From an optimization exercise on the open Yosys and OpenROAD flow, aimed at small area, a short achievable clock period and few clock cycles per item; shortcuts taken in it are not production practice.
At most, simulation tests tie the RTL to the original design; equivalence was not proved.
The series may have gaps, and a smaller design here may also do less where the tests do not look.
The RTL of runs 2 to 8 was laid out without a check of its function.

Figure 1. The routed nets (run 1).
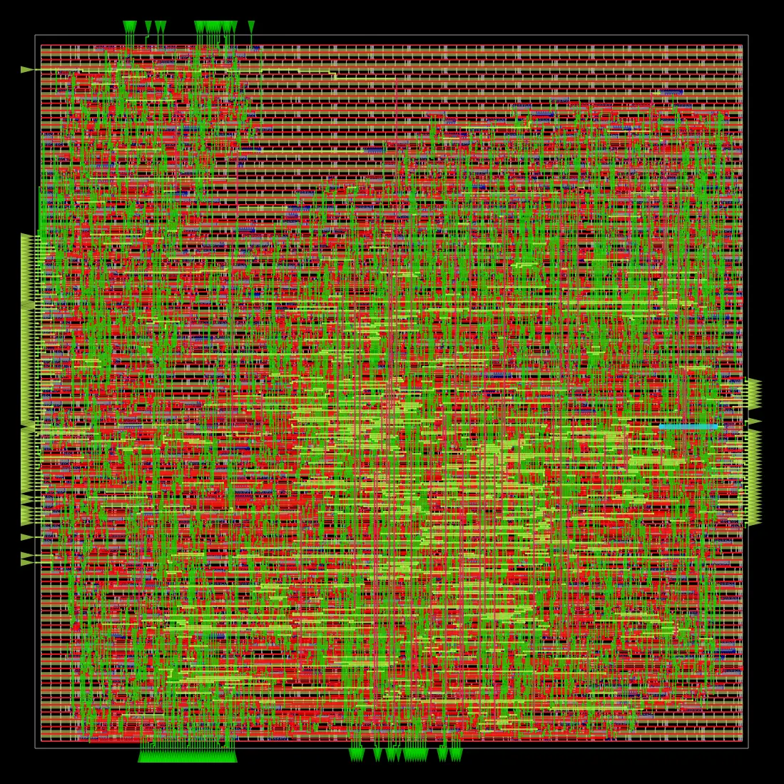
Figure 2. Metal 2 (run 1).
The bar under the picture is 100 um long.
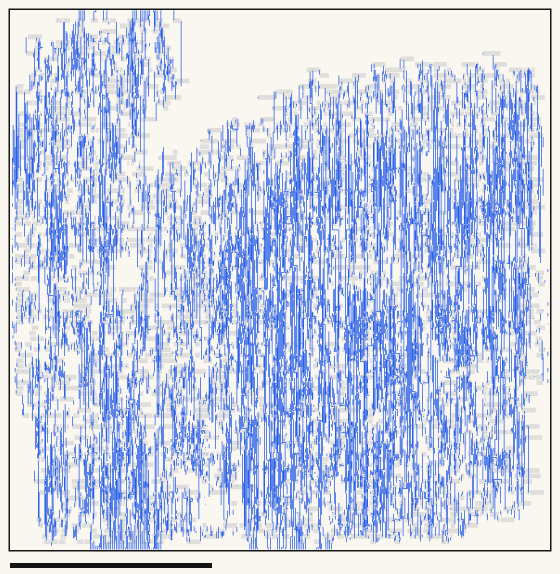
Figure 3. M1 wires (run 1).
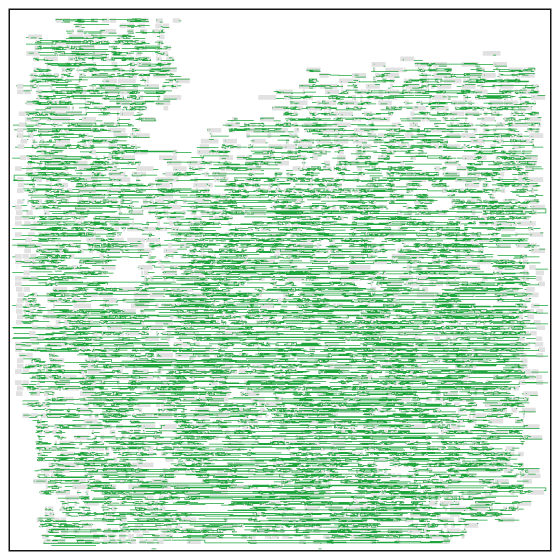
Figure 4. M4 wires (run 1).
The bar under the picture is 100 um long.
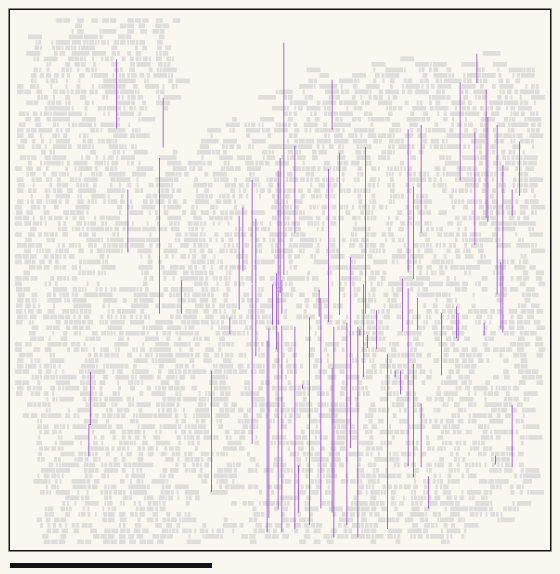
==> flow/config.mk <==
export PLATFORM = sky130hd
export DESIGN_NAME = ysyx_22040228multiplier
export DESIGN_NICKNAME = ysyx_22040228multiplier
export VERILOG_FILES = /design/flow/design.v
export SDC_FILE = /design/flow/constraint.sdc
export NUM_CORES = 4
export LEC_CHECK = 0
export CAP_MARGIN = 20
export CORE_MARGIN = 2
export CORE_UTILIZATION = 40
export PLACE_DENSITY = 0.6
export SLEW_MARGIN = 20
==> flow/run.sh <==
#!/bin/bash
# synth_recipe.tcl (not shown) runs the flow's synth.tcl, then flattens the netlist and writes it again
# the make line also repeats each setting of config.mk as NAME=value (left out here)
make -C /OpenROAD-flow-scripts/flow DESIGN_CONFIG=/design/flow/config.mk WORK_HOME=/design/flow/orfs CLKGATE_MAP_FILE= SYNTH_SCRIPT=/design/flow/synth_recipe.tcl finish
==> flow/constraint.sdc <==
create_clock -name core_clock -period 6.5 [get_ports {clk}]
set_input_delay 1.3000 -clock core_clock [delete_from_list [all_inputs] [get_ports {clk}]]
set_output_delay 1.3000 -clock core_clock [all_outputs]
set_load 0.01 [all_outputs]
==> flow/design.v <==
module ysyx_22040228multiplier (
    input          wire                                            clk              ,
    input          wire                                            rst              ,
    input          wire                                            mult_ready       ,
    input          wire            [7 :0]                          inst_opcode      ,
    input          wire            [63:0]                          mult_op1         ,
    input          wire            [63:0]                          mult_op2         ,
    output         wire            [63:0]                          product_val      ,
    output         wire                                            mult_finish              
);
    reg     mult_valid ;
    reg  [63:0] multipler ;
    assign  mult_finish = mult_valid & ~( | multipler) ;
    always @(posedge clk) begin
        if(rst == 1'b1)
            mult_valid <= 1'b0  ;
        else if(~mult_ready | mult_finish)
            mult_valid <= 1'b0  ;
        else 
            mult_valid <= 1'b1  ;
    end
    wire         op1_signbit ;
    wire         op2_signbit ;
    wire  [63:0] op1_absolute;
    wire  [63:0] op2_absolute;
    wire   op1_signed   = (inst_opcode != 8'b01110000) ;
    wire   op2_signed   = (inst_opcode != 8'b01110000) && (inst_opcode != 8'b00111000) ;
    assign op1_signbit  = mult_op1[63] & op1_signed ;
    assign op2_signbit  = mult_op2[63] & op2_signed ;
    assign op1_absolute = op1_signbit ? (~mult_op1 + 1) : mult_op1 ;
    assign op2_absolute = op2_signbit ? (~mult_op2 + 1) : mult_op2 ; 
    reg  [127:0] multiplcand ;
    always @(posedge clk) begin
        if(rst == 1'b1)
            multiplcand <= 128'h000000000000000000000000000000 ;
        else if(mult_valid)
            multiplcand <= {multiplcand[126:0],1'b0} ;
        else if(mult_ready)
            multiplcand <= {64'b0,op1_absolute}; 
    end
    always @(posedge clk) begin
        if(rst == 1'b1)
            multipler <= 64'h0000000000000000 ;
        else if(mult_valid)
            multipler <= {1'b0, multipler[63:1]} ;
        else if(mult_ready)
            multipler <= op2_absolute ;
    end
    wire [127:0] product_lins ;
    assign product_lins = multipler[0] ? multiplcand : 128'b0 ;
    reg  [127:0] product_temp ;
    always @(posedge clk) begin
        if(rst == 1'b1)
            product_temp <= 128'h0;
        else if(mult_valid)
            product_temp <= product_temp + product_lins ;
        else if(mult_ready)
            product_temp <= 128'b0  ;
    end
    reg   product_signbit ;
    always @(posedge clk) begin
        if(rst == 1'b1)
            product_signbit <= 1'b0 ;
        else if(mult_valid)
            product_signbit <= op1_signbit ^ op2_signbit ;
        else 
            product_signbit <= op1_signbit ^ op2_signbit ;
    end
    wire [127:0] product_full ;
    assign product_full = product_signbit ? (~product_temp + 128'd1) : product_temp ;
    assign product_val = (inst_opcode == 8'b00001110)      ? product_full[63:0]   :
                         (inst_opcode == 8'b00011100)     ? product_full[127:64] :
                         (inst_opcode == 8'b00111000)   ? product_full[127:64] :
                         (inst_opcode == 8'b01110000)    ? product_full[127:64] :
                         (inst_opcode == 8'b11100000)     ? {{32{product_full[31]}}, product_full[31:0]} :
                                                                                                                            64'h0000000000000000;
endmodule
==> summary.md, run 1 <==
| Metric | Value |
|---|---|
| Dpl hpwl | 84.1 mm |
| CTS clock-pin slew for the worst setup and hold paths | 0.06 ns |
| Grt met3 use | 4.44% |
| Wire length on met3 | 8.85 mm |
| Clock Network Area Fraction | 4.60% |
| Sequential fraction of total cell area | 20.1% |
| Row cnt | 96 |
| Worst Setup SP | product_temp[18] |
| Compound-Gate Fraction of Synth Area | 27.8% |
| Multi-In Gates | 3,276 |
| Die Span Y | 268 um |
| CP Class | flop to output port |
| Max-Cap Viols | 0 |
| Post_cts resized | 1 |
| DRC Markers | 0 |
| TritonRoute pass-1 iters | 5 |
| Clock skew | 0.0157 ns |
| Most frequent cells after synthesis | nor2_1 (505), a21oi_1 (469), nand2_1 (338), dfxtp_1 (322), o21ai_0 (266) |
| GPL Wtd Cong | 1.01 |
| DR WL met2 | 46.1 mm |
| Hold Worst Slack | 0.483 ns |
| Setup bufs post-CTS | 0 |
| Flop2flop setup slack | 1.16 ns |
| Multi-input logic area | 20,300 um2 |
| Max Transition Viols Final | 0 |
| Grt total ovfl | 0 |
| Mux contribution to synthesized area | 0.508% |
| Hold Fails Final Rpt | 0 |
| Worst path arrival time | 5.14 ns |
| H-Tree Depth | 2 |
| Hold Crit Class | flop to flop |
| Worst setup SP type | flop |
| Min cycle time layout | 6.44 ns |
| Max_slew headroom | 29.6% |
| DR top layer | met5 |
| Cell accounting for the most synthesized area | dfxtp_1 |
| Register area | 6460 um2 |
| Worst slew pin tran | 1.05 ns |
| Cell class ranked first by area | multi-input combinational cells |
| #FFs+latches synth | 322 |
| Root Driver | clkbuf_16 |
| CP endpoint kind | output port |
| Syn. warnings | 1 |
| 1st-iter DRT viols | 3,019 |
| CTS tree | yes |
| Post-synth net total | 4,177 |
| Largest family of logic cells by synthesized area | compound AO/OA/AOI/OAI gates |
| Status | timing/DRC/antenna clean |
| Post-synth design cell area | 27,800 um2 |
Testbench counts for the RTL of run 1, summed over its fixed seeds: cycles 155,089, items 3,200.
Notes on Figure 1 above:
WL met1: 50.3 mm
GRT Total Usage: 29.7%

Notes on Figure 2 above:
The wires run mostly vertical. The layer carries 46.1 mm of wire.

Notes on Figure 3 above:
The layer holds 46% of the routed length. The longest straight run is 117 um. 3,979 nets have wire on it.
met1 usage: 43.2%
final WL: 109 mm
DR vias: 29,400

Notes on Figure 4 above:
The layer holds 3.3% of the routed length. The layer carries 3,550 um of wire. 58 nets have wire on it.

[run 1: stage by stage]
step           instance area (um2)  TNS, ns
2_1_floorplan                27800        0
3_3_place_gp                 30600        0
3_5_place_dp                 30600        0
4_1_cts                      32000        0
5_1_grt                      32100  -0.0402
6_report                     32100        0
[run 1: how the worst min path moves through the flow]
stage	start	end	cells past startpoint
final	multiplcand[59]	multiplcand[60]	2
after global routing	multipler[48]	multipler[47]	2
after CTS	multipler[48]	multipler[47]	2
after detailed placement	multipler[55]	multipler[54]	1
after floorplan	multiplcand[57]	multiplcand[58]	2
after global placement	multiplcand[59]	multiplcand[60]	2
[run 1: registers in the layout (all words and copies together), names as in the netlist]
| name | count |
|---|---|
| mult_valid | 1 |
| multiplcand | 128 |
| multipler | 64 |
| product_signbit | 1 |
| product_temp | 128 |
[run 1: critical path, stage by stage (launching register included)]
cell and delay (ns):
dfxtp_1 0.38, or4_4 0.57, or3_1 0.32, or4_4 0.45, or2_4 0.34, or3_1 0.38
or3_4 0.41, o41a_1 0.50, a21oi_1 0.24, xor2_2 0.16, o22ai_1 0.22, clkdlybuf4s50_1 0.57
## Run 2: what changed since run 1
==> flow/design.v (replaced) <==
module ysyx_22040228multiplier (
    input  wire        clk,
    input  wire        rst,
    input  wire        mult_ready,
    input  wire [7:0]  inst_opcode,
    input  wire [63:0] mult_op1,
    input  wire [63:0] mult_op2,
    output wire [63:0] product_val,
    output wire        mult_finish
);
    localparam K  = 8;               
    localparam G  = 64 / K + 1;      
    localparam GW = 4;               
    localparam W  = 65 + K;          
    wire op_mul    = (inst_opcode == 8'b00001110);
    wire op_mulh   = (inst_opcode == 8'b00011100);
    wire op_mulhsu = (inst_opcode == 8'b00111000);
    wire op_mulhu  = (inst_opcode == 8'b01110000);
    wire op_mulw   = (inst_opcode == 8'b11100000);
    wire lowmode   = op_mul | op_mulw;           
    wire sa        = ~op_mulhu;
    wire sb        = ~(op_mulhu | op_mulhsu);
    wire [64:0] a65 = op_mulw ? {{33{mult_op1[31]}}, mult_op1[31:0]} : {sa & mult_op1[63], mult_op1};
    wire [64:0] b65 = op_mulw ? {{33{mult_op2[31]}}, mult_op2[31:0]} : {sb & mult_op2[63], mult_op2};
    wire [G-1:0] fits_a, fits_b;
    genvar gi;
    generate
        for (gi = 1; gi <= G; gi = gi + 1) begin : g_fit
            if (gi * K >= 65) begin : g_all
                assign fits_a[gi-1] = 1'b1;
                assign fits_b[gi-1] = 1'b1;
            end else begin : g_chk
                assign fits_a[gi-1] = (&a65[64:gi*K-1]) | ~(|a65[64:gi*K-1]);
                assign fits_b[gi-1] = (&b65[64:gi*K-1]) | ~(|b65[64:gi*K-1]);
            end
        end
    endgenerate
    wire swap = |(fits_a & ~fits_b);
    wire [64:0] mp = swap ? a65 : b65;
    wire [64:0] mc = swap ? b65 : a65;
    wire [G-1:0] fits = swap ? fits_a : fits_b;
    reg [GW-1:0] nm1;
    integer i;
    always @(*) begin
        nm1 = G - 1;
        for (i = G - 1; i >= 1; i = i - 1)
            if (fits[i-1]) nm1 = i - 1;
    end
    wire [G*K+1:0] mpx = {{(G*K+1-65){mp[64]}}, mp, 1'b0};
    function [K:0] grp;
        input [GW-1:0] g;
        integer j;
        begin
            grp = {(K+1){1'b0}};
            for (j = 0; j < G; j = j + 1)
                if (g == j) grp = mpx[j*K +: K+1];
        end
    endfunction
    reg          busy;      
    reg          stepping;  
    reg          fin;
    reg          first;     
    reg          lsb;       
    reg [GW-1:0] cur;       
    reg [GW-1:0] last_r;    
    reg [K:0]    grp_r;
    reg [64:0]   mc_r;
    reg [W-1:0]  acc;
    wire start = mult_ready & ~busy;
    wire is_last = lsb ? (cur == last_r) : (cur == {GW{1'b0}});
    wire [GW-1:0] nxt = lsb ? cur + 1'b1 : cur - 1'b1;
    wire [GW-1:0] first_idx = lowmode ? nm1 : {GW{1'b0}};
    always @(posedge clk) begin
        if (rst) begin
            busy     <= 1'b0;
            stepping <= 1'b0;
            fin      <= 1'b0;
        end else if (start) begin
            busy     <= 1'b1;
            stepping <= 1'b1;
            fin      <= 1'b0;
        end else if (busy) begin
            if (fin | ~mult_ready) begin
                busy     <= 1'b0;
                stepping <= 1'b0;
                fin      <= 1'b0;
            end else if (stepping & is_last) begin
                stepping <= 1'b0;
                fin      <= 1'b1;
            end
        end
    end
    always @(posedge clk) begin
        mc_r  <= mc;
        first <= start;
        if (start) begin
            lsb    <= ~lowmode;
            cur    <= first_idx;
            last_r <= nm1;
            grp_r  <= grp(first_idx);
        end else begin
            cur    <= nxt;
            grp_r  <= grp(nxt);
        end
    end
    wire [W-1:0] mcx = {{(W-65){mc_r[64]}}, mc_r};
    reg  [W-1:0] ppsum;
    reg  [W-1:0] negv;
    integer d;
    reg [2:0] bd;
    reg [W-1:0] sel;
    reg b_one, b_two, b_neg;
    always @(*) begin
        ppsum = {W{1'b0}};
        negv  = {W{1'b0}};
        for (d = 0; d < K / 2; d = d + 1) begin
            bd    = grp_r[2*d +: 3];
            b_neg = bd[2];
            b_one = bd[1] ^ bd[0];
            b_two = (bd == 3'b011) | (bd == 3'b100);
            sel   = ({W{b_one}} & mcx) | ({W{b_two}} & (mcx << 1));
            ppsum = ppsum + (({W{b_neg}} ^ sel) << (2 * d));
            negv[2*d] = b_neg;
        end
    end
    wire [W-1:0] x = first ? {W{1'b0}} :
                     lsb   ? {{K{acc[W-1]}}, acc[W-1:K]} :
                             {acc[W-1-K:0], {K{1'b0}}};
    wire [W-1:0] s = x + ppsum + negv;
    always @(posedge clk) acc <= s;
    wire [GW-1:0] u = (64 / K) - last_r;               
    wire signed [W-1:0] accs = acc;
    wire signed [W-1:0] hi = accs >>> (u * K);
    assign product_val = op_mul  ? acc[63:0] :
                         op_mulw ? {{32{acc[31]}}, acc[31:0]} :
                         (op_mulh | op_mulhsu | op_mulhu) ? hi[63:0] : 64'd0;
    assign mult_finish = fin;
endmodule
Figure 5. M4 wires (run 2).
The bar under the picture is 100 um long.
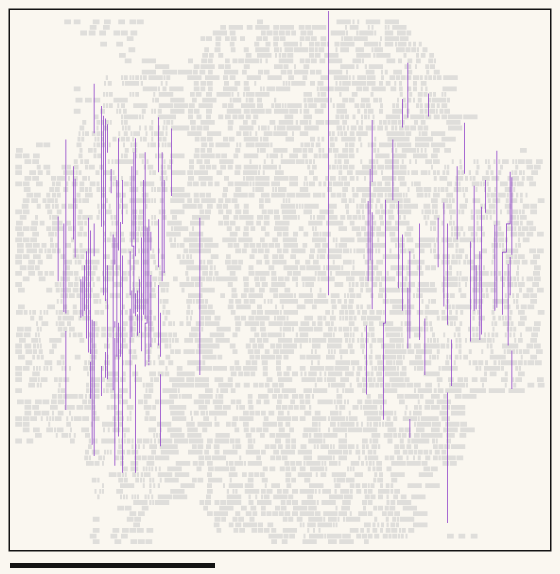
DR vias: 26,400
final WL: 101 mm

Figure 6. M1 wires (run 2).
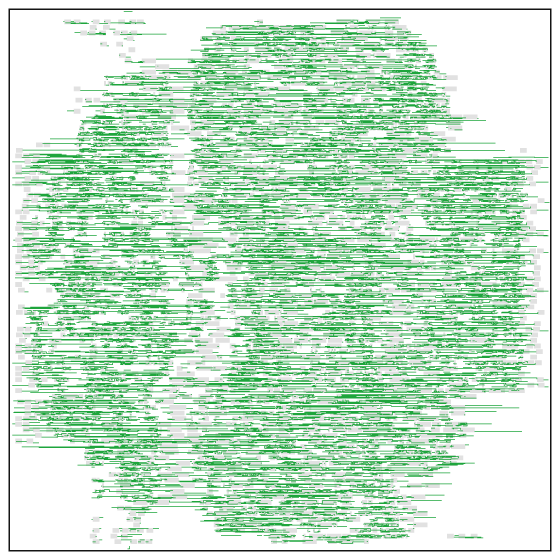
The wires run mostly horizontal. The longest straight run is 74.1 um. The layer carries 45.1 mm of wire.

==> run 2 against run 1 <==
  * Still clean
  * Synthesized cell count decreased by 14%
  * Die area down 3.6%
  * Count of clock-buffer cells in the layout fell by 41
  * Critical path type is now input pin to flop
  * Largest cell class unchanged
==> summary.md, run 2 <==
| Metric | Value |
|---|---|
| Status | timing/DRC/antenna clean (unchanged) |
| Row cnt | 94 (was 96) |
| DP Area | 30,500 um2 (was 30,600 um2) |
| Asr flop ratio synth | 0% (unchanged) |
| Dpl hpwl | 80.6 mm (was 84.1 mm) |
| GPL Wtd Cong | 1.04 (was 1.01) |
| DRC Markers | 0 (unchanged) |
| Mux contribution to synthesized area | 8.18% (was 0.508%) |
| Worst Setup SP | inst_opcode[7] (was product_temp[18]) |
| CP endpoint kind | flop (was output port) |
| Area grow syn2layout | 16.6% (was 15.5%) |
| Number of flip-flops in the largest register | 73 |
| Post-synth design cell area | 26,800 um2 (was 27,800 um2) |
| Most frequent cells after synthesis | nand2_1 (390), a22oi_1 (260), xnor2_1 (251), inv_1 (248), nor2_1 (207) (was nor2_1 (505), a21oi_1 (469), nand2_1 (338), dfxtp_1 (322), o21ai_0 (266)) |
| CP Class | input pin to flop (was flop to output port) |
| Count leader, synth | nand2_1 (was nor2_1) |
| Cell accounting for the most synthesized area | fa_1 (was dfxtp_1) |
| Register area | 3260 um2 (was 6460 um2) |
| TritonRoute pass-1 iters | 9 (was 5) |
| Hold Worst Slack | 0.496 ns (was 0.483 ns) |
| Synth Area in Simple Gates | 14.7% (was 27.1%) |
| H-Tree Depth | 4 (was 2) |
| Bufs and invs on worst path | 5 (was 1) |
| Biggest regs | acc x73, mc_r x65, grp_r x9 (was multiplcand x128, product_temp x128, multipler x64) |
| TNS Setup | 0 ns (unchanged) |
| Max-Cap Viols | 0 (unchanged) |
| Worst-path cell chain | clkdlybuf4s50_1 -> buf_4 -> or4bb_1 -> or2_2 -> a21oi_1 -> ha_1 -> nand4b_1 -> or3_4 -> a2111oi_4 -> a211oi_1 -> a2111o_1 -> nor3_4 -> buf_4 -> buf_4 -> o21ai_2 -> buf_12 -> a31oi_1 -> mux2_2 -> a21oi_1 -> a22oi_1 (was or4_4 -> or3_1 -> or4_4 -> or2_4 -> or3_1 -> or3_4 -> o41a_1 -> a21oi_1 -> xor2_2 -> o22ai_1 -> clkdlybuf4s50_1) |
| 1st-iter DRT viols | 3,191 (was 3,019) |
| Buffers outside the clock class | 413 (was 269) |
| Delay of the slowest critical-path stage | 0.52 ns (was 0.57 ns) |
| Max_slew headroom | 25.1% (was 29.6%) |
| Worst setup SP type | input pin (was flop) |
| CTS tree | yes (unchanged) |
| Root Driver | clkbuf_16 (unchanged) |
| Min cycle time layout | 6.23 ns (was 6.44 ns) |
| Syn. warnings | 1 (unchanged) |
| Final worst setup slack | 0.274 ns (was 0.0641 ns) |
| CTS clock-pin slew for the worst setup and hold paths | 0.06 ns (about the same) |
| Hold Fails Final Rpt | 0 (unchanged) |
| Worst slew pin tran | 1.12 ns (was 1.05 ns) |
| Clock skew | 0.0135 ns (was 0.0157 ns) |
| Post-route cell area | 31,200 um2 (was 32,100 um2) |
| Largest family of logic cells by synthesized area | compound AO/OA/AOI/OAI gates (unchanged) |
| Diode count | 0 (unchanged) |
| Hold Crit Start | stepping (was multiplcand[59]) |
| Hold Crit Class | flop to flop (unchanged) |
| Crit path max-delay family | compound AO/OA/AOI/OAI gates (was simple AND/OR/NAND/NOR gates) |
| Most used cell, CP | buf_4 |
| Cell class ranked first by area | multi-input combinational cells (unchanged) |
| Multi-In Gates | 2,662 (was 3,276) |
| Compound-Gate Fraction of Synth Area | 22.9% (was 27.8%) |
| Max Transition Viols Final | 0 (unchanged) |
| Ratio of final minimum period to clock period | 95.8% (was 99.0%) |
| Biggest register | acc |
| Worst path arrival time | 6.58 ns (was 5.14 ns) |
| Non-clock buffer share | 12.1% (was 8.01%) |
| Grt total ovfl | 0 (unchanged) |
| Netlist cell types | 88 (was 80) |
| Die Span Y | 263 um (was 268 um) |
| Multi-input logic area | 21,600 um2 (was 20,300 um2) |
| #FFs+latches synth | 160 (was 322) |
| Sequential fraction of total cell area | 10.5% (was 20.1%) |
| GRT Total Usage | 28.8% (was 29.7%) |
| Post-synth net total | 3,871 (was 4,177) |
| Clock Network Area Fraction | 1.89% (was 4.60%) |
| Slowest stage cell, crit path | a31oi_1 (was or4_4) |
| IO Count | 204 (unchanged) |
Figure 7. The metal 3 layer (run 2).
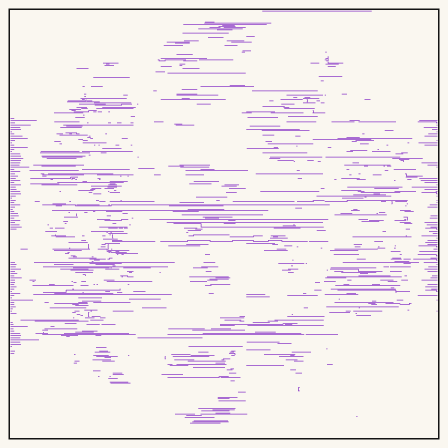
The layer carries 8,780 um of wire. The layer holds 8.6% of the routed length. The longest straight run is 134 um. 602 nets have wire on it.
grt met3 use: 4.57%

Figure 8. The routed nets (run 2).
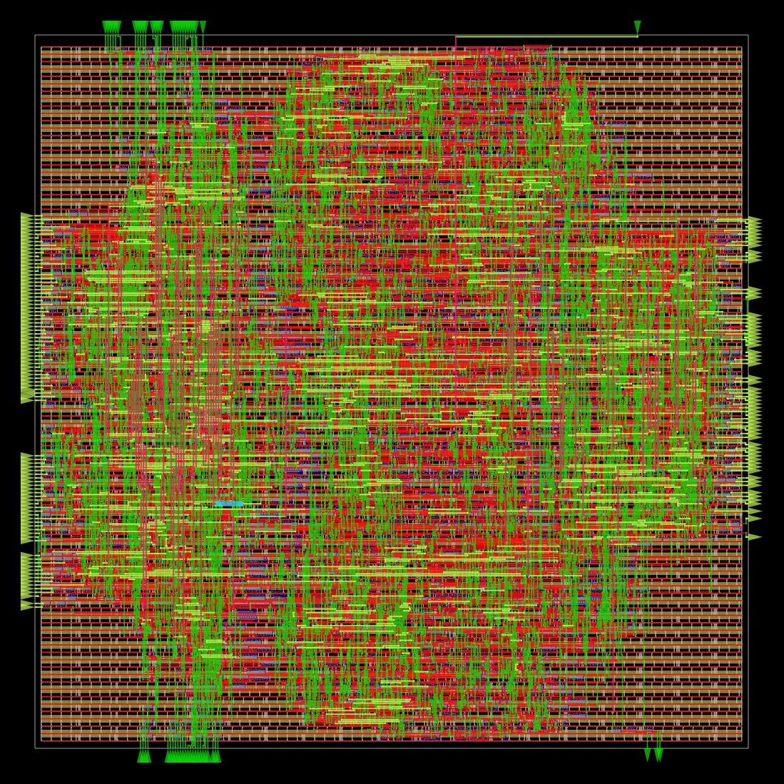
WL met1: 45.1 mm
wire length on met3: 8.78 mm
DR WL met2: 43.4 mm
DR top layer: met5

## run 2: routing by layer
layer  global-route usage (%)  up-vias  share of wire, %
li1                         -    12100                 -
met1                     41.1    12600                44
met2                     43.1     1425                43
met3                     4.57      219               8.7
met4                     11.9        2               4.2
met5                        0        -            0.0079
## run 2: repair_timing
action,in CTS,in global routing
setup endpoints to repair,0,25
gates resized for setup,0,26
hold endpoints to repair,0,0
setup buffers,0,2
## run 2: final timing paths
check,slack [ns],cells after the start,end
setup / recovery,0.27,20,grp_r[4]
hold / removal,0.50,2,stepping
setup reg to reg,0.32,26,acc[66]
hold reg to reg,0.50,2,stepping
## run 2: cells by family (layout without fill, tap and decap cells)
logic type | after synthesis | count (layout)
DFF | 160 | 160
and+or+nand+nor | 868 | 868
muxes | 183 | 183
AOI/OAI and AO/OA | 904 | 904
adders and majority gates | 365 | 365
buffers and inverters | 545 | 696
xor gates and xnor gates | 342 | 342
## Run 3: what changed since run 2
--- a/flow/config.mk
+++ b/flow/config.mk
@@ -10,3 +10,5 @@
 export CORE_UTILIZATION = 40
 export PLACE_DENSITY = 0.6
+export SETUP_SLACK_MARGIN = 2.5
 export SLEW_MARGIN = 20
+export TNS_END_PERCENT = 100
Figure 9. Metal 2 (run 3).
The bar under the picture is 100 um long.
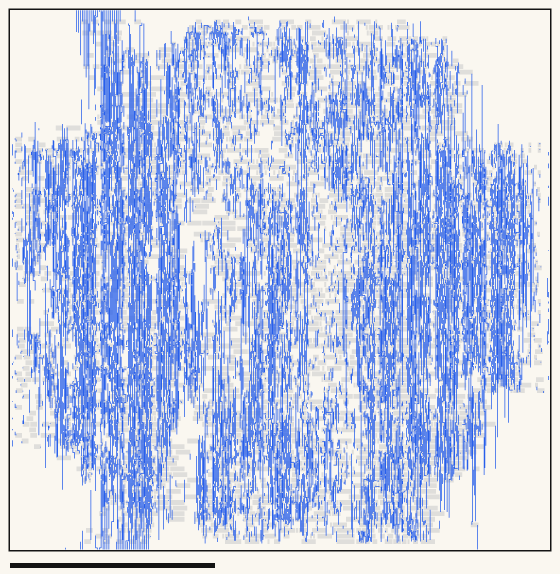
The longest straight run is 89.8 um. The layer carries 50.5 mm of wire. The wires run mostly vertical. The layer holds 44% of the routed length.
DR vias: 28,300
grt met2 use: 48.3%

Figure 10. M4 wires (run 3).
The bar under the picture is 100 um long.
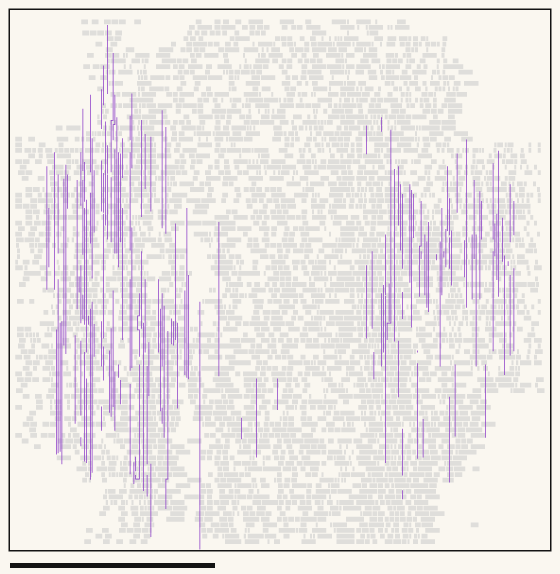
final WL: 116 mm

==> run 3 against run 2 <==
  * Still clean on timing, DRC and antenna
  * Worst setup slack improved by 0.16 ns
  * Synthesized cell count did not move
  * Hold slack got worse by 0.011 ns
  * First-iteration DRC count rose by 1.8%
  * Synthesized area did not move
  * Routed wire length rose by 14%
==> summary.md, run 3 <==
| Metric | Value |
|---|---|
| Max_slew headroom | 33.3% (was 25.1%) |
| Final worst setup slack | 0.439 ns (was 0.274 ns) |
| Crit path max-delay family | adder cells (was compound AO/OA/AOI/OAI gates) |
| Placed insts | 4,309 (was 4,349) |
| Area grow syn2layout | 38.4% (was 16.6%) |
| Crit Reg-Reg Endpoint | acc[65] (was acc[66]) |
| Synth top area cells | fa_1 (15%), dfxtp_1 (12%), xnor2_1 (8.2%), ha_1 (7.4%), a22oi_1 (7.3%) (unchanged) |
| Post-synth net total | 3,871 (unchanged) |
| Post-route cell area | 37,100 um2 (was 31,200 um2) |
| Number of flip-flops in the largest register | 73 (unchanged) |
| TNS Setup | 0 ns (unchanged) |
| Worst path arrival time | 6.47 ns (was 6.58 ns) |
| Post_cts resized | 651 (was 0) |
| Setup bufs post-CTS | 137 (was 0) |
| Port Buffers | 203 (unchanged) |
| Endpoint, Worst Hold | stepping (unchanged) |
| Worst hold path depth | 2 (unchanged) |
| Most frequent cells after synthesis | nand2_1 (390), a22oi_1 (260), xnor2_1 (251), inv_1 (248), nor2_1 (207) (unchanged) |
| Cell accounting for the most synthesized area | fa_1 (unchanged) |
| CTS tree | yes (unchanged) |
| GPL Wtd Cong | 1.02 (was 1.04) |
| Status | timing/DRC/antenna clean (unchanged) |
| Post-synth EDFFs | 5 (unchanged) |
| Die Span Y | 263 um (unchanged) |
| GRT Total Usage | 32.1% (was 28.8%) |
| #FFs+latches synth | 160 (unchanged) |
| Commonest cells after routing, fill and taps aside | nand2_1 (310), inv_1 (239), xnor2_1 (227) (was nand2_1 (390), a22oi_1 (260), xnor2_1 (249)) |
| Reg2Reg Depth | 25 (was 26) |
| CP Depth | 25 (was 20) |
| Ratio of final minimum period to clock period | 93.2% (was 95.8%) |
| Netlist cell types | 88 (unchanged) |
| Worst setup SP type | flop (was input pin) |
| First-pass GRT wire length | 172 mm (was 156 mm) |
| WL met1 | 49.2 mm (was 45.1 mm) |
| Min cycle time layout | 6.06 ns (was 6.23 ns) |
| Clock sink total | 160 (unchanged) |
| Asr flop ratio synth | 0% (unchanged) |
| H-Tree Depth | 4 (unchanged) |
| Clock skew | 0.0171 ns (was 0.0135 ns) |
| Bufs and invs on worst path | 8 (was 5) |
| Largest net degree at the start of global routing | 62 (was 84) |
| Clock buffer depth | 2 (unchanged) |
| Hold Fails Final Rpt | 0 (unchanged) |
| Row cnt | 94 (unchanged) |
| Worst slew pin tran | 1.00 ns (was 1.12 ns) |
| Slowest stage cell, crit path | or4_4 (was a31oi_1) |
| Post-place setup slack | 0.0956 ns (was -0.338 ns) |
| IO Count | 204 (unchanged) |
| CP endpoint kind | flop (unchanged) |
| Hold Crit Class | flop to flop (unchanged) |
| CTS clock-pin slew for the worst setup and hold paths | 0.08 ns (was 0.06 ns) |
| TritonRoute pass-1 iters | 6 (was 9) |
| DRC Markers | 0 (unchanged) |
| Mapped Avg Cell Area | 7.96 um2 (unchanged) |
| Critical Path End | acc[65] (was grp_r[4]) |
| CP Class | flop to flop (was input pin to flop) |
| Grt total ovfl | 0 (unchanged) |
| Wire length on met3 | 10.1 mm (was 8.78 mm) |
| DP Area | 31,100 um2 (was 30,500 um2) |
| Count leader, synth | nand2_1 (unchanged) |
| Worst Setup SP | grp_r[5] (was inst_opcode[7]) |
| 1st-iter DRT viols | 3,247 (was 3,191) |
| DR top layer | met4 (was met5) |
| Full die area | 69,100 um2 (unchanged) |
| Root Driver | clkbuf_16 (unchanged) |
| Dpl hpwl | 83.6 mm (was 80.6 mm) |
| Max-Cap Viols | 0 (unchanged) |
| Flop2flop setup slack | 0.44 ns (was 0.32 ns) |
| Most used routing layer | met2 (unchanged) |
| Post-synth design cell area | 26,800 um2 (unchanged) |
| Maximum clock rate | 165 MHz (was 161 MHz) |
| Hold Worst Slack | 0.486 ns (was 0.496 ns) |
| Max Transition Viols Final | 0 (unchanged) |
| DR WL met2 | 50.5 mm (was 43.4 mm) |
| Diode count | 0 (unchanged) |
| Hold Crit Start | stepping (unchanged) |
| Syn. warnings | 1 (unchanged) |
| Fin util | 56.2% (was 47.3%) |
| Biggest regs | acc x73, mc_r x65, grp_r x9 (unchanged) |
| Delay of the slowest critical-path stage | 0.58 ns (was 0.52 ns) |
| Vias in the first global route | 27,300 (was 25,200) |
| Biggest register | acc (unchanged) |
| Via density | 6.18 (was 6.02) |
Figure 11. M1 wires (run 3).
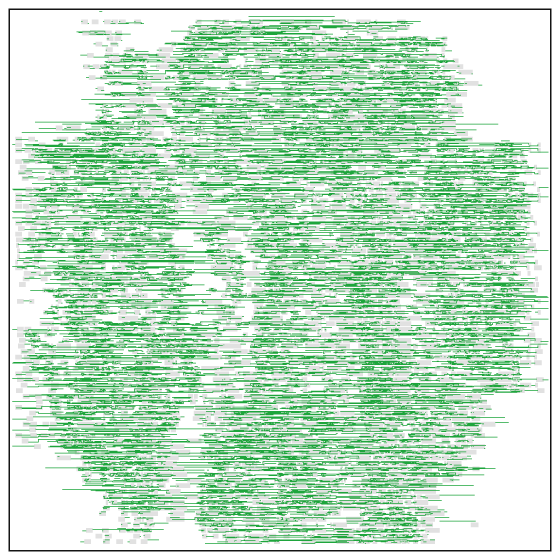
met1 usage: 44.1%

Figure 12. The metal 3 layer (run 3).
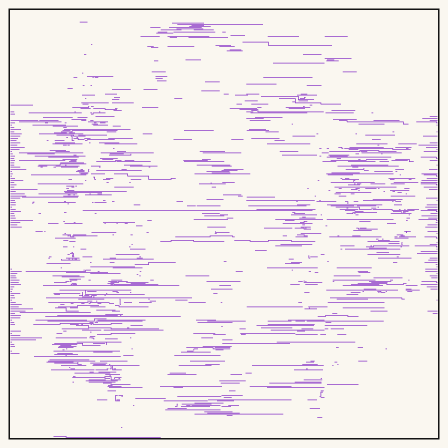
The layer carries 10,100 um of wire. The longest straight run is 141 um.
grt met3 use: 5.40%

==> run 3: cell counts after synthesis <==
Identical to the previous run, type by type.
==> run 3: cell type report <==
type / instances / area [um2] / area share, %
clock inverters: 12 / 121 / 0.327
inverters: 252 / 968 / 2.61
clock buffers: 20 / 478 / 1.29
well taps: 864 / 1080 / 2.92
multi-input cells: 2669 / 25000 / 67.5
repair buffers: 605 / 6120 / 16.5
flip-flops and latches: 160 / 3280 / 8.85
==> run 3: logic make-up (layout without fill, tap and decap cells) <==
family	after synthesis	in the layout	share of synthesized area [%]
AOI/OAI and AO/OA	904	905	22.9
and+or+nand+nor	868	868	14.7
buffers and inverters	545	889	8.07
adders and majority gates	365	365	22.8
xor gates and xnor gates	342	343	11.2
muxes	183	188	8.18
DFF	160	160	12.1
==> run 4: a larger rewrite; changed files in full <==
==> flow/design.v <==
module ysyx_22040228multiplier (
    input  wire        clk,
    input  wire        rst,
    input  wire        mult_ready,
    input  wire [7:0]  inst_opcode,
    input  wire [63:0] mult_op1,
    input  wire [63:0] mult_op2,
    output wire [63:0] product_val,
    output wire        mult_finish
);
    localparam K  = 8;               
    localparam ND = K / 2;           
    localparam G  = 64 / K + 1;      
    localparam GW = 4;               
    localparam W  = 65 + K;          
    wire op_mul    = (inst_opcode == 8'b00001110);
    wire op_mulh   = (inst_opcode == 8'b00011100);
    wire op_mulhsu = (inst_opcode == 8'b00111000);
    wire op_mulhu  = (inst_opcode == 8'b01110000);
    wire op_mulw   = (inst_opcode == 8'b11100000);
    wire pw        = inst_opcode[7];                       
    wire lowmode   = inst_opcode[7] | ~inst_opcode[4];     
    wire sa        = ~inst_opcode[6] | inst_opcode[7];     
    wire sb        = ~inst_opcode[5] | inst_opcode[7];     
    wire [64:0] a65 = pw ? {{33{mult_op1[31]}}, mult_op1[31:0]} : {sa & mult_op1[63], mult_op1};
    wire [64:0] b65 = pw ? {{33{mult_op2[31]}}, mult_op2[31:0]} : {sb & mult_op2[63], mult_op2};
    wire [G-1:0] fits_a, fits_b;
    genvar gi;
    generate
        for (gi = 1; gi <= G; gi = gi + 1) begin : g_fit
            if (gi * K >= 65) begin : g_all
                assign fits_a[gi-1] = 1'b1;
                assign fits_b[gi-1] = 1'b1;
            end else begin : g_chk
                assign fits_a[gi-1] = (&a65[64:gi*K-1]) | ~(|a65[64:gi*K-1]);
                assign fits_b[gi-1] = (&b65[64:gi*K-1]) | ~(|b65[64:gi*K-1]);
            end
        end
    endgenerate
    wire [G-1:0] top_a = fits_a & ~{fits_a[G-2:0], 1'b0};
    wire [G-1:0] top_b = fits_b & ~{fits_b[G-2:0], 1'b0};
    wire swap = |(fits_a & ~fits_b);
    wire [64:0] mc = swap ? b65 : a65;
    wire [G*K+1:0] ax = {{(G*K+1-65){a65[64]}}, a65, 1'b0};
    wire [G*K+1:0] bx = {{(G*K+1-65){b65[64]}}, b65, 1'b0};
    reg  [K:0]    ga_top, gb_top;
    reg  [GW-1:0] na_m1, nb_m1;
    integer i;
    always @(*) begin
        ga_top = {(K+1){1'b0}};
        gb_top = {(K+1){1'b0}};
        na_m1  = {GW{1'b0}};
        nb_m1  = {GW{1'b0}};
        for (i = 0; i < G; i = i + 1) begin
            ga_top = ga_top | ({(K+1){top_a[i]}} & ax[i*K +: K+1]);
            gb_top = gb_top | ({(K+1){top_b[i]}} & bx[i*K +: K+1]);
            na_m1  = na_m1 | ({GW{top_a[i]}} & i[GW-1:0]);
            nb_m1  = nb_m1 | ({GW{top_b[i]}} & i[GW-1:0]);
        end
    end
    wire [GW-1:0] nm1 = swap ? na_m1 : nb_m1;
    wire [K:0] g_first = lowmode ? (swap ? ga_top : gb_top)
                                 : (swap ? ax[K:0] : bx[K:0]);
    reg swap_r;
    wire [G*K+1:0] mpx = swap_r ? ax : bx;
    function [K:0] grp;
        input [GW-1:0] g;
        integer j;
        begin
            grp = {(K+1){1'b0}};
            for (j = 0; j < G; j = j + 1)
                if (g == j) grp = mpx[j*K +: K+1];
        end
    endfunction
    function [3*ND-1:0] benc;
        input [K:0] b;
        integer j;
        reg [2:0] t;
        begin
            for (j = 0; j < ND; j = j + 1) begin
                t = b[2*j +: 3];
                benc[3*j+2] = t[2];
                benc[3*j+1] = (t == 3'b011) | (t == 3'b100);
                benc[3*j]   = t[1] ^ t[0];
            end
        end
    endfunction
    reg          busy;      
    reg          stepping;  
    reg          fin;
    reg          xl, xm;    
    reg          lsb;       
    reg [GW-1:0] cur;       
    reg [GW-1:0] last_r;    
    reg [3*ND-1:0] enc_r;
    reg [64:0]   mc_r;
    reg [W-1:0]  acc;
    wire start = mult_ready & ~busy;
    wire is_last = lsb ? (cur == last_r) : (cur == {GW{1'b0}});
    wire [GW-1:0] nxt = lsb ? cur + 1'b1 : cur - 1'b1;
    wire [GW-1:0] first_idx = lowmode ? nm1 : {GW{1'b0}};
    always @(posedge clk) begin
        if (rst) begin
            busy     <= 1'b0;
            stepping <= 1'b0;
            fin      <= 1'b0;
        end else if (start) begin
            busy     <= 1'b1;
            stepping <= 1'b1;
            fin      <= 1'b0;
        end else if (busy) begin
            if (fin | ~mult_ready) begin
                busy     <= 1'b0;
                stepping <= 1'b0;
                fin      <= 1'b0;
            end else if (stepping & is_last) begin
                stepping <= 1'b0;
                fin      <= 1'b1;
            end
        end
    end
    always @(posedge clk) begin
        mc_r   <= mc;
        swap_r <= swap;
        xl   <= ~start & lsb;
        xm   <= ~start & ~lsb;
        if (start) begin
            lsb    <= ~lowmode;
            cur    <= first_idx;
            last_r <= nm1;
            enc_r  <= benc(g_first);
        end else begin
            cur    <= nxt;
            enc_r  <= benc(grp(nxt));
        end
    end
    reg  [W-1:0] rows [0:ND-1];
    reg  [W-1:0] negv;
    reg  [65:0]  sel;
    reg  [W-1:0] cst;
    integer d;
    always @(*) begin
        negv = {W{1'b0}};
        cst  = {W{1'b0}};
        for (d = 0; d < ND; d = d + 1) begin
            sel = ({66{enc_r[3*d]}} & {mc_r[64], mc_r}) | ({66{enc_r[3*d+1]}} & {mc_r, 1'b0});
            sel = sel ^ {66{enc_r[3*d+2]}};
            rows[d] = {{(W-66){1'b0}}, ~sel[65], sel[64:0]} << (2 * d);
            negv[2*d] = enc_r[3*d+2];
            cst = cst - ({{(W-1){1'b0}}, 1'b1} << (65 + 2 * d));
        end
    end
    wire [W-1:0] x = ({W{xl}} & {{K{acc[W-1]}}, acc[W-1:K]}) |
                     ({W{xm}} & {acc[W-1-K:0], {K{1'b0}}});
    reg [W-1:0] s;
    always @(*) begin
        s = x + negv + cst;
        for (d = 0; d < ND; d = d + 1) s = s + rows[d];
    end
    always @(posedge clk) acc <= s;
    wire [GW-1:0] u = (64 / K) - last_r;               
    wire signed [W-1:0] accs = acc;
    wire signed [W-1:0] hi = accs >>> (u * K);
    assign product_val = op_mul  ? acc[63:0] :
                         op_mulw ? {{32{acc[31]}}, acc[31:0]} :
                         (op_mulh | op_mulhsu | op_mulhu) ? hi[63:0] : 64'd0;
    assign mult_finish = fin;
endmodule
==> flow/config.mk <==
export PLATFORM = sky130hd
export DESIGN_NAME = ysyx_22040228multiplier
export DESIGN_NICKNAME = ysyx_22040228multiplier
export VERILOG_FILES = /design/flow/design.v
export SDC_FILE = /design/flow/constraint.sdc
export NUM_CORES = 4
export LEC_CHECK = 0
export CAP_MARGIN = 20
export CORE_MARGIN = 2
export CORE_UTILIZATION = 40
export PLACE_DENSITY = 0.6
export SLEW_MARGIN = 20
Figure 13. The routed nets (run 4).
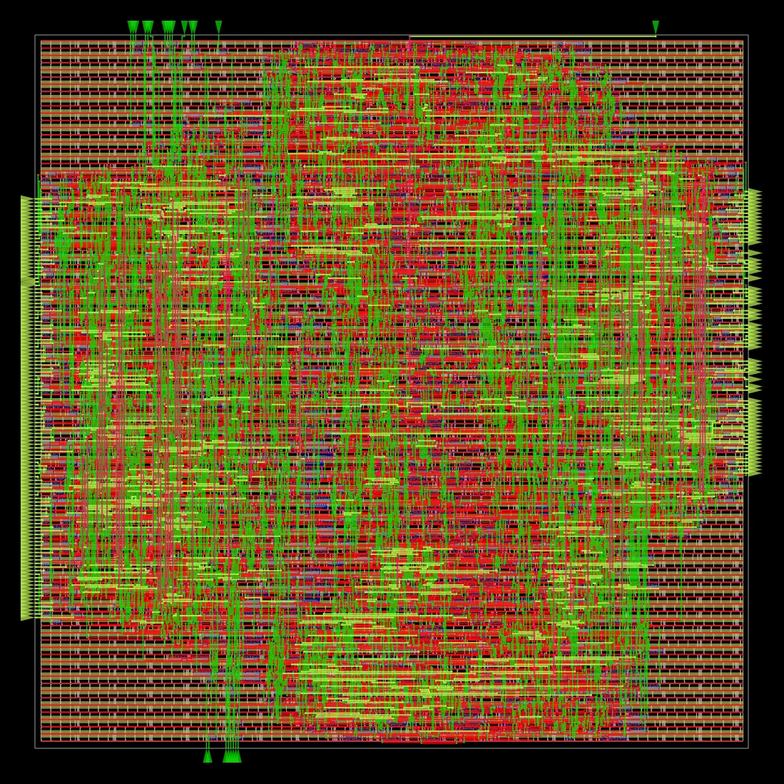
GRT Total Usage: 30.1%
final WL: 111 mm
DR WL met2: 46.9 mm
wire length on met3: 9.26 mm

Figure 14. M4 wires (run 4).
The bar under the picture is 100 um long.
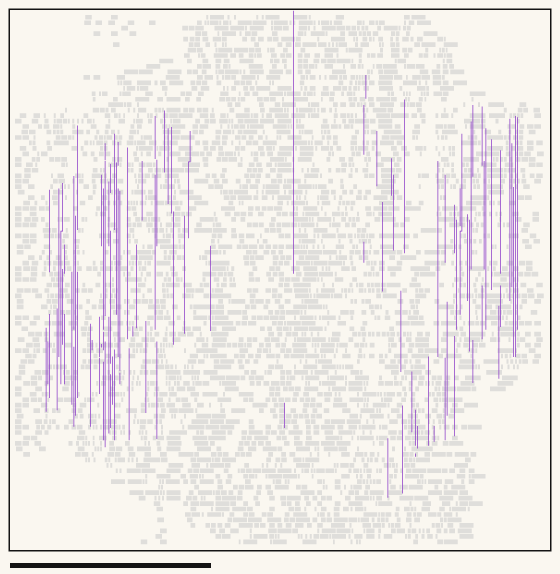
The longest straight run is 131 um. The layer holds 4.4% of the routed length. The layer carries 4,810 um of wire. The wires run mostly vertical. 97 nets have wire on it.

==> run 4 against run 3 <==
  * Clock skew rose by 0.0014 ns
  * Routed wire length fell by 4.7%
  * Sequential share of layout area up 1.9 points
  * Synthesized area increased by 4.7%
  * Critical path depth fell by 7
  * Non-clock buffer count is 309 lower
  * Via count down 4.3%
  * First-iteration DRC count increased by 3.0%
  * Highest routed layer unchanged
==> summary.md, run 4 <==
| Metric | Value |
|---|---|
| Status | timing/DRC/antenna clean (unchanged) |
| Worst-path cell chain | buf_4 -> buf_4 -> a22o_1 -> fa_1 -> inv_1 -> fa_1 -> fa_1 -> inv_1 -> ha_1 -> and3_1 -> or3b_2 -> a311oi_1 -> o211ai_1 -> a31o_2 -> a21oi_1 -> a211oi_1 -> o31ai_1 -> xor2_1 |
| Register area | 3380 um2 (was 3280 um2) |
| Crit path max-delay family | compound AO/OA/AOI/OAI gates (was adder cells) |
| CTS tree | yes (unchanged) |
| Final worst setup slack | 0.436 ns (was 0.439 ns) |
| TritonRoute pass-1 iters | 6 (unchanged) |
| Ratio of final minimum period to clock period | 93.3% (was 93.2%) |
| Fin util | 45.0% (was 56.2%) |
| Largest net degree at the start of global routing | 70 (was 62) |
| Maximum clock rate | 165 MHz (about the same) |
| Port Buffers | 203 (unchanged) |
| Multi-input logic area | 22,000 um2 (was 25,000 um2) |
| Hold Worst Slack | 0.494 ns (was 0.486 ns) |
| Post-Synth XOR/XNOR Area | 10.6% (was 11.2%) |
| Biggest regs | acc x73, mc_r x65, enc_r x12 (was acc x73, mc_r x65, grp_r x9) |
| Biggest register | acc (unchanged) |
| 1st-iter DRT viols | 3,344 (was 3,247) |
| Post-synth EDFFs | 5 (unchanged) |
| Via density | 6.05 (was 6.18) |
| Grt total ovfl | 0 (unchanged) |
| Adder-cell area share of the yosys netlist | 21.6% (was 22.8%) |
| Most used cell, CP | fa_1 |
| Die Span Y | 269 um (was 263 um) |
| Commonest cells after routing, fill and taps aside | inv_1 (388), nand2_1 (339), xnor2_1 (293) (was nand2_1 (310), inv_1 (239), xnor2_1 (227)) |
| Flop2flop setup slack | 0.44 ns (about the same) |
| Post-route cell area | 31,400 um2 (was 37,100 um2) |
| TNS Setup | 0 ns (unchanged) |
| Synth Area in Simple Gates | 13.2% (was 14.7%) |
| Mux contribution to synthesized area | 7.30% (was 8.18%) |
| Netlist cell types | 95 (was 88) |
| Full die area | 72,300 um2 (was 69,100 um2) |
| Worst setup SP type | flop (unchanged) |
| Number of flip-flops in the largest register | 73 (unchanged) |
| CP Class | flop to flop (unchanged) |
| Asr flop ratio synth | 0% (unchanged) |
| DR vias | 27,100 (was 28,300) |
| Mapped Avg Cell Area | 8.00 um2 (was 7.96 um2) |
| Slowest stage cell, crit path | dfxtp_2 (was or4_4) |
| Delay of the slowest critical-path stage | 0.68 ns (was 0.58 ns) |
| IO Count | 204 (unchanged) |
| #FFs+latches synth | 165 (was 160) |
| Max-Cap Viols | 0 (unchanged) |
| Synth top area cells | fa_1 (14%), dfxtp_1 (11%), xnor2_1 (9.2%), ha_1 (7.6%), a22oi_1 (7.2%) (was fa_1 (15%), dfxtp_1 (12%), xnor2_1 (8.2%), ha_1 (7.4%), a22oi_1 (7.3%)) |
| Count leader, synth | inv_1 (was nand2_1) |
| CP endpoint kind | flop (unchanged) |
| H-Tree Depth | 4 (unchanged) |
| Compound-Gate Fraction of Synth Area | 25.6% (was 22.9%) |
| Max_slew headroom | 39.6% (was 33.3%) |
| First-pass GRT wire length | 164 mm (was 172 mm) |
| Root Driver | clkbuf_16 (unchanged) |
| DP Area | 30,800 um2 (was 31,100 um2) |
| Largest family of logic cells by synthesized area | compound AO/OA/AOI/OAI gates (unchanged) |
| Syn. warnings | 2 (was 1) |
| Placed insts | 4,444 (was 4,309) |
| DRC Markers | 0 (unchanged) |
| Post_cts resized | 0 (was 651) |
| Diode count | 0 (unchanged) |
| Clock skew | 0.0185 ns (was 0.0171 ns) |
| Most frequent cells after synthesis | inv_1 (388), nand2_1 (339), xnor2_1 (295), a22oi_1 (268), a21oi_1 (197) (was nand2_1 (390), a22oi_1 (260), xnor2_1 (251), inv_1 (248), nor2_1 (207)) |
| Cell accounting for the most synthesized area | fa_1 (unchanged) |
| CTS clock-pin slew for the worst setup and hold paths | 0.07 ns (was 0.08 ns) |
| Hold Crit Class | flop to flop (unchanged) |
| Synth top area share | 14.0% (was 15.4%) |
| Post-synth design cell area | 28,100 um2 (was 26,800 um2) |
| GPL Wtd Cong | 1.02 (about the same) |
| Post-place setup slack | 0.510 ns (was 0.0956 ns) |
| Vias in the first global route | 25,400 (was 27,300) |
| Area grow syn2layout | 12.1% (was 38.4%) |
| Min cycle time layout | 6.06 ns (about the same) |
| Clock buffer depth | 2 (unchanged) |
| Hold Fails Final Rpt | 0 (unchanged) |
| Post-synth net total | 4,014 (was 3,871) |
| Worst path arrival time | 6.46 ns (was 6.47 ns) |
| Setup bufs post-CTS | 0 (was 137) |
| Most common cell after layout, fill and taps aside | inv_1 (was nand2_1) |
| Bufs and invs on worst path | 4 (was 8) |
| Dpl hpwl | 87.5 mm (was 83.6 mm) |
| Row cnt | 97 (was 94) |
Figure 15. M1 wires (run 4).
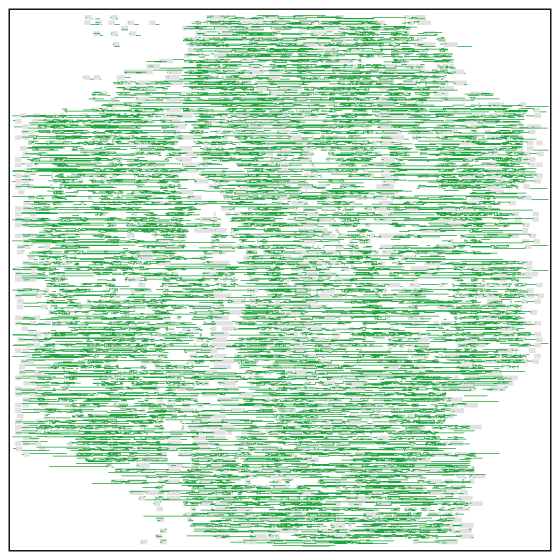
3,719 nets have wire on it. The longest straight run is 98.0 um. The layer carries 49.7 mm of wire.

Figure 16. Metal 2 (run 4).
The bar under the picture is 100 um long.
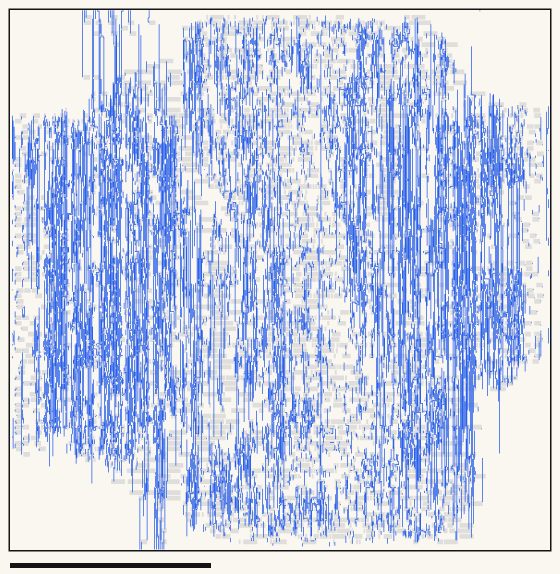
The longest straight run is 87.4 um. The layer carries 46.9 mm of wire. 3,095 nets have wire on it. The layer holds 42% of the routed length.

run 4: final timing paths:
| path | startpoint | to | depth (start not counted) |
|---|---|---|---|
| worst min-delay path | stepping | stepping | 2 |
| worst min register to register | stepping | stepping | 2 |
| worst max-delay path | xl | acc[70] | 18 |
| worst max register to register | xl | acc[70] | 18 |
run 4: area by class of cell:
type,instances,area share (%)
Tap cell,940,3.74
Inverter,393,4.69
Multi-Input combinational cell,2651,70.1
Timing Repair Buffer,296,8.79
Clock inverter,15,0.565
Clock buffer,17,1.35
Sequential cell,165,10.8
run 4: per-layer routing:
layer  track usage, %  part of all wire, %  vias up
met5                0                    0        -
met1             44.1                   45    13000
met3             3.28                  8.4      218
met4             12.9                  4.3        0
met2             44.6                   42     1480
li1                 -                    -    12400
--- run 5: outline of the changes from run 4 ---
flow/design.v: 168 -> 876 lines; modules unchanged: 0
  ysyx_22040228multiplier: edited, 168 -> 184 lines
  ysyx_22040228multiplier_csa: new, 692 lines
==> module ysyx_22040228multiplier as of run 5 <==
module ysyx_22040228multiplier (
    input  wire        clk,
    input  wire        rst,
    input  wire        mult_ready,
    input  wire [7:0]  inst_opcode,
    input  wire [63:0] mult_op1,
    input  wire [63:0] mult_op2,
    output wire [63:0] product_val,
    output wire        mult_finish
);
    localparam K  = 8;                   
    localparam ND = K / 2;               
    localparam G  = (65 + K - 1) / K;    
    localparam GW = 4;                   
    localparam W  = 65 + K;              
    wire op_mul    = (inst_opcode == 8'b00001110);
    wire op_mulh   = (inst_opcode == 8'b00011100);
    wire op_mulhsu = (inst_opcode == 8'b00111000);
    wire op_mulhu  = (inst_opcode == 8'b01110000);
    wire op_mulw   = (inst_opcode == 8'b11100000);
    wire pw        = inst_opcode[7];                       
    wire lowmode   = inst_opcode[7] | ~inst_opcode[4];     
    wire sa        = ~inst_opcode[6] | inst_opcode[7];     
    wire sb        = ~inst_opcode[5] | inst_opcode[7];     
    wire [64:0] a65 = pw ? {{33{mult_op1[31]}}, mult_op1[31:0]} : {sa & mult_op1[63], mult_op1};
    wire [64:0] b65 = pw ? {{33{mult_op2[31]}}, mult_op2[31:0]} : {sb & mult_op2[63], mult_op2};
    wire [G-1:0] fits_a, fits_b;
    genvar gi;
    generate
        for (gi = 1; gi <= G; gi = gi + 1) begin : g_fit
            if (gi * K >= 65) begin : g_all
                assign fits_a[gi-1] = 1'b1;
                assign fits_b[gi-1] = 1'b1;
            end else begin : g_chk
                assign fits_a[gi-1] = (&a65[64:gi*K-1]) | ~(|a65[64:gi*K-1]);
                assign fits_b[gi-1] = (&b65[64:gi*K-1]) | ~(|b65[64:gi*K-1]);
            end
        end
    endgenerate
    wire [G-1:0] top_a = fits_a & ~{fits_a[G-2:0], 1'b0};
    wire [G-1:0] top_b = fits_b & ~{fits_b[G-2:0], 1'b0};
    wire swap = |(fits_a & ~fits_b);
    wire [64:0] mc = swap ? b65 : a65;
    localparam XW = G * K + 2;
    wire [XW-1:0] ax = {{(XW-66){a65[64]}}, a65, 1'b0};
    wire [XW-1:0] bx = {{(XW-66){b65[64]}}, b65, 1'b0};
    reg  [K:0]    ga_top, gb_top;
    reg  [GW-1:0] na_m1, nb_m1;
    integer i;
    always @(*) begin
        ga_top = {(K+1){1'b0}};
        gb_top = {(K+1){1'b0}};
        na_m1  = {GW{1'b0}};
        nb_m1  = {GW{1'b0}};
        for (i = 0; i < G; i = i + 1) begin
            ga_top = ga_top | ({(K+1){top_a[i]}} & ax[i*K +: K+1]);
            gb_top = gb_top | ({(K+1){top_b[i]}} & bx[i*K +: K+1]);
            na_m1  = na_m1 | ({GW{top_a[i]}} & i[GW-1:0]);
            nb_m1  = nb_m1 | ({GW{top_b[i]}} & i[GW-1:0]);
        end
    end
    wire [GW-1:0] nm1 = swap ? na_m1 : nb_m1;
    wire [K:0] g_first = lowmode ? (swap ? ga_top : gb_top)
                                 : (swap ? ax[K:0] : bx[K:0]);
    wire [GW-1:0] first_idx = lowmode ? nm1 : {GW{1'b0}};
    reg swap_r;
    wire [XW-1:0] mpx = swap_r ? ax : bx;
    function [K:0] grp;
        input [GW-1:0] g;
        integer j;
        begin
            grp = {(K+1){1'b0}};
            for (j = 0; j < G; j = j + 1)
                if (g == j) grp = mpx[j*K +: K+1];
        end
    endfunction
    function [3*ND-1:0] benc;
        input [K:0] b;
        integer j;
        reg [2:0] t;
        begin
            for (j = 0; j < ND; j = j + 1) begin
                t = b[2*j +: 3];
                benc[3*j+2] = t[2];
                benc[3*j+1] = (t == 3'b011) | (t == 3'b100);
                benc[3*j]   = t[1] ^ t[0];
            end
        end
    endfunction
    reg          busy;      
    reg          stepping;  
    reg          resolve;   
    reg          fin;
    reg          first;     
    reg          lsb;       
    reg [GW-1:0] cur;       
    reg [GW-1:0] last_r;    
    reg [3*ND-1:0] enc_r;
    reg [64:0]   mc_r;
    reg [W-1:0]  as, ac;    
    wire start = mult_ready & ~busy;
    wire is_last = lsb ? (cur == last_r) : (cur == {GW{1'b0}});
    wire [GW-1:0] nxt = lsb ? cur + 1'b1 : cur - 1'b1;
    always @(posedge clk) begin
        if (rst) begin
            busy     <= 1'b0;
            stepping <= 1'b0;
            resolve  <= 1'b0;
            fin      <= 1'b0;
        end else if (start) begin
            busy     <= 1'b1;
            stepping <= 1'b1;
            resolve  <= 1'b0;
            fin      <= 1'b0;
        end else if (fin | ~mult_ready) begin
            busy     <= 1'b0;
            stepping <= 1'b0;
            resolve  <= 1'b0;
            fin      <= 1'b0;
        end else begin
            stepping <= stepping & ~is_last;
            resolve  <= stepping & is_last;
            fin      <= resolve;
        end
    end
    always @(posedge clk) begin
        mc_r   <= mc;
        swap_r <= swap;
        first  <= start;
        if (start) begin
            lsb    <= ~lowmode;
            cur    <= first_idx;
            last_r <= nm1;
            enc_r  <= benc(g_first);
        end else begin
            cur    <= nxt;
            enc_r  <= benc(grp(nxt));
        end
    end
    localparam [W-1:0] BETA = {{(W-65){1'b0}}, 1'b1, 64'd0};
    reg  [66*ND-1:0] rows;
    reg  [ND-1:0]    ng;
    reg  [65:0]      sel;
    integer d;
    always @(*) begin
        for (d = 0; d < ND; d = d + 1) begin
            sel = ({66{enc_r[3*d]}} & {mc_r[64], mc_r}) | ({66{enc_r[3*d+1]}} & {mc_r, 1'b0});
            sel = sel ^ {66{enc_r[3*d+2]}};
            rows[66*d +: 66] = {~sel[65], sel[64:0]};
            ng[d] = enc_r[3*d+2];
        end
    end
    wire xl = lsb & ~first;
    wire xm = ~lsb & ~first;
    wire [W-1:0] xs = ({W{xl}} & {{K{1'b0}}, as[W-1:K]}) |
                      ({W{xm}} & {as[W-1-K:0], {K{1'b0}}}) |
                      ({W{first}} & BETA);
    wire [W-1:0] xc = ({W{xl}} & {{K{1'b0}}, ac[W-1:K]}) |
                      ({W{xm}} & {ac[W-1-K:0], {K{1'b0}}});
    wire [K:0] lowsum = {1'b0, as[K-1:0]} + {1'b0, ac[K-1:0]};
    wire clow = xl & lowsum[K];
    wire [W-1:0] cs_s, cs_c;
    ysyx_22040228multiplier_csa u_csa (
        .r0(rows[0 +: 66]), .r1(rows[66 +: 66]), .r2(rows[132 +: 66]), .r3(rows[198 +: 66]),
        .ng(ng), .xs(xs), .xc(xc), .cin(clow), .s(cs_s), .c(cs_c));
    wire [W-1:0] r = as + ac;
    wire [W-1:0] t = {r[W-1] ^ lsb, r[W-2:0]};    
    wire [GW-1:0] sh = last_r;
    reg  [63:0] hi;
    integer q;
    always @(*) begin
        hi = t[63:0];
        for (q = 0; q < G; q = q + 1)
            if (sh == q) hi = ($signed(t) >>> (64 - q * K));
    end
    wire [63:0] res = lsb ? hi : r[63:0];
    always @(posedge clk) begin
        as <= resolve ? {{(W-64){1'b0}}, res} : cs_s;
        ac <= resolve ? {W{1'b0}} : cs_c;
    end
    assign product_val = (op_mul | op_mulh | op_mulhsu | op_mulhu) ? as[63:0] :
                         op_mulw ? {{32{as[31]}}, as[31:0]} : 64'd0;
    assign mult_finish = fin;
endmodule
Figure 17. Metal 2 (run 5).
The bar under the picture is 100 um long.
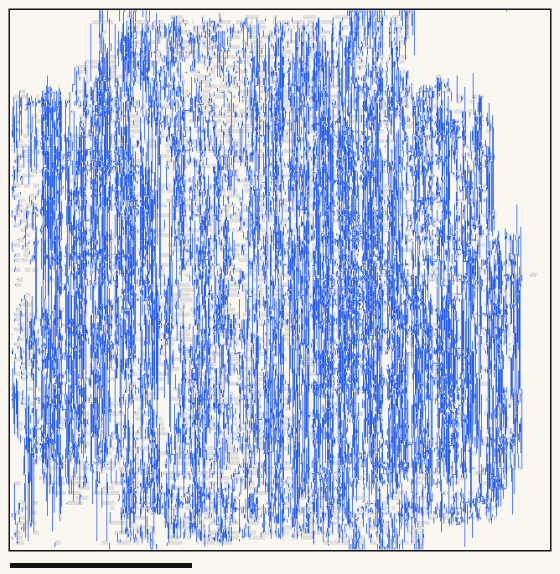
The longest straight run is 123 um. 3,897 nets have wire on it. The wires run mostly vertical.

Figure 18. The metal 3 layer (run 5).
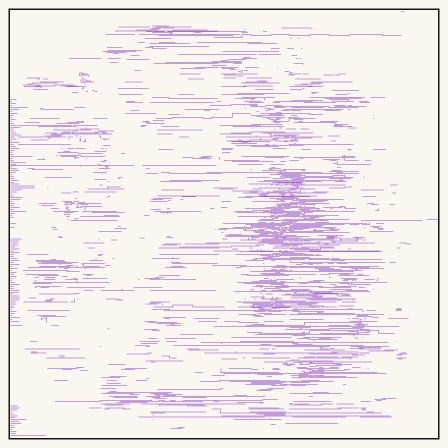
DR vias: 35,000
final WL: 163 mm
grt met3 use: 9.48%

==> run 5 against run 4 <==
  * Still clean on timing, DRC and antenna
  * Maximum frequency grew 7.9%
  * Via count grew 29%
  * Global-route usage grew 6.3 points
  * Synthesized area grew 22%
  * Core utilization grew 0.085 points
  * Die area grew 22%
  * Final area grew 22%
  * Routed wire length grew 48%
  * Critical path depth shrank 1
  * Clock skew grew 0.033 ns
  * Critical endpoint is now enc_r[7]
  * Largest cell class unchanged
==> summary.md, run 5 <==
| Metric | Value |
|---|---|
| Status | timing/DRC/antenna clean (unchanged) |
| Full die area | 87,800 um2 (was 72,300 um2) |
| Worst-path cell chain | buf_2 -> buf_4 -> nor2b_1 -> a41oi_1 -> nor4b_4 -> buf_4 -> nor2_1 -> nor2b_1 -> a222oi_1 -> o21ai_0 -> a221oi_1 -> o21ai_0 -> mux4_2 -> ha_1 -> mux2_2 -> nor3_1 -> a211oi_1 (was buf_4 -> buf_4 -> a22o_1 -> fa_1 -> inv_1 -> fa_1 -> fa_1 -> inv_1 -> ha_1 -> and3_1 -> or3b_2 -> a311oi_1 -> o211ai_1 -> a31o_2 -> a21oi_1 -> a211oi_1 -> o31ai_1 -> xor2_1) |
| Crit path max-delay family | compound AO/OA/AOI/OAI gates (unchanged) |
| Post-synth net total | 4,790 (was 4,014) |
| Max_slew headroom | 17.6% (was 39.6%) |
| Dpl hpwl | 126 mm (was 87.5 mm) |
| Clock buffer depth | 3 (was 2) |
| Netlist cell types | 101 (was 95) |
| Grt met2 use | 55.2% (was 44.6%) |
| DP Area | 37,200 um2 (was 30,800 um2) |
| GPL Wtd Cong | 1.06 (was 1.02) |
| Max-Cap Viols | 0 (unchanged) |
| Maximum clock rate | 178 MHz (was 165 MHz) |
| Row cnt | 107 (was 97) |
| Met1 usage | 48.3% (was 44.1%) |
| Setup bufs post-CTS | 0 (unchanged) |
| CP endpoint kind | flop (unchanged) |
| TritonRoute pass-1 iters | 9 (was 6) |
| Most common cell after layout, fill and taps aside | nand2_1 (was inv_1) |
| Fin util | 45.1% (was 45.0%) |
| Adder-cell area share of the yosys netlist | 21.8% (was 21.6%) |
| Share of layout cells above drive strength 1 | 9.48% (was 7.83%) |
| Commonest cells after routing, fill and taps aside | nand2_1 (340), a21oi_1 (287), a22oi_1 (276) (was inv_1 (388), nand2_1 (339), xnor2_1 (293)) |
| Largest family of logic cells by synthesized area | compound AO/OA/AOI/OAI gates (unchanged) |
| Asr flop ratio synth | 0% (unchanged) |
| Cell accounting for the most synthesized area | fa_1 (unchanged) |
| Clock sink total | 238 (was 165) |
| 1st-iter DRT viols | 5,237 (was 3,344) |
| Seq/Total Area, Yosys | 14.1% (was 12.0%) |
| Area grow syn2layout | 12.1% (about the same) |
| Mapped Avg Cell Area | 8.11 um2 (was 8.00 um2) |
| Most frequent cells after synthesis | nand2_1 (340), a21oi_1 (287), a22oi_1 (276), fa_1 (269), xnor2_1 (237) (was inv_1 (388), nand2_1 (339), xnor2_1 (295), a22oi_1 (268), a21oi_1 (197)) |
| Post_cts resized | 0 (unchanged) |
| Post-synth EDFFs | 5 (unchanged) |
| H-Tree Depth | 2 (was 4) |
| Mux contribution to synthesized area | 7.24% (was 7.30%) |
| CTS tree | yes (unchanged) |
| Hold Worst Slack | 0.467 ns (was 0.494 ns) |
| Hold Crit Class | flop to flop (unchanged) |
| Max Transition Viols Final | 0 (unchanged) |
| Port Buffers | 203 (unchanged) |
| TNS Setup | 0 ns (unchanged) |
| DRC Markers | 0 (unchanged) |
| Post-route cell area | 38,300 um2 (was 31,400 um2) |
| Largest net degree at the start of global routing | 103 (was 70) |
| Bufs and invs on worst path | 3 (was 4) |
| Synth top area cells | fa_1 (16%), dfxtp_1 (14%), ha_1 (6.1%), xnor2_1 (6.1%), a22oi_1 (6.1%) (was fa_1 (14%), dfxtp_1 (11%), xnor2_1 (9.2%), ha_1 (7.6%), a22oi_1 (7.2%)) |
| Hold Fails Final Rpt | 0 (unchanged) |
| Biggest regs | ac x73, as x73, mc_r x65 (was acc x73, mc_r x65, enc_r x12) |
| CTS clock-pin slew for the worst setup and hold paths | 0.07 ns (about the same) |
| Worst slew pin tran | 1.23 ns (was 0.884 ns) |
| Root Driver | clkbuf_16 (unchanged) |
| CP Class | input pin to flop (was flop to flop) |
| Die Span Y | 296 um (was 269 um) |
| Grt total ovfl | 0 (unchanged) |
| Synth Area in Simple Gates | 16.6% (was 13.2%) |
| Syn. warnings | 1 (was 2) |
| DRT antenna net count | 0 (unchanged) |
| Worst path arrival time | 6.04 ns (was 6.46 ns) |
| Slowest stage cell, crit path | a222oi_1 (was dfxtp_2) |
| Synth top area share | 15.8% (was 14.0%) |
| Min cycle time layout | 5.62 ns (was 6.06 ns) |
| DR top layer | met5 (was met4) |
| Post-synth design cell area | 34,200 um2 (was 28,100 um2) |
| Compound-Gate Fraction of Synth Area | 24.5% (was 25.6%) |
| Post-Synth XOR/XNOR Area | 8.94% (was 10.6%) |
| Delay of the slowest critical-path stage | 0.59 ns (was 0.68 ns) |
| Most used routing layer | met2 (unchanged) |
| Clock skew | 0.0518 ns (was 0.0185 ns) |
| #FFs+latches synth | 238 (was 165) |
| RSZ-0062 raised after global routing | no (unchanged) |
| First-pass GRT wire length | 235 mm (was 164 mm) |
| Ratio of final minimum period to clock period | 86.5% (was 93.3%) |
| Count leader, synth | nand2_1 (was inv_1) |
Figure 19. The routed nets (run 5).
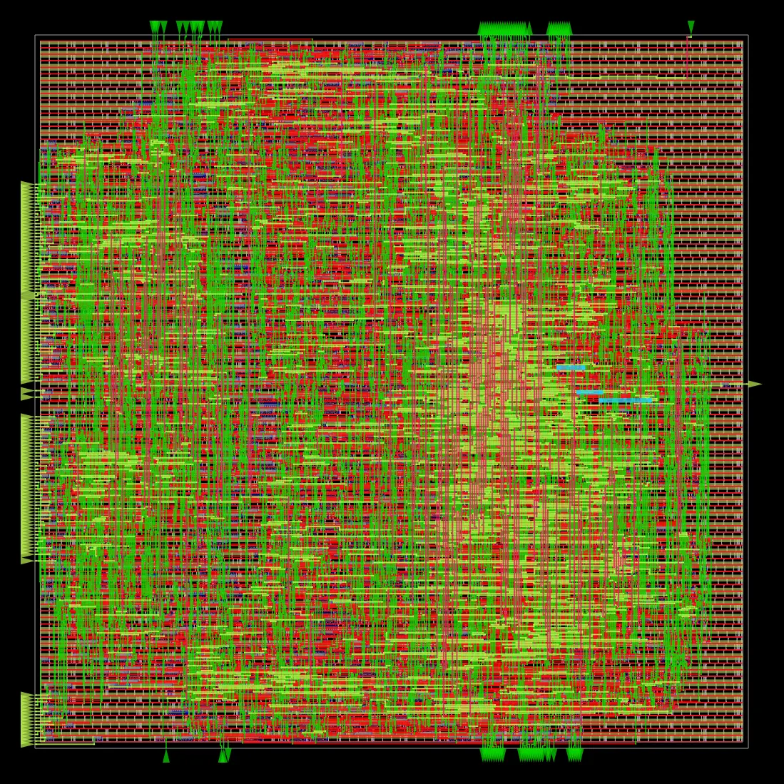
GRT Total Usage: 36.4%
WL met1: 66.6 mm
wire length on met3: 17.7 mm
DR WL met2: 69.9 mm
DR WL/cell: 30.3 um

Figure 20. M4 wires (run 5).
The bar under the picture is 100 um long.
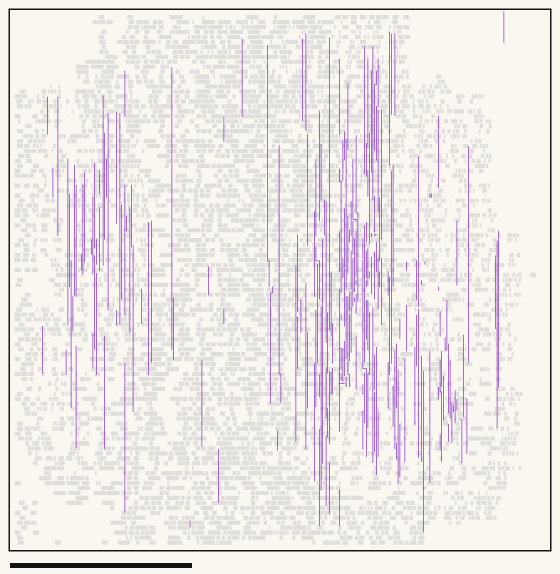
The wires run mostly vertical. The layer holds 5.5% of the routed length.

run 5: through the flow:
step,worst slack (ns),cells
2_1_floorplan,1.70,4216
3_3_place_gp,0.399,5329
3_5_place_dp,0.404,5329
4_1_cts,0.992,5386
5_1_grt,0.787,5386
6_report,0.880,5390
run 5: layout make-up:
cell class	count	area, um2	area share [%]
clock inverters	12	131	0.343
flip-flops and latches	238	4850	12.7
diodes	4	10.0	0.0261
well taps	1144	1430	3.74
clock buffers	45	953	2.49
multi-input cells	3398	27100	70.7
repair buffers	331	3010	7.87
inverters	218	820	2.14
run 5: worst paths after layout:
path | startpoint | endpoint | slack (ns) | cells after the start
worst min register to register | stepping | resolve | 0.47 | 1
worst max register to register | ac[17] | as[9] | 1.08 | 12
worst max-delay path | inst_opcode[7] | enc_r[7] | 0.88 | 17
worst min-delay path | stepping | resolve | 0.47 | 1
run 5: kinds of logic after synthesis:
kind of cell	after synthesis
compound gates	1239
fa+ha+maj	435
xor+xnor	349
simple gates	1140
buf+inv	580
mux	235
flops	238
==> run 6: too many edits to list; what changed since run 5 <==
flow/design.v: 876 -> 1183 lines; modules unchanged: 0
  ysyx_22040228multiplier: edited, 184 -> 200 lines
  ysyx_22040228multiplier_csa: edited, 692 -> 546 lines
  ysyx_22040228multiplier_add: new, 437 lines
==> module ysyx_22040228multiplier as of run 6 <==
module ysyx_22040228multiplier (
    input  wire        clk,
    input  wire        rst,
    input  wire        mult_ready,
    input  wire [7:0]  inst_opcode,
    input  wire [63:0] mult_op1,
    input  wire [63:0] mult_op2,
    output wire [63:0] product_val,
    output wire        mult_finish
);
    localparam K  = 8;                 
    localparam ND = 4;                 
    localparam G  = 9;                 
    localparam GW = 4;                 
    localparam W  = 73;                
    localparam XW = 74;                
    wire op_mul    = (inst_opcode == 8'b00001110);
    wire op_mulh   = (inst_opcode == 8'b00011100);
    wire op_mulhsu = (inst_opcode == 8'b00111000);
    wire op_mulhu  = (inst_opcode == 8'b01110000);
    wire op_mulw   = (inst_opcode == 8'b11100000);
    wire pw        = inst_opcode[7];                       
    wire lowmode   = inst_opcode[7] | ~inst_opcode[4];     
    wire sa        = ~inst_opcode[6] | inst_opcode[7];     
    wire sb        = ~inst_opcode[5] | inst_opcode[7];     
    wire [64:0] a65 = pw ? {{33{mult_op1[31]}}, mult_op1[31:0]} : {sa & mult_op1[63], mult_op1};
    wire [64:0] b65 = pw ? {{33{mult_op2[31]}}, mult_op2[31:0]} : {sb & mult_op2[63], mult_op2};
    function [G-1:0] fitv;
        input [63:0] o;
        input        w;      
        input        sg;     
        integer g, i;
        reg [G-1:0] f64, fu, f32;
        reg o64, z64, o32, z32;
        begin
            o64 = 1'b1; z64 = 1'b1; o32 = 1'b1; z32 = 1'b1;
            for (g = G; g >= 1; g = g - 1) begin
                for (i = 0; i < 64; i = i + 1)
                    if (i >= g * K - 1 && i <= g * K + K - 2) begin
                        o64 = o64 & o[i];
                        z64 = z64 & ~o[i];
                        if (i < 32) begin
                            o32 = o32 & o[i];
                            z32 = z32 & ~o[i];
                        end
                    end
                f64[g-1] = o64 | z64;
                fu[g-1]  = z64;
                f32[g-1] = o32 | z32;
            end
            fitv = w ? f32 : (sg ? f64 : fu);
        end
    endfunction
    wire [G-1:0] fits_a = fitv(mult_op1, pw, sa);
    wire [G-1:0] fits_b = fitv(mult_op2, pw, sb);
    wire [G-1:0] top_a = fits_a & ~{fits_a[G-2:0], 1'b0};
    wire [G-1:0] top_b = fits_b & ~{fits_b[G-2:0], 1'b0};
    wire swap = |(fits_a & ~fits_b);
    wire [64:0] mc = swap ? b65 : a65;
    wire [XW-1:0] ax = {{(XW-66){a65[64]}}, a65, 1'b0};
    wire [XW-1:0] bx = {{(XW-66){b65[64]}}, b65, 1'b0};
    reg  [K:0]    ga_top, gb_top;
    reg  [GW-1:0] na_m1, nb_m1;
    integer i;
    always @(*) begin
        ga_top = {(K+1){1'b0}};
        gb_top = {(K+1){1'b0}};
        na_m1  = {GW{1'b0}};
        nb_m1  = {GW{1'b0}};
        for (i = 0; i < G; i = i + 1) begin
            ga_top = ga_top | ({(K+1){top_a[i]}} & ax[i*K +: K+1]);
            gb_top = gb_top | ({(K+1){top_b[i]}} & bx[i*K +: K+1]);
            na_m1  = na_m1 | ({GW{top_a[i]}} & i[GW-1:0]);
            nb_m1  = nb_m1 | ({GW{top_b[i]}} & i[GW-1:0]);
        end
    end
    wire [GW-1:0] nm1 = swap ? na_m1 : nb_m1;
    wire [GW-1:0] first_idx = lowmode ? nm1 : {GW{1'b0}};
    reg swap_r;
    wire [XW-1:0] mpx = swap_r ? ax : bx;
    function [K:0] grp;
        input [GW-1:0] g;
        integer j;
        begin
            grp = {(K+1){1'b0}};
            for (j = 0; j < G; j = j + 1)
                if (g == j) grp = mpx[j*K +: K+1];
        end
    endfunction
    function [3*ND-1:0] benc;
        input [K:0] b;
        integer j;
        reg [2:0] t;
        begin
            for (j = 0; j < ND; j = j + 1) begin
                t = b[2*j +: 3];
                benc[3*j+2] = t[2];
                benc[3*j+1] = (t[2] ^ t[1]) & ~(t[1] ^ t[0]);
                benc[3*j]   = t[1] ^ t[0];
            end
        end
    endfunction
    reg          busy;      
    reg          stepping;  
    reg          fin;
    reg          lsb;       
    reg [GW-1:0] cur;       
    reg [GW-1:0] last_r;    
    reg [3*ND-1:0] enc_r;
    reg [64:0]   mc_r;
    reg [W-1:0]  acc;
    wire start = mult_ready & ~busy;
    wire is_last = lsb ? (cur == last_r) : (cur == {GW{1'b0}});
    wire [GW-1:0] nxt = lsb ? cur + 1'b1 : cur - 1'b1;
    always @(posedge clk) begin
        if (rst) begin
            busy     <= 1'b0;
            stepping <= 1'b0;
            fin      <= 1'b0;
        end else if (start) begin
            busy     <= 1'b1;
            stepping <= 1'b1;
            fin      <= 1'b0;
        end else if (fin | ~mult_ready) begin
            busy     <= 1'b0;
            stepping <= 1'b0;
            fin      <= 1'b0;
        end else begin
            stepping <= stepping & ~is_last;
            fin      <= stepping & is_last;
        end
    end
    always @(posedge clk) begin
        mc_r   <= mc;
        swap_r <= swap;
        if (start) begin
            lsb    <= ~lowmode;
            cur    <= first_idx;
            last_r <= nm1;
            enc_r  <= swap ? (lowmode ? benc(ga_top) : benc(ax[K:0]))
                           : (lowmode ? benc(gb_top) : benc(bx[K:0]));
        end else begin
            cur    <= nxt;
            enc_r  <= benc(grp(nxt));
        end
    end
    reg  [66*ND-1:0] rows;
    reg  [ND-1:0]    ng;
    reg  [65:0]      sel;
    integer d;
    always @(*) begin
        for (d = 0; d < ND; d = d + 1) begin
            sel = ({66{enc_r[3*d]}} & {mc_r[64], mc_r}) | ({66{enc_r[3*d+1]}} & {mc_r, 1'b0});
            sel = sel ^ {66{enc_r[3*d+2]}};
            rows[66*d +: 66] = {~sel[65], sel[64:0]};
            ng[d] = enc_r[3*d+2];
        end
    end
    wire [W-1:0] cs_s, cs_c, s;
    ysyx_22040228multiplier_csa u_csa (
        .r0(rows[0 +: 66]), .r1(rows[66 +: 66]), .r2(rows[132 +: 66]), .r3(rows[198 +: 66]),
        .ng(ng), .x(acc), .s(cs_s), .c(cs_c));
    ysyx_22040228multiplier_add u_add (.a(cs_s), .b(cs_c), .s(s));
    wire keep = stepping & is_last;
    wire shr  = ~start & ~keep & lsb;
    wire shl  = ~start & ~keep & ~lsb;
    wire hold = ~start & keep;
    always @(posedge clk)
        acc <= ({W{hold}} & s) |
               ({W{shr}}  & {{K{s[W-1]}}, s[W-1:K]}) |
               ({W{shl}}  & {s[W-1-K:0], {K{1'b0}}});
    wire [63:0] ash0 = $signed(acc) >>> 64;
    wire [63:0] ash1 = $signed(acc) >>> 56;
    wire [63:0] ash2 = $signed(acc) >>> 48;
    wire [63:0] ash3 = $signed(acc) >>> 40;
    wire [63:0] ash4 = $signed(acc) >>> 32;
    wire [63:0] ash5 = $signed(acc) >>> 24;
    wire [63:0] ash6 = $signed(acc) >>> 16;
    wire [63:0] ash7 = $signed(acc) >>> 8;
    wire [63:0] ash8 = $signed(acc) >>> 0;
    reg  [63:0] hi;
    always @(*) begin
        case (last_r)
            4'd0: hi = ash0;
            4'd1: hi = ash1;
            4'd2: hi = ash2;
            4'd3: hi = ash3;
            4'd4: hi = ash4;
            4'd5: hi = ash5;
            4'd6: hi = ash6;
            4'd7: hi = ash7;
            4'd8: hi = ash8;
            default: hi = ash0;
        endcase
    end
    assign product_val = op_mul  ? acc[63:0] :
                         op_mulw ? {{32{acc[31]}}, acc[31:0]} :
                         (op_mulh | op_mulhsu | op_mulhu) ? hi : 64'd0;
    assign mult_finish = fin;
endmodule
Figure 21. M1 wires (run 6).
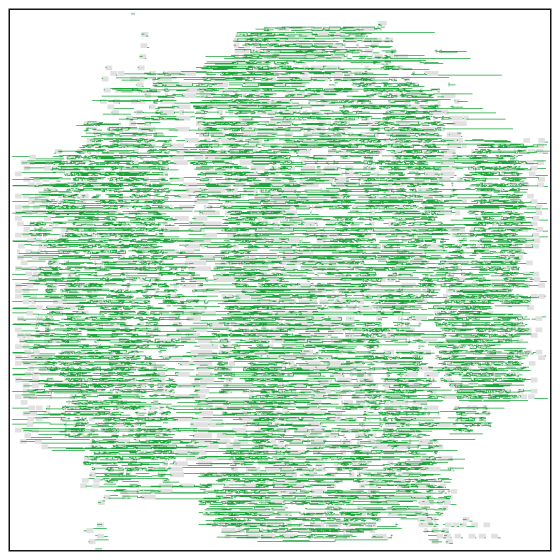
3,463 nets have wire on it. The layer carries 45.7 mm of wire. The layer holds 44% of the routed length.
met1 usage: 41.9%
final WL: 104 mm
DR vias: 26,500

Figure 22. M4 wires (run 6).
The bar under the picture is 100 um long.
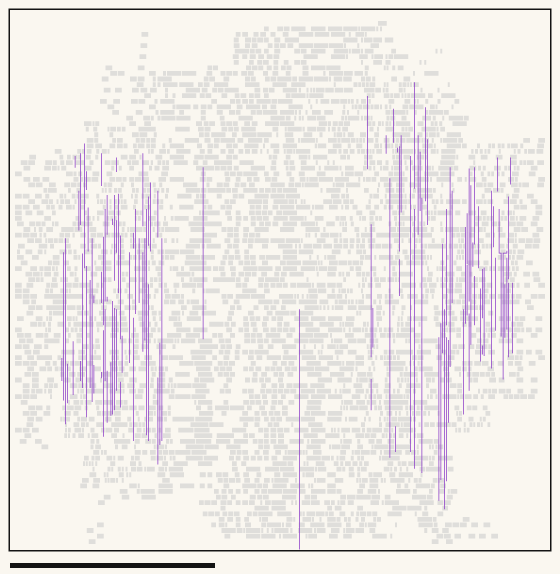
The wires run mostly vertical. The layer carries 4,940 um of wire.

==> run 6 against run 5 <==
  * Die area fell by 21%
  * Via count fell by 24%
  * Largest cell class unchanged
  * Clock skew fell by 0.040 ns
  * Register-to-register slack lost 0.74 ns
  * Hold slack better by 0.0028 ns
  * Non-clock buffer count is 43 lower
  * Sequential share of layout area down 1.6 points
  * Core utilization increased by 0.052 points
  * Flip-flop and latch count down 75
==> summary.md, run 6 <==
| Metric | Value |
|---|---|
| Fin util | 45.2% (was 45.1%) |
| TritonRoute pass-1 iters | 11 (was 9) |
| Most used routing layer | met2 (unchanged) |
| Commonest cells after routing, fill and taps aside | a22oi_1 (341), inv_1 (270), fa_1 (203) (was nand2_1 (340), a21oi_1 (287), a22oi_1 (276)) |
| Number of flip-flops in the largest register | 73 |
| Worst setup SP type | flop (was input pin) |
| Hold Crit Class | flop to flop (unchanged) |
| Max Transition Viols Final | 0 (unchanged) |
| Syn. warnings | 1 (unchanged) |
| Count leader, synth | a22oi_1 (was nand2_1) |
| Synth top area share | 15.1% (was 15.8%) |
| Most frequent cells after synthesis | a22oi_1 (341), inv_1 (271), clkbuf_1 (204), fa_1 (203), xnor2_1 (198) (was nand2_1 (340), a21oi_1 (287), a22oi_1 (276), fa_1 (269), xnor2_1 (237)) |
| Biggest regs | acc x73, mc_r x65, enc_r x12 (was ac x73, as x73, mc_r x65) |
| Max-Cap Viols | 0 (unchanged) |
| Delay of the slowest critical-path stage | 0.52 ns (was 0.59 ns) |
| Status | timing/DRC/antenna clean (unchanged) |
| First-pass GRT wire length | 158 mm (was 235 mm) |
| Most used cell, CP | fa_1 |
| Post_cts resized | 0 (unchanged) |
| Cts hold-fix bufs | 0 (unchanged) |
| #FFs+latches synth | 163 (was 238) |
| H-Tree Depth | 4 (was 2) |
| Slowest stage cell, crit path | fa_1 (was a222oi_1) |
| Hold Worst Slack | 0.470 ns (was 0.467 ns) |
| Clock skew | 0.0121 ns (was 0.0518 ns) |
| Multi-input logic area | 21,300 um2 (was 27,100 um2) |
| 1st-iter DRT viols | 4,227 (was 5,237) |
| DP Area | 29,600 um2 (was 37,200 um2) |
| Post-synth net total | 3,790 (was 4,790) |
| DR top layer | met4 (was met5) |
| Post-synth design cell area | 26,900 um2 (was 34,200 um2) |
| Die Span Y | 264 um (was 296 um) |
| CP endpoint kind | flop (unchanged) |
| Dpl hpwl | 82.0 mm (was 126 mm) |
| Grt met3 use | 4.57% (was 9.48%) |
| Asr flop ratio synth | 0% (unchanged) |
| Biggest register | acc |
| GPL Wtd Cong | 1.04 (was 1.06) |
| Max_slew headroom | 27.8% (was 17.6%) |
| Via density | 6.37 (was 6.49) |
| Crit path max-delay family | adder cells (was compound AO/OA/AOI/OAI gates) |
| TNS Setup | 0 ns (unchanged) |
| Synth top area cells | fa_1 (15%), dfxtp_1 (12%), a22oi_1 (9.5%), ha_1 (6.9%), xnor2_1 (6.4%) (was fa_1 (16%), dfxtp_1 (14%), ha_1 (6.1%), xnor2_1 (6.1%), a22oi_1 (6.1%)) |
| Post-route cell area | 30,200 um2 (was 38,300 um2) |
| Worst Setup SP | enc_r[3] (was inst_opcode[7]) |
| Non-Filler Instances | 4,163 (was 5,390) |
| Netlist cell types | 98 (was 101) |
| Worst-path cell chain | buf_12 -> a22oi_1 -> xor2_1 -> fa_1 -> fa_1 -> fa_1 -> inv_1 -> ha_1 -> ha_1 -> o21ai_0 -> nor2_1 -> a221oi_1 -> a21boi_1 -> nand2_1 -> o21ai_1 -> o21ai_0 -> a21oi_1 -> fa_1 -> nand2_1 -> o211ai_1 -> a21oi_1 (was buf_2 -> buf_4 -> nor2b_1 -> a41oi_1 -> nor4b_4 -> buf_4 -> nor2_1 -> nor2b_1 -> a222oi_1 -> o21ai_0 -> a221oi_1 -> o21ai_0 -> mux4_2 -> ha_1 -> mux2_2 -> nor3_1 -> a211oi_1) |
| Grt total ovfl | 0 (unchanged) |
| Area grow syn2layout | 12.2% (was 12.1%) |
| Worst slew pin tran | 1.08 ns (was 1.23 ns) |
| Setup bufs post-CTS | 0 (unchanged) |
| Row cnt | 95 (was 107) |
| CTS tree | yes (unchanged) |
| Worst path arrival time | 6.54 ns (was 6.04 ns) |
| IO Count | 204 (unchanged) |
| DRT antenna net count | 0 (unchanged) |
| Register area | 3340 um2 (was 4850 um2) |
| Largest net degree at the start of global routing | 62 (was 103) |
| Grt met2 use | 42.8% (was 55.2%) |
| Nets | 3,768 (was 4,795) |
| Diode count | 0 (was 4) |
| CP Class | flop to flop (was input pin to flop) |
| Full die area | 69,400 um2 (was 87,800 um2) |
| Port Buffers | 203 (unchanged) |
| Maximum clock rate | 162 MHz (was 178 MHz) |
| Most common cell after layout, fill and taps aside | a22oi_1 (was nand2_1) |
| Clock sink total | 163 (was 238) |
| Bufs and invs on worst path | 2 (was 3) |
| Share of layout cells above drive strength 1 | 6.23% (was 9.48%) |
| Post-synth EDFFs | 5 (unchanged) |
| Hold Fails Final Rpt | 0 (unchanged) |
| CTS clock-pin slew for the worst setup and hold paths | 0.07 ns (about the same) |
| DR WL met2 | 43.7 mm (was 69.9 mm) |
| DRC Markers | 0 (unchanged) |
| Mapped Avg Cell Area | 8.17 um2 (was 8.11 um2) |
| Cell accounting for the most synthesized area | fa_1 (unchanged) |
| Vias in the first global route | 25,300 (was 33,300) |
| RSZ-0062 raised after global routing | no (unchanged) |
| Post-place setup slack | 0.392 ns (was 0.404 ns) |
Figure 23. The routed nets (run 6).
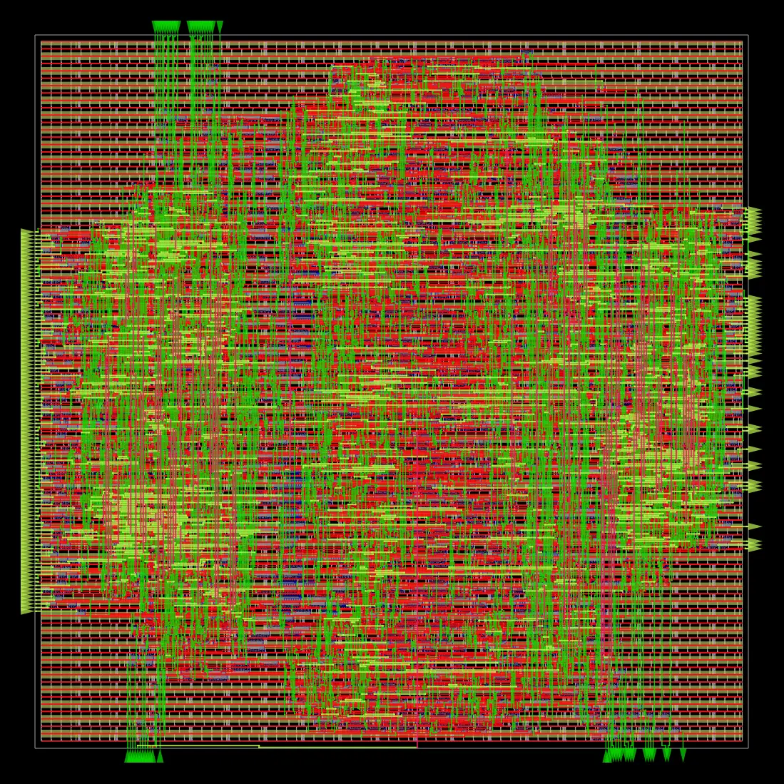
WL met1: 45.7 mm
DR WL/cell: 25.0 um
GRT Total Usage: 29.2%

Figure 24. Metal 2 (run 6).
The bar under the picture is 100 um long.
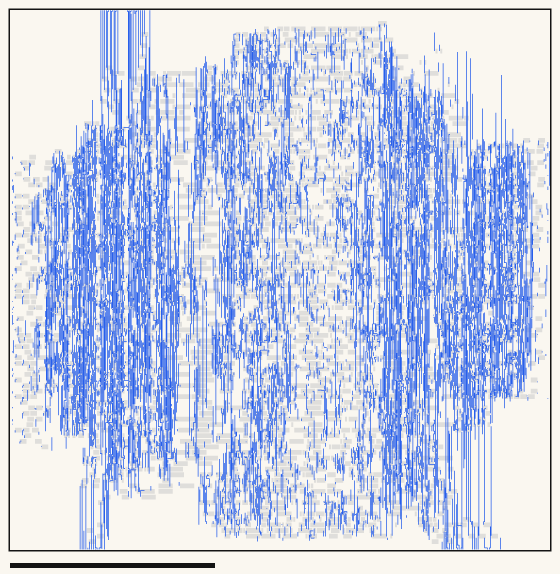
The layer holds 42% of the routed length. The layer carries 43.7 mm of wire. The wires run mostly vertical.

run 6: cell types whose count changed in the layout (fill, tap and decap cells not counted), moves of 88 or more:
cell / previous run / this run
nand2_1: 340 / 175
or2_2: 118 / 4
mux2i_1: 184 / 75
nor2_1: 224 / 118
a21oi_1: 287 / 195
nor2b_1: 105 / 17
run 6: worst paths after layout:
kind,endpoint,slack (ns),depth (start not counted)
setup / recovery,acc[56],0.34,21
hold / removal,stepping,0.47,1
setup reg to reg,acc[56],0.34,21
hold reg to reg,stepping,0.47,1
run 6: kinds of logic after synthesis:
family	after synthesis	share of synthesized area (%)
mux	112	4.50
buf+inv	606	8.93
simple gates	602	11.4
xor+xnor	346	11.2
compound gates	1118	29.6
fa+ha+maj	352	22.0
flops	163	12.3
run 6: area by class of cell:
cell class,count,share of cell area [%]
multi-input cells,2530,70.4
clock inverters,10,0.468
flip-flops and latches,163,11.0
clock buffers,22,1.68
inverters,277,3.45
repair buffers,288,9.31
well taps,873,3.61
## Run 7: what changed since run 6
--- a/flow/config.mk
+++ b/flow/config.mk
@@ -10,3 +10,4 @@
 export CORE_UTILIZATION = 40
 export PLACE_DENSITY = 0.6
+export SETUP_SLACK_MARGIN = 1.5
 export SLEW_MARGIN = 20
Figure 25. The metal 3 layer (run 7).
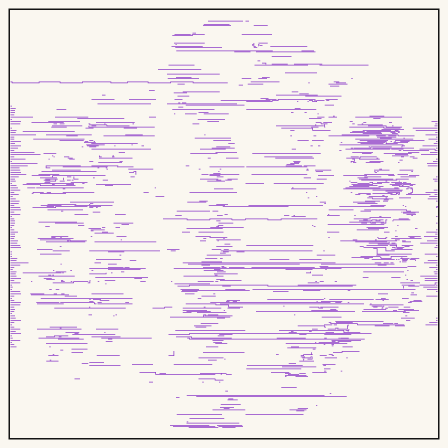
final WL: 116 mm
DR vias: 28,000

Figure 26. Metal 2 (run 7).
The bar under the picture is 100 um long.
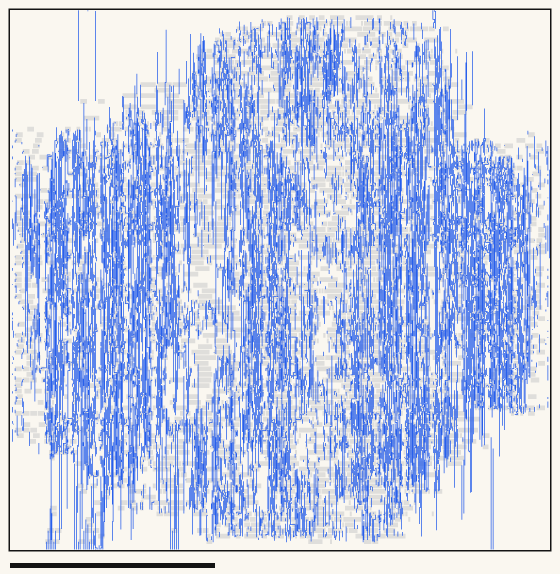
The longest straight run is 106 um. The wires run mostly vertical. The layer carries 50.8 mm of wire. The layer holds 44% of the routed length. 3,190 nets have wire on it.

==> run 7 against run 6 <==
  * Worst setup slack better by 0.62 ns
  * Cell count grew 3.4%
  * Die area stayed put
  * Core utilization rose by 6.5 points
  * Still clean
  * Final area is 14% higher
  * Largest cell class unchanged
==> summary.md, run 7 <==
| Metric | Value |
|---|---|
| Non-CTS inverters | 277 (unchanged) |
| Max Transition Viols Final | 0 (unchanged) |
| Area grow syn2layout | 28.3% (was 12.2%) |
| GPL Wtd Cong | 0.970 (was 1.04) |
| DR top layer | met5 (was met4) |
| CP Class | flop to flop (unchanged) |
| Grt met2 use | 49.7% (was 42.8%) |
| 1st-iter DRT viols | 4,064 (was 4,227) |
| Clock skew | 0.0108 ns (was 0.0121 ns) |
| Die Span Y | 264 um (unchanged) |
| Full die area | 69,400 um2 (unchanged) |
| Cell class ranked first by area | multi-input combinational cells (unchanged) |
| Share of layout cells above drive strength 1 | 20.7% (was 6.23%) |
| IO Count | 204 (unchanged) |
| FFs & Latches | 163 (unchanged) |
| Hold Crit Class | flop to flop (unchanged) |
| TNS Setup | 0 ns (unchanged) |
| RSZ-0062 raised after global routing | yes (was no) |
| CTS clock-pin slew for the worst setup and hold paths | 0.06 ns (was 0.07 ns) |
| Min cycle time layout | 5.55 ns (was 6.16 ns) |
| Post-route cell area | 34,600 um2 (was 30,200 um2) |
| Register area | 3370 um2 (was 3340 um2) |
| Multi-input logic area | 24,000 um2 (was 21,300 um2) |
| Mapped Avg Cell Area | 8.17 um2 (unchanged) |
| Non-clock buffer share | 12.9% (was 9.31%) |
| Non-Filler Instances | 4,305 (was 4,163) |
| Grt total ovfl | 0 (unchanged) |
| Most frequent cells after synthesis | a22oi_1 (341), inv_1 (271), clkbuf_1 (204), fa_1 (203), xnor2_1 (198) (unchanged) |
| TritonRoute pass-1 iters | 12 (was 11) |
| DP Area | 30,000 um2 (was 29,600 um2) |
| Status | timing/DRC/antenna clean (unchanged) |
| DRC Markers | 0 (unchanged) |
| Cts hold-fix bufs | 0 (unchanged) |
| Worst path arrival time | 5.92 ns (was 6.54 ns) |
| Clock sink total | 163 (unchanged) |
| Max_slew headroom | 16.5% (was 27.8%) |
| Commonest cells after routing, fill and taps aside | a22oi_1 (296), inv_1 (263), xnor2_1 (172) (was a22oi_1 (341), inv_1 (270), fa_1 (203)) |
| Synth top area cells | fa_1 (15%), dfxtp_1 (12%), a22oi_1 (9.5%), ha_1 (6.9%), xnor2_1 (6.4%) (unchanged) |
| DRT antenna net count | 0 (unchanged) |
| Multi-In Gates | 2,535 (was 2,530) |
| First-pass GRT wire length | 172 mm (was 158 mm) |
| Sequential fraction of total cell area | 9.76% (was 11.0%) |
| Clock buffers | 22 (unchanged) |
| Post-synth EDFFs | 5 (unchanged) |
| Fraction of area in multi-input gates | 69.4% (was 70.4%) |
| Post-synth design cell area | 26,900 um2 (unchanged) |
| Nets | 3,910 (was 3,768) |
| Clock buffer depth | 2 (unchanged) |
| Via density | 6.50 (was 6.37) |
| Buffers outside the clock class | 425 (was 288) |
| CTS tree | yes (unchanged) |
| Synth top area share | 15.1% (unchanged) |
| #FFs+latches synth | 163 (unchanged) |
| Biggest register | acc (unchanged) |
| Flop2flop setup slack | 0.95 ns (was 0.34 ns) |
| Grt met3 use | 5.01% (was 4.57%) |
| Final worst setup slack | 0.953 ns (was 0.335 ns) |
| Asr flop ratio synth | 0% (unchanged) |
| H-Tree Depth | 4 (unchanged) |
| Ratio of final minimum period to clock period | 85.3% (was 94.8%) |
| Wire length on met3 | 10.8 mm (was 9.95 mm) |
| Syn. warnings | 1 (unchanged) |
| Worst setup SP type | flop (unchanged) |
| Most common cell after layout, fill and taps aside | a22oi_1 (unchanged) |
| Netlist cell types | 98 (unchanged) |
| Largest net degree at the start of global routing | 61 (was 62) |
| Worst slew pin tran | 1.25 ns (was 1.08 ns) |
| Hold Worst Slack | 0.476 ns (was 0.470 ns) |
| Row cnt | 95 (unchanged) |
| Max-Cap Viols | 0 (unchanged) |
| Cell accounting for the most synthesized area | fa_1 (unchanged) |
| Number of flip-flops in the largest register | 73 (unchanged) |
| Clock Network Area Fraction | 1.73% (was 2.14%) |
| Maximum clock rate | 180 MHz (was 162 MHz) |
| Diode count | 1 (was 0) |
| Post-place setup slack | 0.433 ns (was 0.392 ns) |
| TAP cells | 873 (unchanged) |
| GRT Total Usage | 32.2% (was 29.2%) |
| Vias in the first global route | 26,800 (was 25,300) |
| Count of final setup violators | 0 (unchanged) |
| Root Driver | clkbuf_16 (unchanged) |
| Biggest regs | acc x73, mc_r x65, enc_r x12 (unchanged) |
| Hold Fails Final Rpt | 0 (unchanged) |
| Most used routing layer | met2 (unchanged) |
Figure 27. M4 wires (run 7).
The bar under the picture is 100 um long.
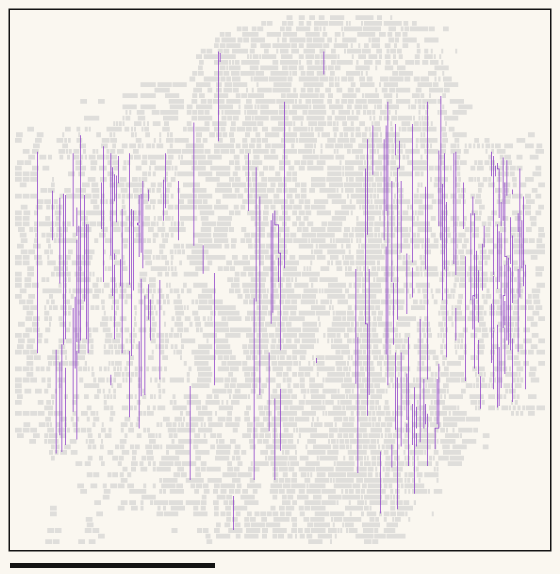
The layer carries 6,400 um of wire. 127 nets have wire on it. The longest straight run is 138 um. The layer holds 5.5% of the routed length. The wires run mostly vertical.

Figure 28. M1 wires (run 7).
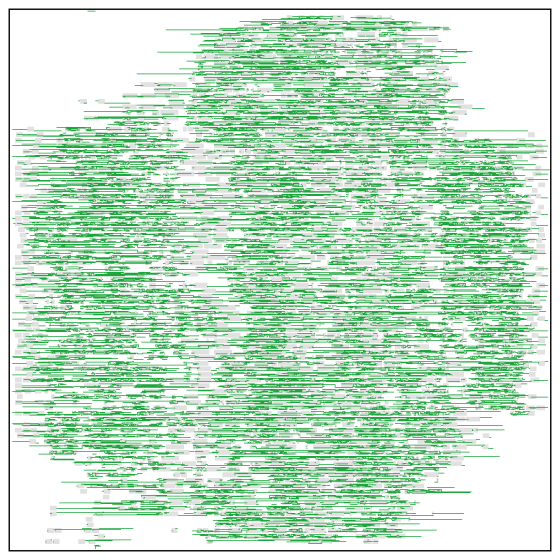
met1 usage: 44.2%

## run 7: critical path, stage by stage, from the launching register on
cell and delay [ns]:
dfxtp_4 0.46, buf_8 0.17, buf_16 0.16, a22oi_1 0.09
xor2_1 0.20, fa_1 0.39, fa_1 0.45, fa_1 0.49
inv_1 0.04, ha_1 0.31, ha_4 0.31, nand2_1 0.11
nor2_1 0.16, nand4_1 0.16, buf_4 0.20, a32oi_4 0.32
o21ai_4 0.14, o21ai_4 0.22, a21oi_4 0.09, fa_2 0.38
xnor2_2 0.21, a21oi_1 0.12, a211oi_2 0.26
## run 7: path summary, 6_finish.rpt
kind / from / endpoint / cells after the start
min reg2reg: busy / busy / 1
min: busy / busy / 1
max: enc_r[4] / acc[57] / 22
max reg2reg: enc_r[4] / acc[57] / 22
## run 7: logic make-up after synthesis
logic type	synth area share, %
multiplexers	4.50
buffers and inverters	8.93
AND/OR/NAND/NOR	11.4
AO/OA/AOI/OAI	29.6
adder cells (fa/ha/maj)	22.0
flip-flops	12.3
XOR/XNOR	11.2
## run 7: repair_timing
item | CTS | global route
pin swaps | 151 | 84
cloned | 14 | 1
buffers inserted | 110 | 26
gates resized for setup | 390 | 158
endpoints found under the setup margin | 132 | 171
## Run 8: large edit since run 7, in outline
flow/design.v: 1183 -> 1344 lines; modules unchanged: 0
  ysyx_22040228multiplier: edited, 200 -> 105 lines
  ysyx_22040228multiplier_prep: new, 97 lines
  ysyx_22040228multiplier_nenc: new, 46 lines
  ysyx_22040228multiplier_step: new, 54 lines
  ysyx_22040228multiplier_out: new, 52 lines
  ysyx_22040228multiplier_csa: edited, 546 -> 551 lines
  ysyx_22040228multiplier_add: edited, 437 -> 439 lines
==> module ysyx_22040228multiplier_step as of run 8 <==
module ysyx_22040228multiplier_step (
    input  wire [11:0] enc,
    input  wire [64:0] mc,
    input  wire [72:0] v,
    input  wire [9:0] pc,
    input  wire        xl,     
    input  wire        xm,     
    input  wire        xf,     
    output wire [72:0] bs,
    output wire [9:0] bco
);
    localparam K  = 8;                 
    localparam ND = 4;                 
    localparam G  = 9;                 
    localparam GW = 4;                 
    localparam W  = 73;                
    localparam XW = 74;                
    localparam NB = 10;                 
    localparam BL = 8;                
    reg  [66*ND-1:0] rows;
    reg  [ND-1:0]    ng;
    reg  [65:0]      sel;
    integer d;
    always @(*) begin
        for (d = 0; d < ND; d = d + 1) begin
            sel = ({66{enc[3*d]}} & {mc[64], mc}) | ({66{enc[3*d+1]}} & {mc, 1'b0});
            sel = sel ^ {66{enc[3*d+2]}};
            rows[66*d +: 66] = {~sel[65], sel[64:0]};
            ng[d] = enc[3*d+2];
        end
    end
    localparam [W-1:0] BETA = {{(W-65){1'b0}}, 1'b1, 64'd0};
    wire [W-1:0] x = ({W{xl}} & {{K{1'b0}}, v[W-1:K]}) |
                     ({W{xm}} & {v[W-1-K:0], {K{1'b0}}}) |
                     ({W{xf}} & BETA);
    wire [W-1:0] pcx;
    assign pcx = {pc[9], 1'b0, 1'b0, 1'b0, 1'b0, 1'b0, 1'b0, 1'b0, pc[8], 1'b0, 1'b0, 1'b0, 1'b0, 1'b0, 1'b0, 1'b0, pc[7], 1'b0, 1'b0, 1'b0, 1'b0, 1'b0, 1'b0, 1'b0, pc[6], 1'b0, 1'b0, 1'b0, 1'b0, 1'b0, 1'b0, 1'b0, pc[5], 1'b0, 1'b0, 1'b0, 1'b0, 1'b0, 1'b0, 1'b0, pc[4], 1'b0, 1'b0, 1'b0, 1'b0, 1'b0, 1'b0, 1'b0, pc[3], 1'b0, 1'b0, 1'b0, 1'b0, 1'b0, 1'b0, 1'b0, pc[2], 1'b0, 1'b0, 1'b0, 1'b0, 1'b0, 1'b0, 1'b0, pc[1], 1'b0, 1'b0, 1'b0, 1'b0, 1'b0, 1'b0, 1'b0, pc[0]};
    wire [W-1:0] inj = ({W{xl}} & {{K{1'b0}}, pcx[W-1:K]}) |
                       ({W{xm}} & {pcx[W-1-K:0], {K{1'b0}}});
    wire [W-1:0] cs_s, cs_c;
    ysyx_22040228multiplier_csa u_csa (
        .r0(rows[0 +: 66]), .r1(rows[66 +: 66]), .r2(rows[132 +: 66]), .r3(rows[198 +: 66]),
        .ng(ng), .x(x), .inj(inj), .s(cs_s), .c(cs_c));
    assign {bco[0], bs[7:0]} = {1'b0, cs_s[7:0]} + {1'b0, cs_c[7:0]};
    assign {bco[1], bs[15:8]} = {1'b0, cs_s[15:8]} + {1'b0, cs_c[15:8]};
    assign {bco[2], bs[23:16]} = {1'b0, cs_s[23:16]} + {1'b0, cs_c[23:16]};
    assign {bco[3], bs[31:24]} = {1'b0, cs_s[31:24]} + {1'b0, cs_c[31:24]};
    assign {bco[4], bs[39:32]} = {1'b0, cs_s[39:32]} + {1'b0, cs_c[39:32]};
    assign {bco[5], bs[47:40]} = {1'b0, cs_s[47:40]} + {1'b0, cs_c[47:40]};
    assign {bco[6], bs[55:48]} = {1'b0, cs_s[55:48]} + {1'b0, cs_c[55:48]};
    assign {bco[7], bs[63:56]} = {1'b0, cs_s[63:56]} + {1'b0, cs_c[63:56]};
    assign {bco[8], bs[71:64]} = {1'b0, cs_s[71:64]} + {1'b0, cs_c[71:64]};
    assign {bco[9], bs[72:72]} = {1'b0, cs_s[72:72]} + {1'b0, cs_c[72:72]};
endmodule
--- a/flow/config.mk
+++ b/flow/config.mk
@@ -10,4 +10,4 @@
 export CORE_UTILIZATION = 40
 export PLACE_DENSITY = 0.6
-export SETUP_SLACK_MARGIN = 1.5
+export SETUP_SLACK_MARGIN = 1.0
 export SLEW_MARGIN = 20
Figure 29. M1 wires (run 8).
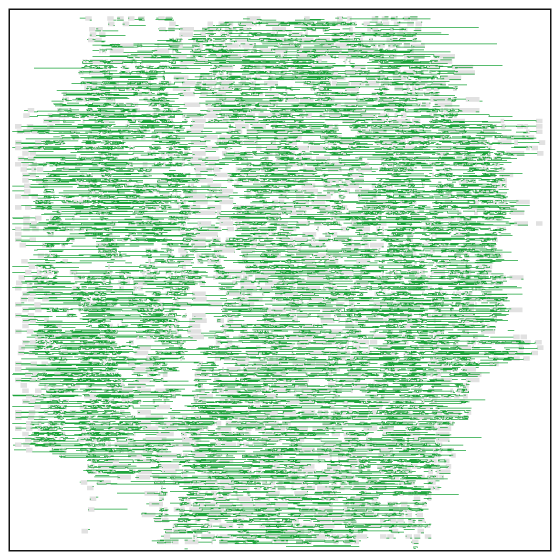
The layer carries 51.4 mm of wire. The layer holds 41% of the routed length. The wires run mostly horizontal. The longest straight run is 66.7 um.

Figure 30. The routed nets (run 8).
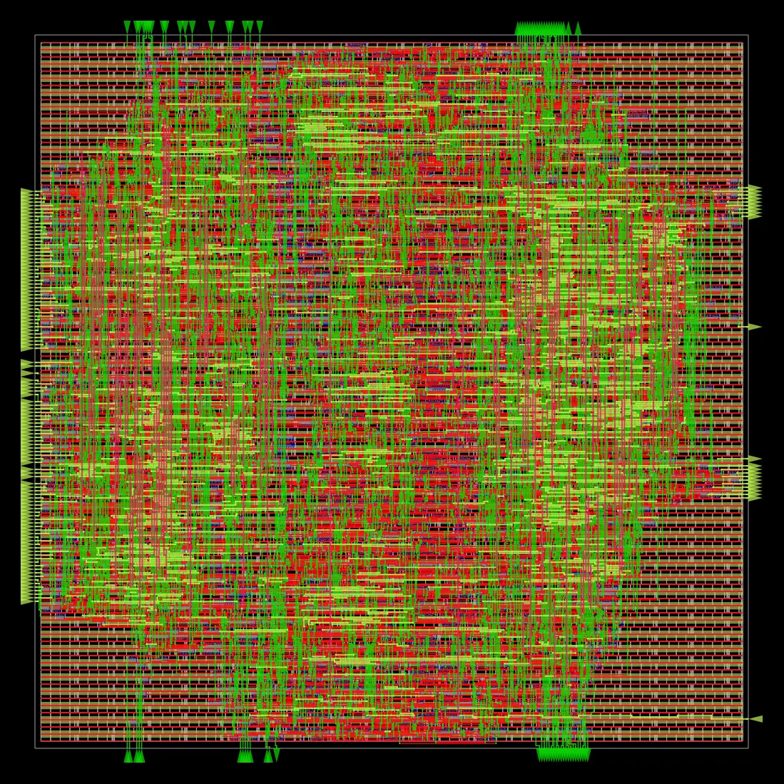
wire length on met3: 12.3 mm
DR WL/cell: 27.2 um
final WL: 124 mm
DR WL met2: 52.8 mm
DR top layer: met4

==> run 8 against run 7 <==
  * Sequential share of layout area rose by 2.0 points
  * Final area fell by 7.4%
  * Hold slack worse by 0.039 ns
  * Flip-flop and latch count is 16 higher
  * Worst setup slack improved by 0.29 ns
==> summary.md, run 8 <==
| Metric | Value |
|---|---|
| Status | timing/DRC/antenna clean (unchanged) |
| Nets | 4,098 (was 3,910) |
| Non-Filler Instances | 4,554 (was 4,305) |
| Worst slew pin tran | 1.23 ns (was 1.25 ns) |
| Die Span Y | 272 um (was 264 um) |
| Commonest cells after routing, fill and taps aside | nand2_1 (354), a22oi_1 (333), inv_1 (271) (was a22oi_1 (296), inv_1 (263), xnor2_1 (172)) |
| Cts hold-fix bufs | 0 (unchanged) |
| Synth top area cells | fa_1 (15%), dfxtp_1 (11%), a22oi_1 (8.7%), xnor2_1 (7.3%), ha_1 (6.4%) (was fa_1 (15%), dfxtp_1 (12%), a22oi_1 (9.5%), ha_1 (6.9%), xnor2_1 (6.4%)) |
| CTS clock-pin slew for the worst setup and hold paths | 0.09 ns (was 0.06 ns) |
| RSZ-0062 raised after global routing | yes (unchanged) |
| Flop2flop setup slack | 1.24 ns (was 0.95 ns) |
| Fin util | 44.8% (was 51.6%) |
| Biggest regs | v x73, mc_r x65, enc_r x12 (was acc x73, mc_r x65, enc_r x12) |
| Post-place setup slack | 1.05 ns (was 0.433 ns) |
| Mux contribution to synthesized area | 2.60% (was 4.50%) |
| CP Class | flop to flop (unchanged) |
| Hold Fails Final Rpt | 0 (unchanged) |
| Grt met3 use | 5.85% (was 5.01%) |
| Synth top area share | 15.3% (was 15.1%) |
| Most common cell after layout, fill and taps aside | nand2_1 (was a22oi_1) |
| Most used routing layer | met2 (unchanged) |
| Worst-path cell chain | a22oi_1 -> fa_1 -> inv_1 -> fa_1 -> fa_1 -> ha_1 -> a21o_1 -> a21o_1 -> a21oi_1 -> o21bai_1 -> xnor2_1 -> buf_4 -> o221ai_1 -> a221oi_1 -> o221ai_1 -> a221oi_1 -> a21oi_1 (was buf_8 -> buf_16 -> a22oi_1 -> xor2_1 -> fa_1 -> fa_1 -> fa_1 -> inv_1 -> ha_1 -> ha_4 -> nand2_1 -> nor2_1 -> nand4_1 -> buf_4 -> a32oi_4 -> o21ai_4 -> o21ai_4 -> a21oi_4 -> fa_2 -> xnor2_2 -> a21oi_1 -> a211oi_2) |
| Most used cell, CP | fa_1 (unchanged) |
| Synth Area in Simple Gates | 14.9% (was 11.4%) |
| Delay of the slowest critical-path stage | 0.74 ns (was 0.49 ns) |
| Worst hold path depth | 2 (was 1) |
| CP endpoint kind | flop (unchanged) |
| Asr flop ratio synth | 0% (unchanged) |
| Setup bufs post-CTS | 0 (was 110) |
| TritonRoute pass-1 iters | 8 (was 12) |
| Maximum clock rate | 190 MHz (was 180 MHz) |
| Worst path arrival time | 5.61 ns (was 5.92 ns) |
| Hold Crit Start | stepping (was busy) |
| Crit Reg-Reg Endpoint | v[13] (was acc[57]) |
| DP Area | 31,300 um2 (was 30,000 um2) |
| Most frequent cells after synthesis | nand2_1 (354), a22oi_1 (333), inv_1 (272), xnor2_1 (239), fa_1 (220) (was a22oi_1 (341), inv_1 (271), clkbuf_1 (204), fa_1 (203), xnor2_1 (198)) |
| Count leader, synth | nand2_1 (was a22oi_1) |
| Vias in the first global route | 27,600 (was 26,800) |
| Dpl hpwl | 95.4 mm (was 83.8 mm) |
| Post-synth net total | 4,122 (was 3,790) |
| Largest net degree at the start of global routing | 67 (was 61) |
| Post-synth EDFFs | 16 (was 5) |
| Share of layout cells above drive strength 1 | 5.74% (was 20.7%) |
| Critical Path End | v[13] (was acc[57]) |
| Netlist cell types | 100 (was 98) |
| Endpoint, Worst Hold | resolve (was busy) |
| Hold Worst Slack | 0.437 ns (was 0.476 ns) |
| CTS tree | yes (unchanged) |
| Max_slew headroom | 17.5% (was 16.5%) |
| Max-Cap Viols | 0 (unchanged) |
| Largest family of logic cells by synthesized area | compound AO/OA/AOI/OAI gates (unchanged) |
| Clock sink total | 179 (was 163) |
| #FFs+latches synth | 179 (was 163) |
| Ratio of final minimum period to clock period | 80.9% (was 85.3%) |
| Biggest register | v (was acc) |
| Placed insts | 4,522 (was 4,122) |
| Crit path max-delay family | compound AO/OA/AOI/OAI gates (was adder cells) |
| TNS Setup | 0 ns (unchanged) |
| DRT antenna net count | 0 (unchanged) |
| Compound-Gate Fraction of Synth Area | 27.2% (was 29.6%) |
| Final worst setup slack | 1.24 ns (was 0.953 ns) |
| Max Transition Viols Final | 0 (unchanged) |
| Full die area | 74,100 um2 (was 69,400 um2) |
| Min cycle time layout | 5.26 ns (was 5.55 ns) |
| Adder-cell area share of the yosys netlist | 21.7% (was 22.0%) |
| Mapped Avg Cell Area | 7.96 um2 (was 8.17 um2) |
| Clock skew | 0.0161 ns (was 0.0108 ns) |
| Met1 usage | 45.2% (was 44.2%) |
| IO Count | 204 (unchanged) |
| Seq/Total Area, Yosys | 13.0% (was 12.3%) |
| First-pass GRT wire length | 184 mm (was 172 mm) |
| Diode count | 0 (was 1) |
| 1st-iter DRT viols | 4,749 (was 4,064) |
| Area grow syn2layout | 11.2% (was 28.3%) |
| GPL Wtd Cong | 1.05 (was 0.970) |
| GRT Total Usage | 32.9% (was 32.2%) |
| Post-Synth XOR/XNOR Area | 12.1% (was 11.2%) |
| Post_cts resized | 0 (was 390) |
| CP Depth | 17 (was 22) |
| Syn. warnings | 5 (was 1) |
| Post-route cell area | 32,000 um2 (was 34,600 um2) |
Figure 31. Metal 2 (run 8).
The bar under the picture is 100 um long.
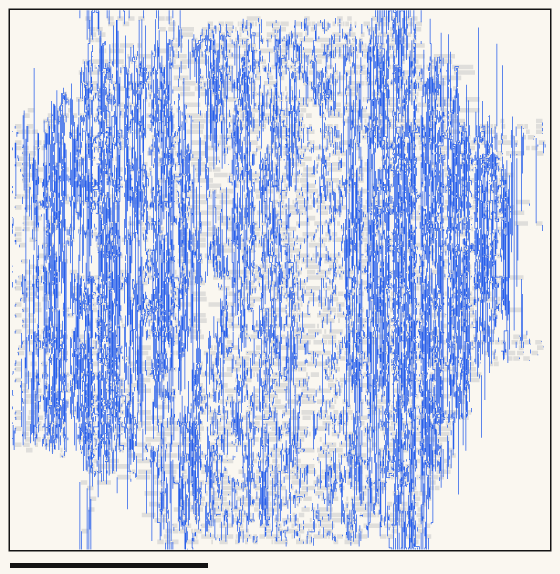
The longest straight run is 117 um. The wires run mostly vertical. 3,207 nets have wire on it.
grt met2 use: 49.3%
DR vias: 29,200

Figure 32. M4 wires (run 8).
The bar under the picture is 100 um long.
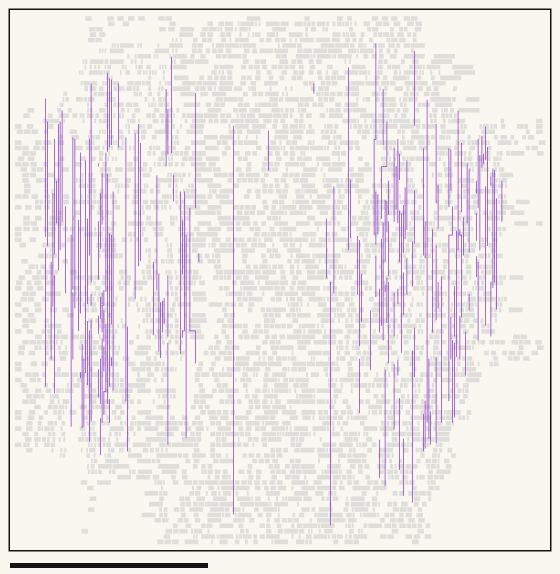
The longest straight run is 196 um. 151 nets have wire on it. The wires run mostly vertical. The layer holds 6.0% of the routed length. The layer carries 7,480 um of wire.

run 8: cell types whose count changed after synthesis, sizes merged, moves of 41 or more:
cell,change
a21oi,-51
a222oi,-42
nand2,+178
a31oi,+49
xnor2,+41
a21o,+45
run 8: worst reg2reg max path, cell delays in order, from the launching register on:
cell	delay (ns)
dfxtp_1	0.74
a22oi_1	0.26
fa_1	0.57
inv_1	0.05
fa_1	0.49
fa_1	0.43
ha_1	0.29
a21o_1	0.15
a21o_1	0.19
a21oi_1	0.19
o21bai_1	0.09
xnor2_1	0.13
buf_4	0.17
o221ai_1	0.16
a221oi_1	0.25
o221ai_1	0.17
a221oi_1	0.59
a21oi_1	0.18
run 8: area by class of cell:
| class | instances | area (um2) |
|---|---|---|
| sequential | 179 | 3780 |
| clock buffer | 17 | 425 |
| fill | 7257 | 39400 |
| multi-input combinational | 2824 | 22600 |
| clock inverter | 15 | 183 |
| tap | 950 | 1190 |
| timing repair buffer | 292 | 2730 |
| inverter | 277 | 1040 |
run 8: per-layer routing:
| layer | wire [um] | part of all wire, % |
|---|---|---|
| met1 | 51400 | 41 |
| met5 | 0 | 0 |
| met2 | 52800 | 43 |
| met4 | 7480 | 6.0 |
| met3 | 12300 | 9.9 |

==> screenshots <==
The metal 3 layer.
shot_01.png
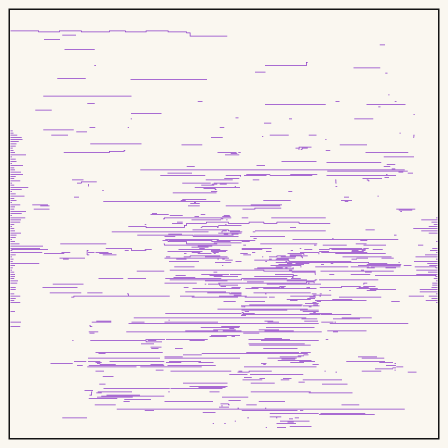
shot_02.png
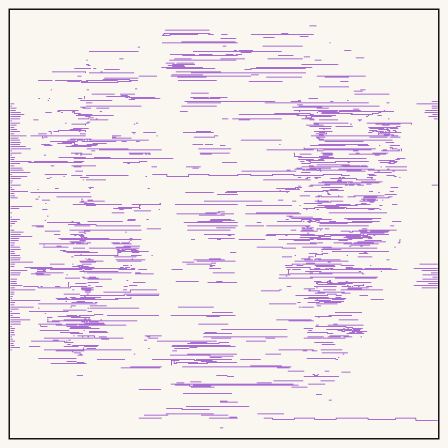
shot_03.png
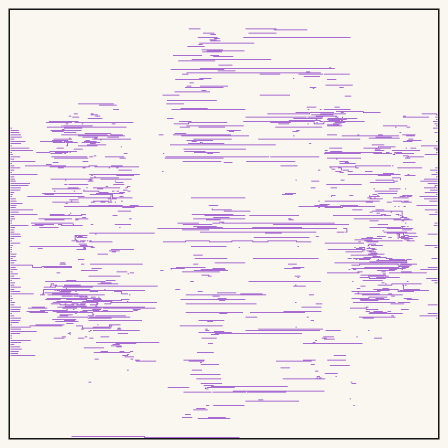
shot_04.png
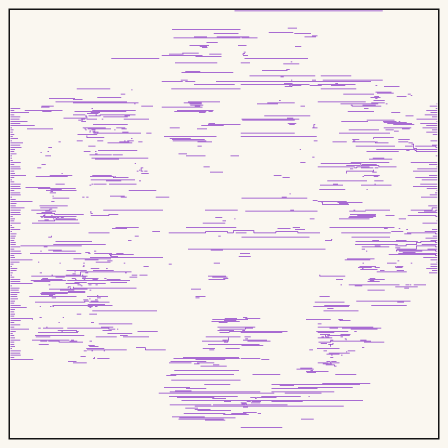
For run 4, see shot_04.png.
For run 6, see shot_03.png.
For run 1, see shot_01.png.
For run 8, see shot_02.png.

Key to shot_04.png:
634 nets have wire on it. The longest straight run is 114 um. The layer carries 9,260 um of wire. The wires run mostly horizontal.

separate check: timing with driven ports:
The results above use ideal ports. As a check the final layouts listed here were re-extracted and re-timed, cells and wires unchanged. Step 1, drivers: a clkbuf_16 drives clk and a buf_2 each remaining input, both assumed. Step 2 times the ports against the registers' clock, not the clock port: input delays grow and output delays shrink by t, the midpoint of the rising clock arrivals with the driver on. Three values: no drivers, after step 1, after step 2; two values: the first two.
run	shift t [ns]	slack for setup (ns)	hold WS [ns]
run 1	0.641	0.064 / 0.002 / 0.639	0.483 / 0.483 / 0.483
run 2	0.504	0.274 / 0.308 / -0.195	0.496 / 0.496 / 0.496
run 3	0.555	0.439 / 0.439 / 0.397	0.486 / 0.486 / 0.486
run 4	0.514	0.436 / 0.436 / 0.436	0.494 / 0.494 / 0.494
run 5	0.627	0.880 / 0.916 / 0.289	0.467 / 0.467 / 0.467
run 6	0.495	0.335 / 0.335 / 0.335	0.470 / 0.470 / 0.470
run 7	0.515	0.953 / 0.953 / 0.953	0.476 / 0.476 / 0.476
run 8	0.554	1.238 / 1.238 / 0.889	0.437 / 0.437 / 0.437
Met with ideal ports but missed after step 2: setup timing in run 2. The setup slack of run 5, which loses most, moves by +0.036 ns with the drivers and by -0.591 ns with both steps.
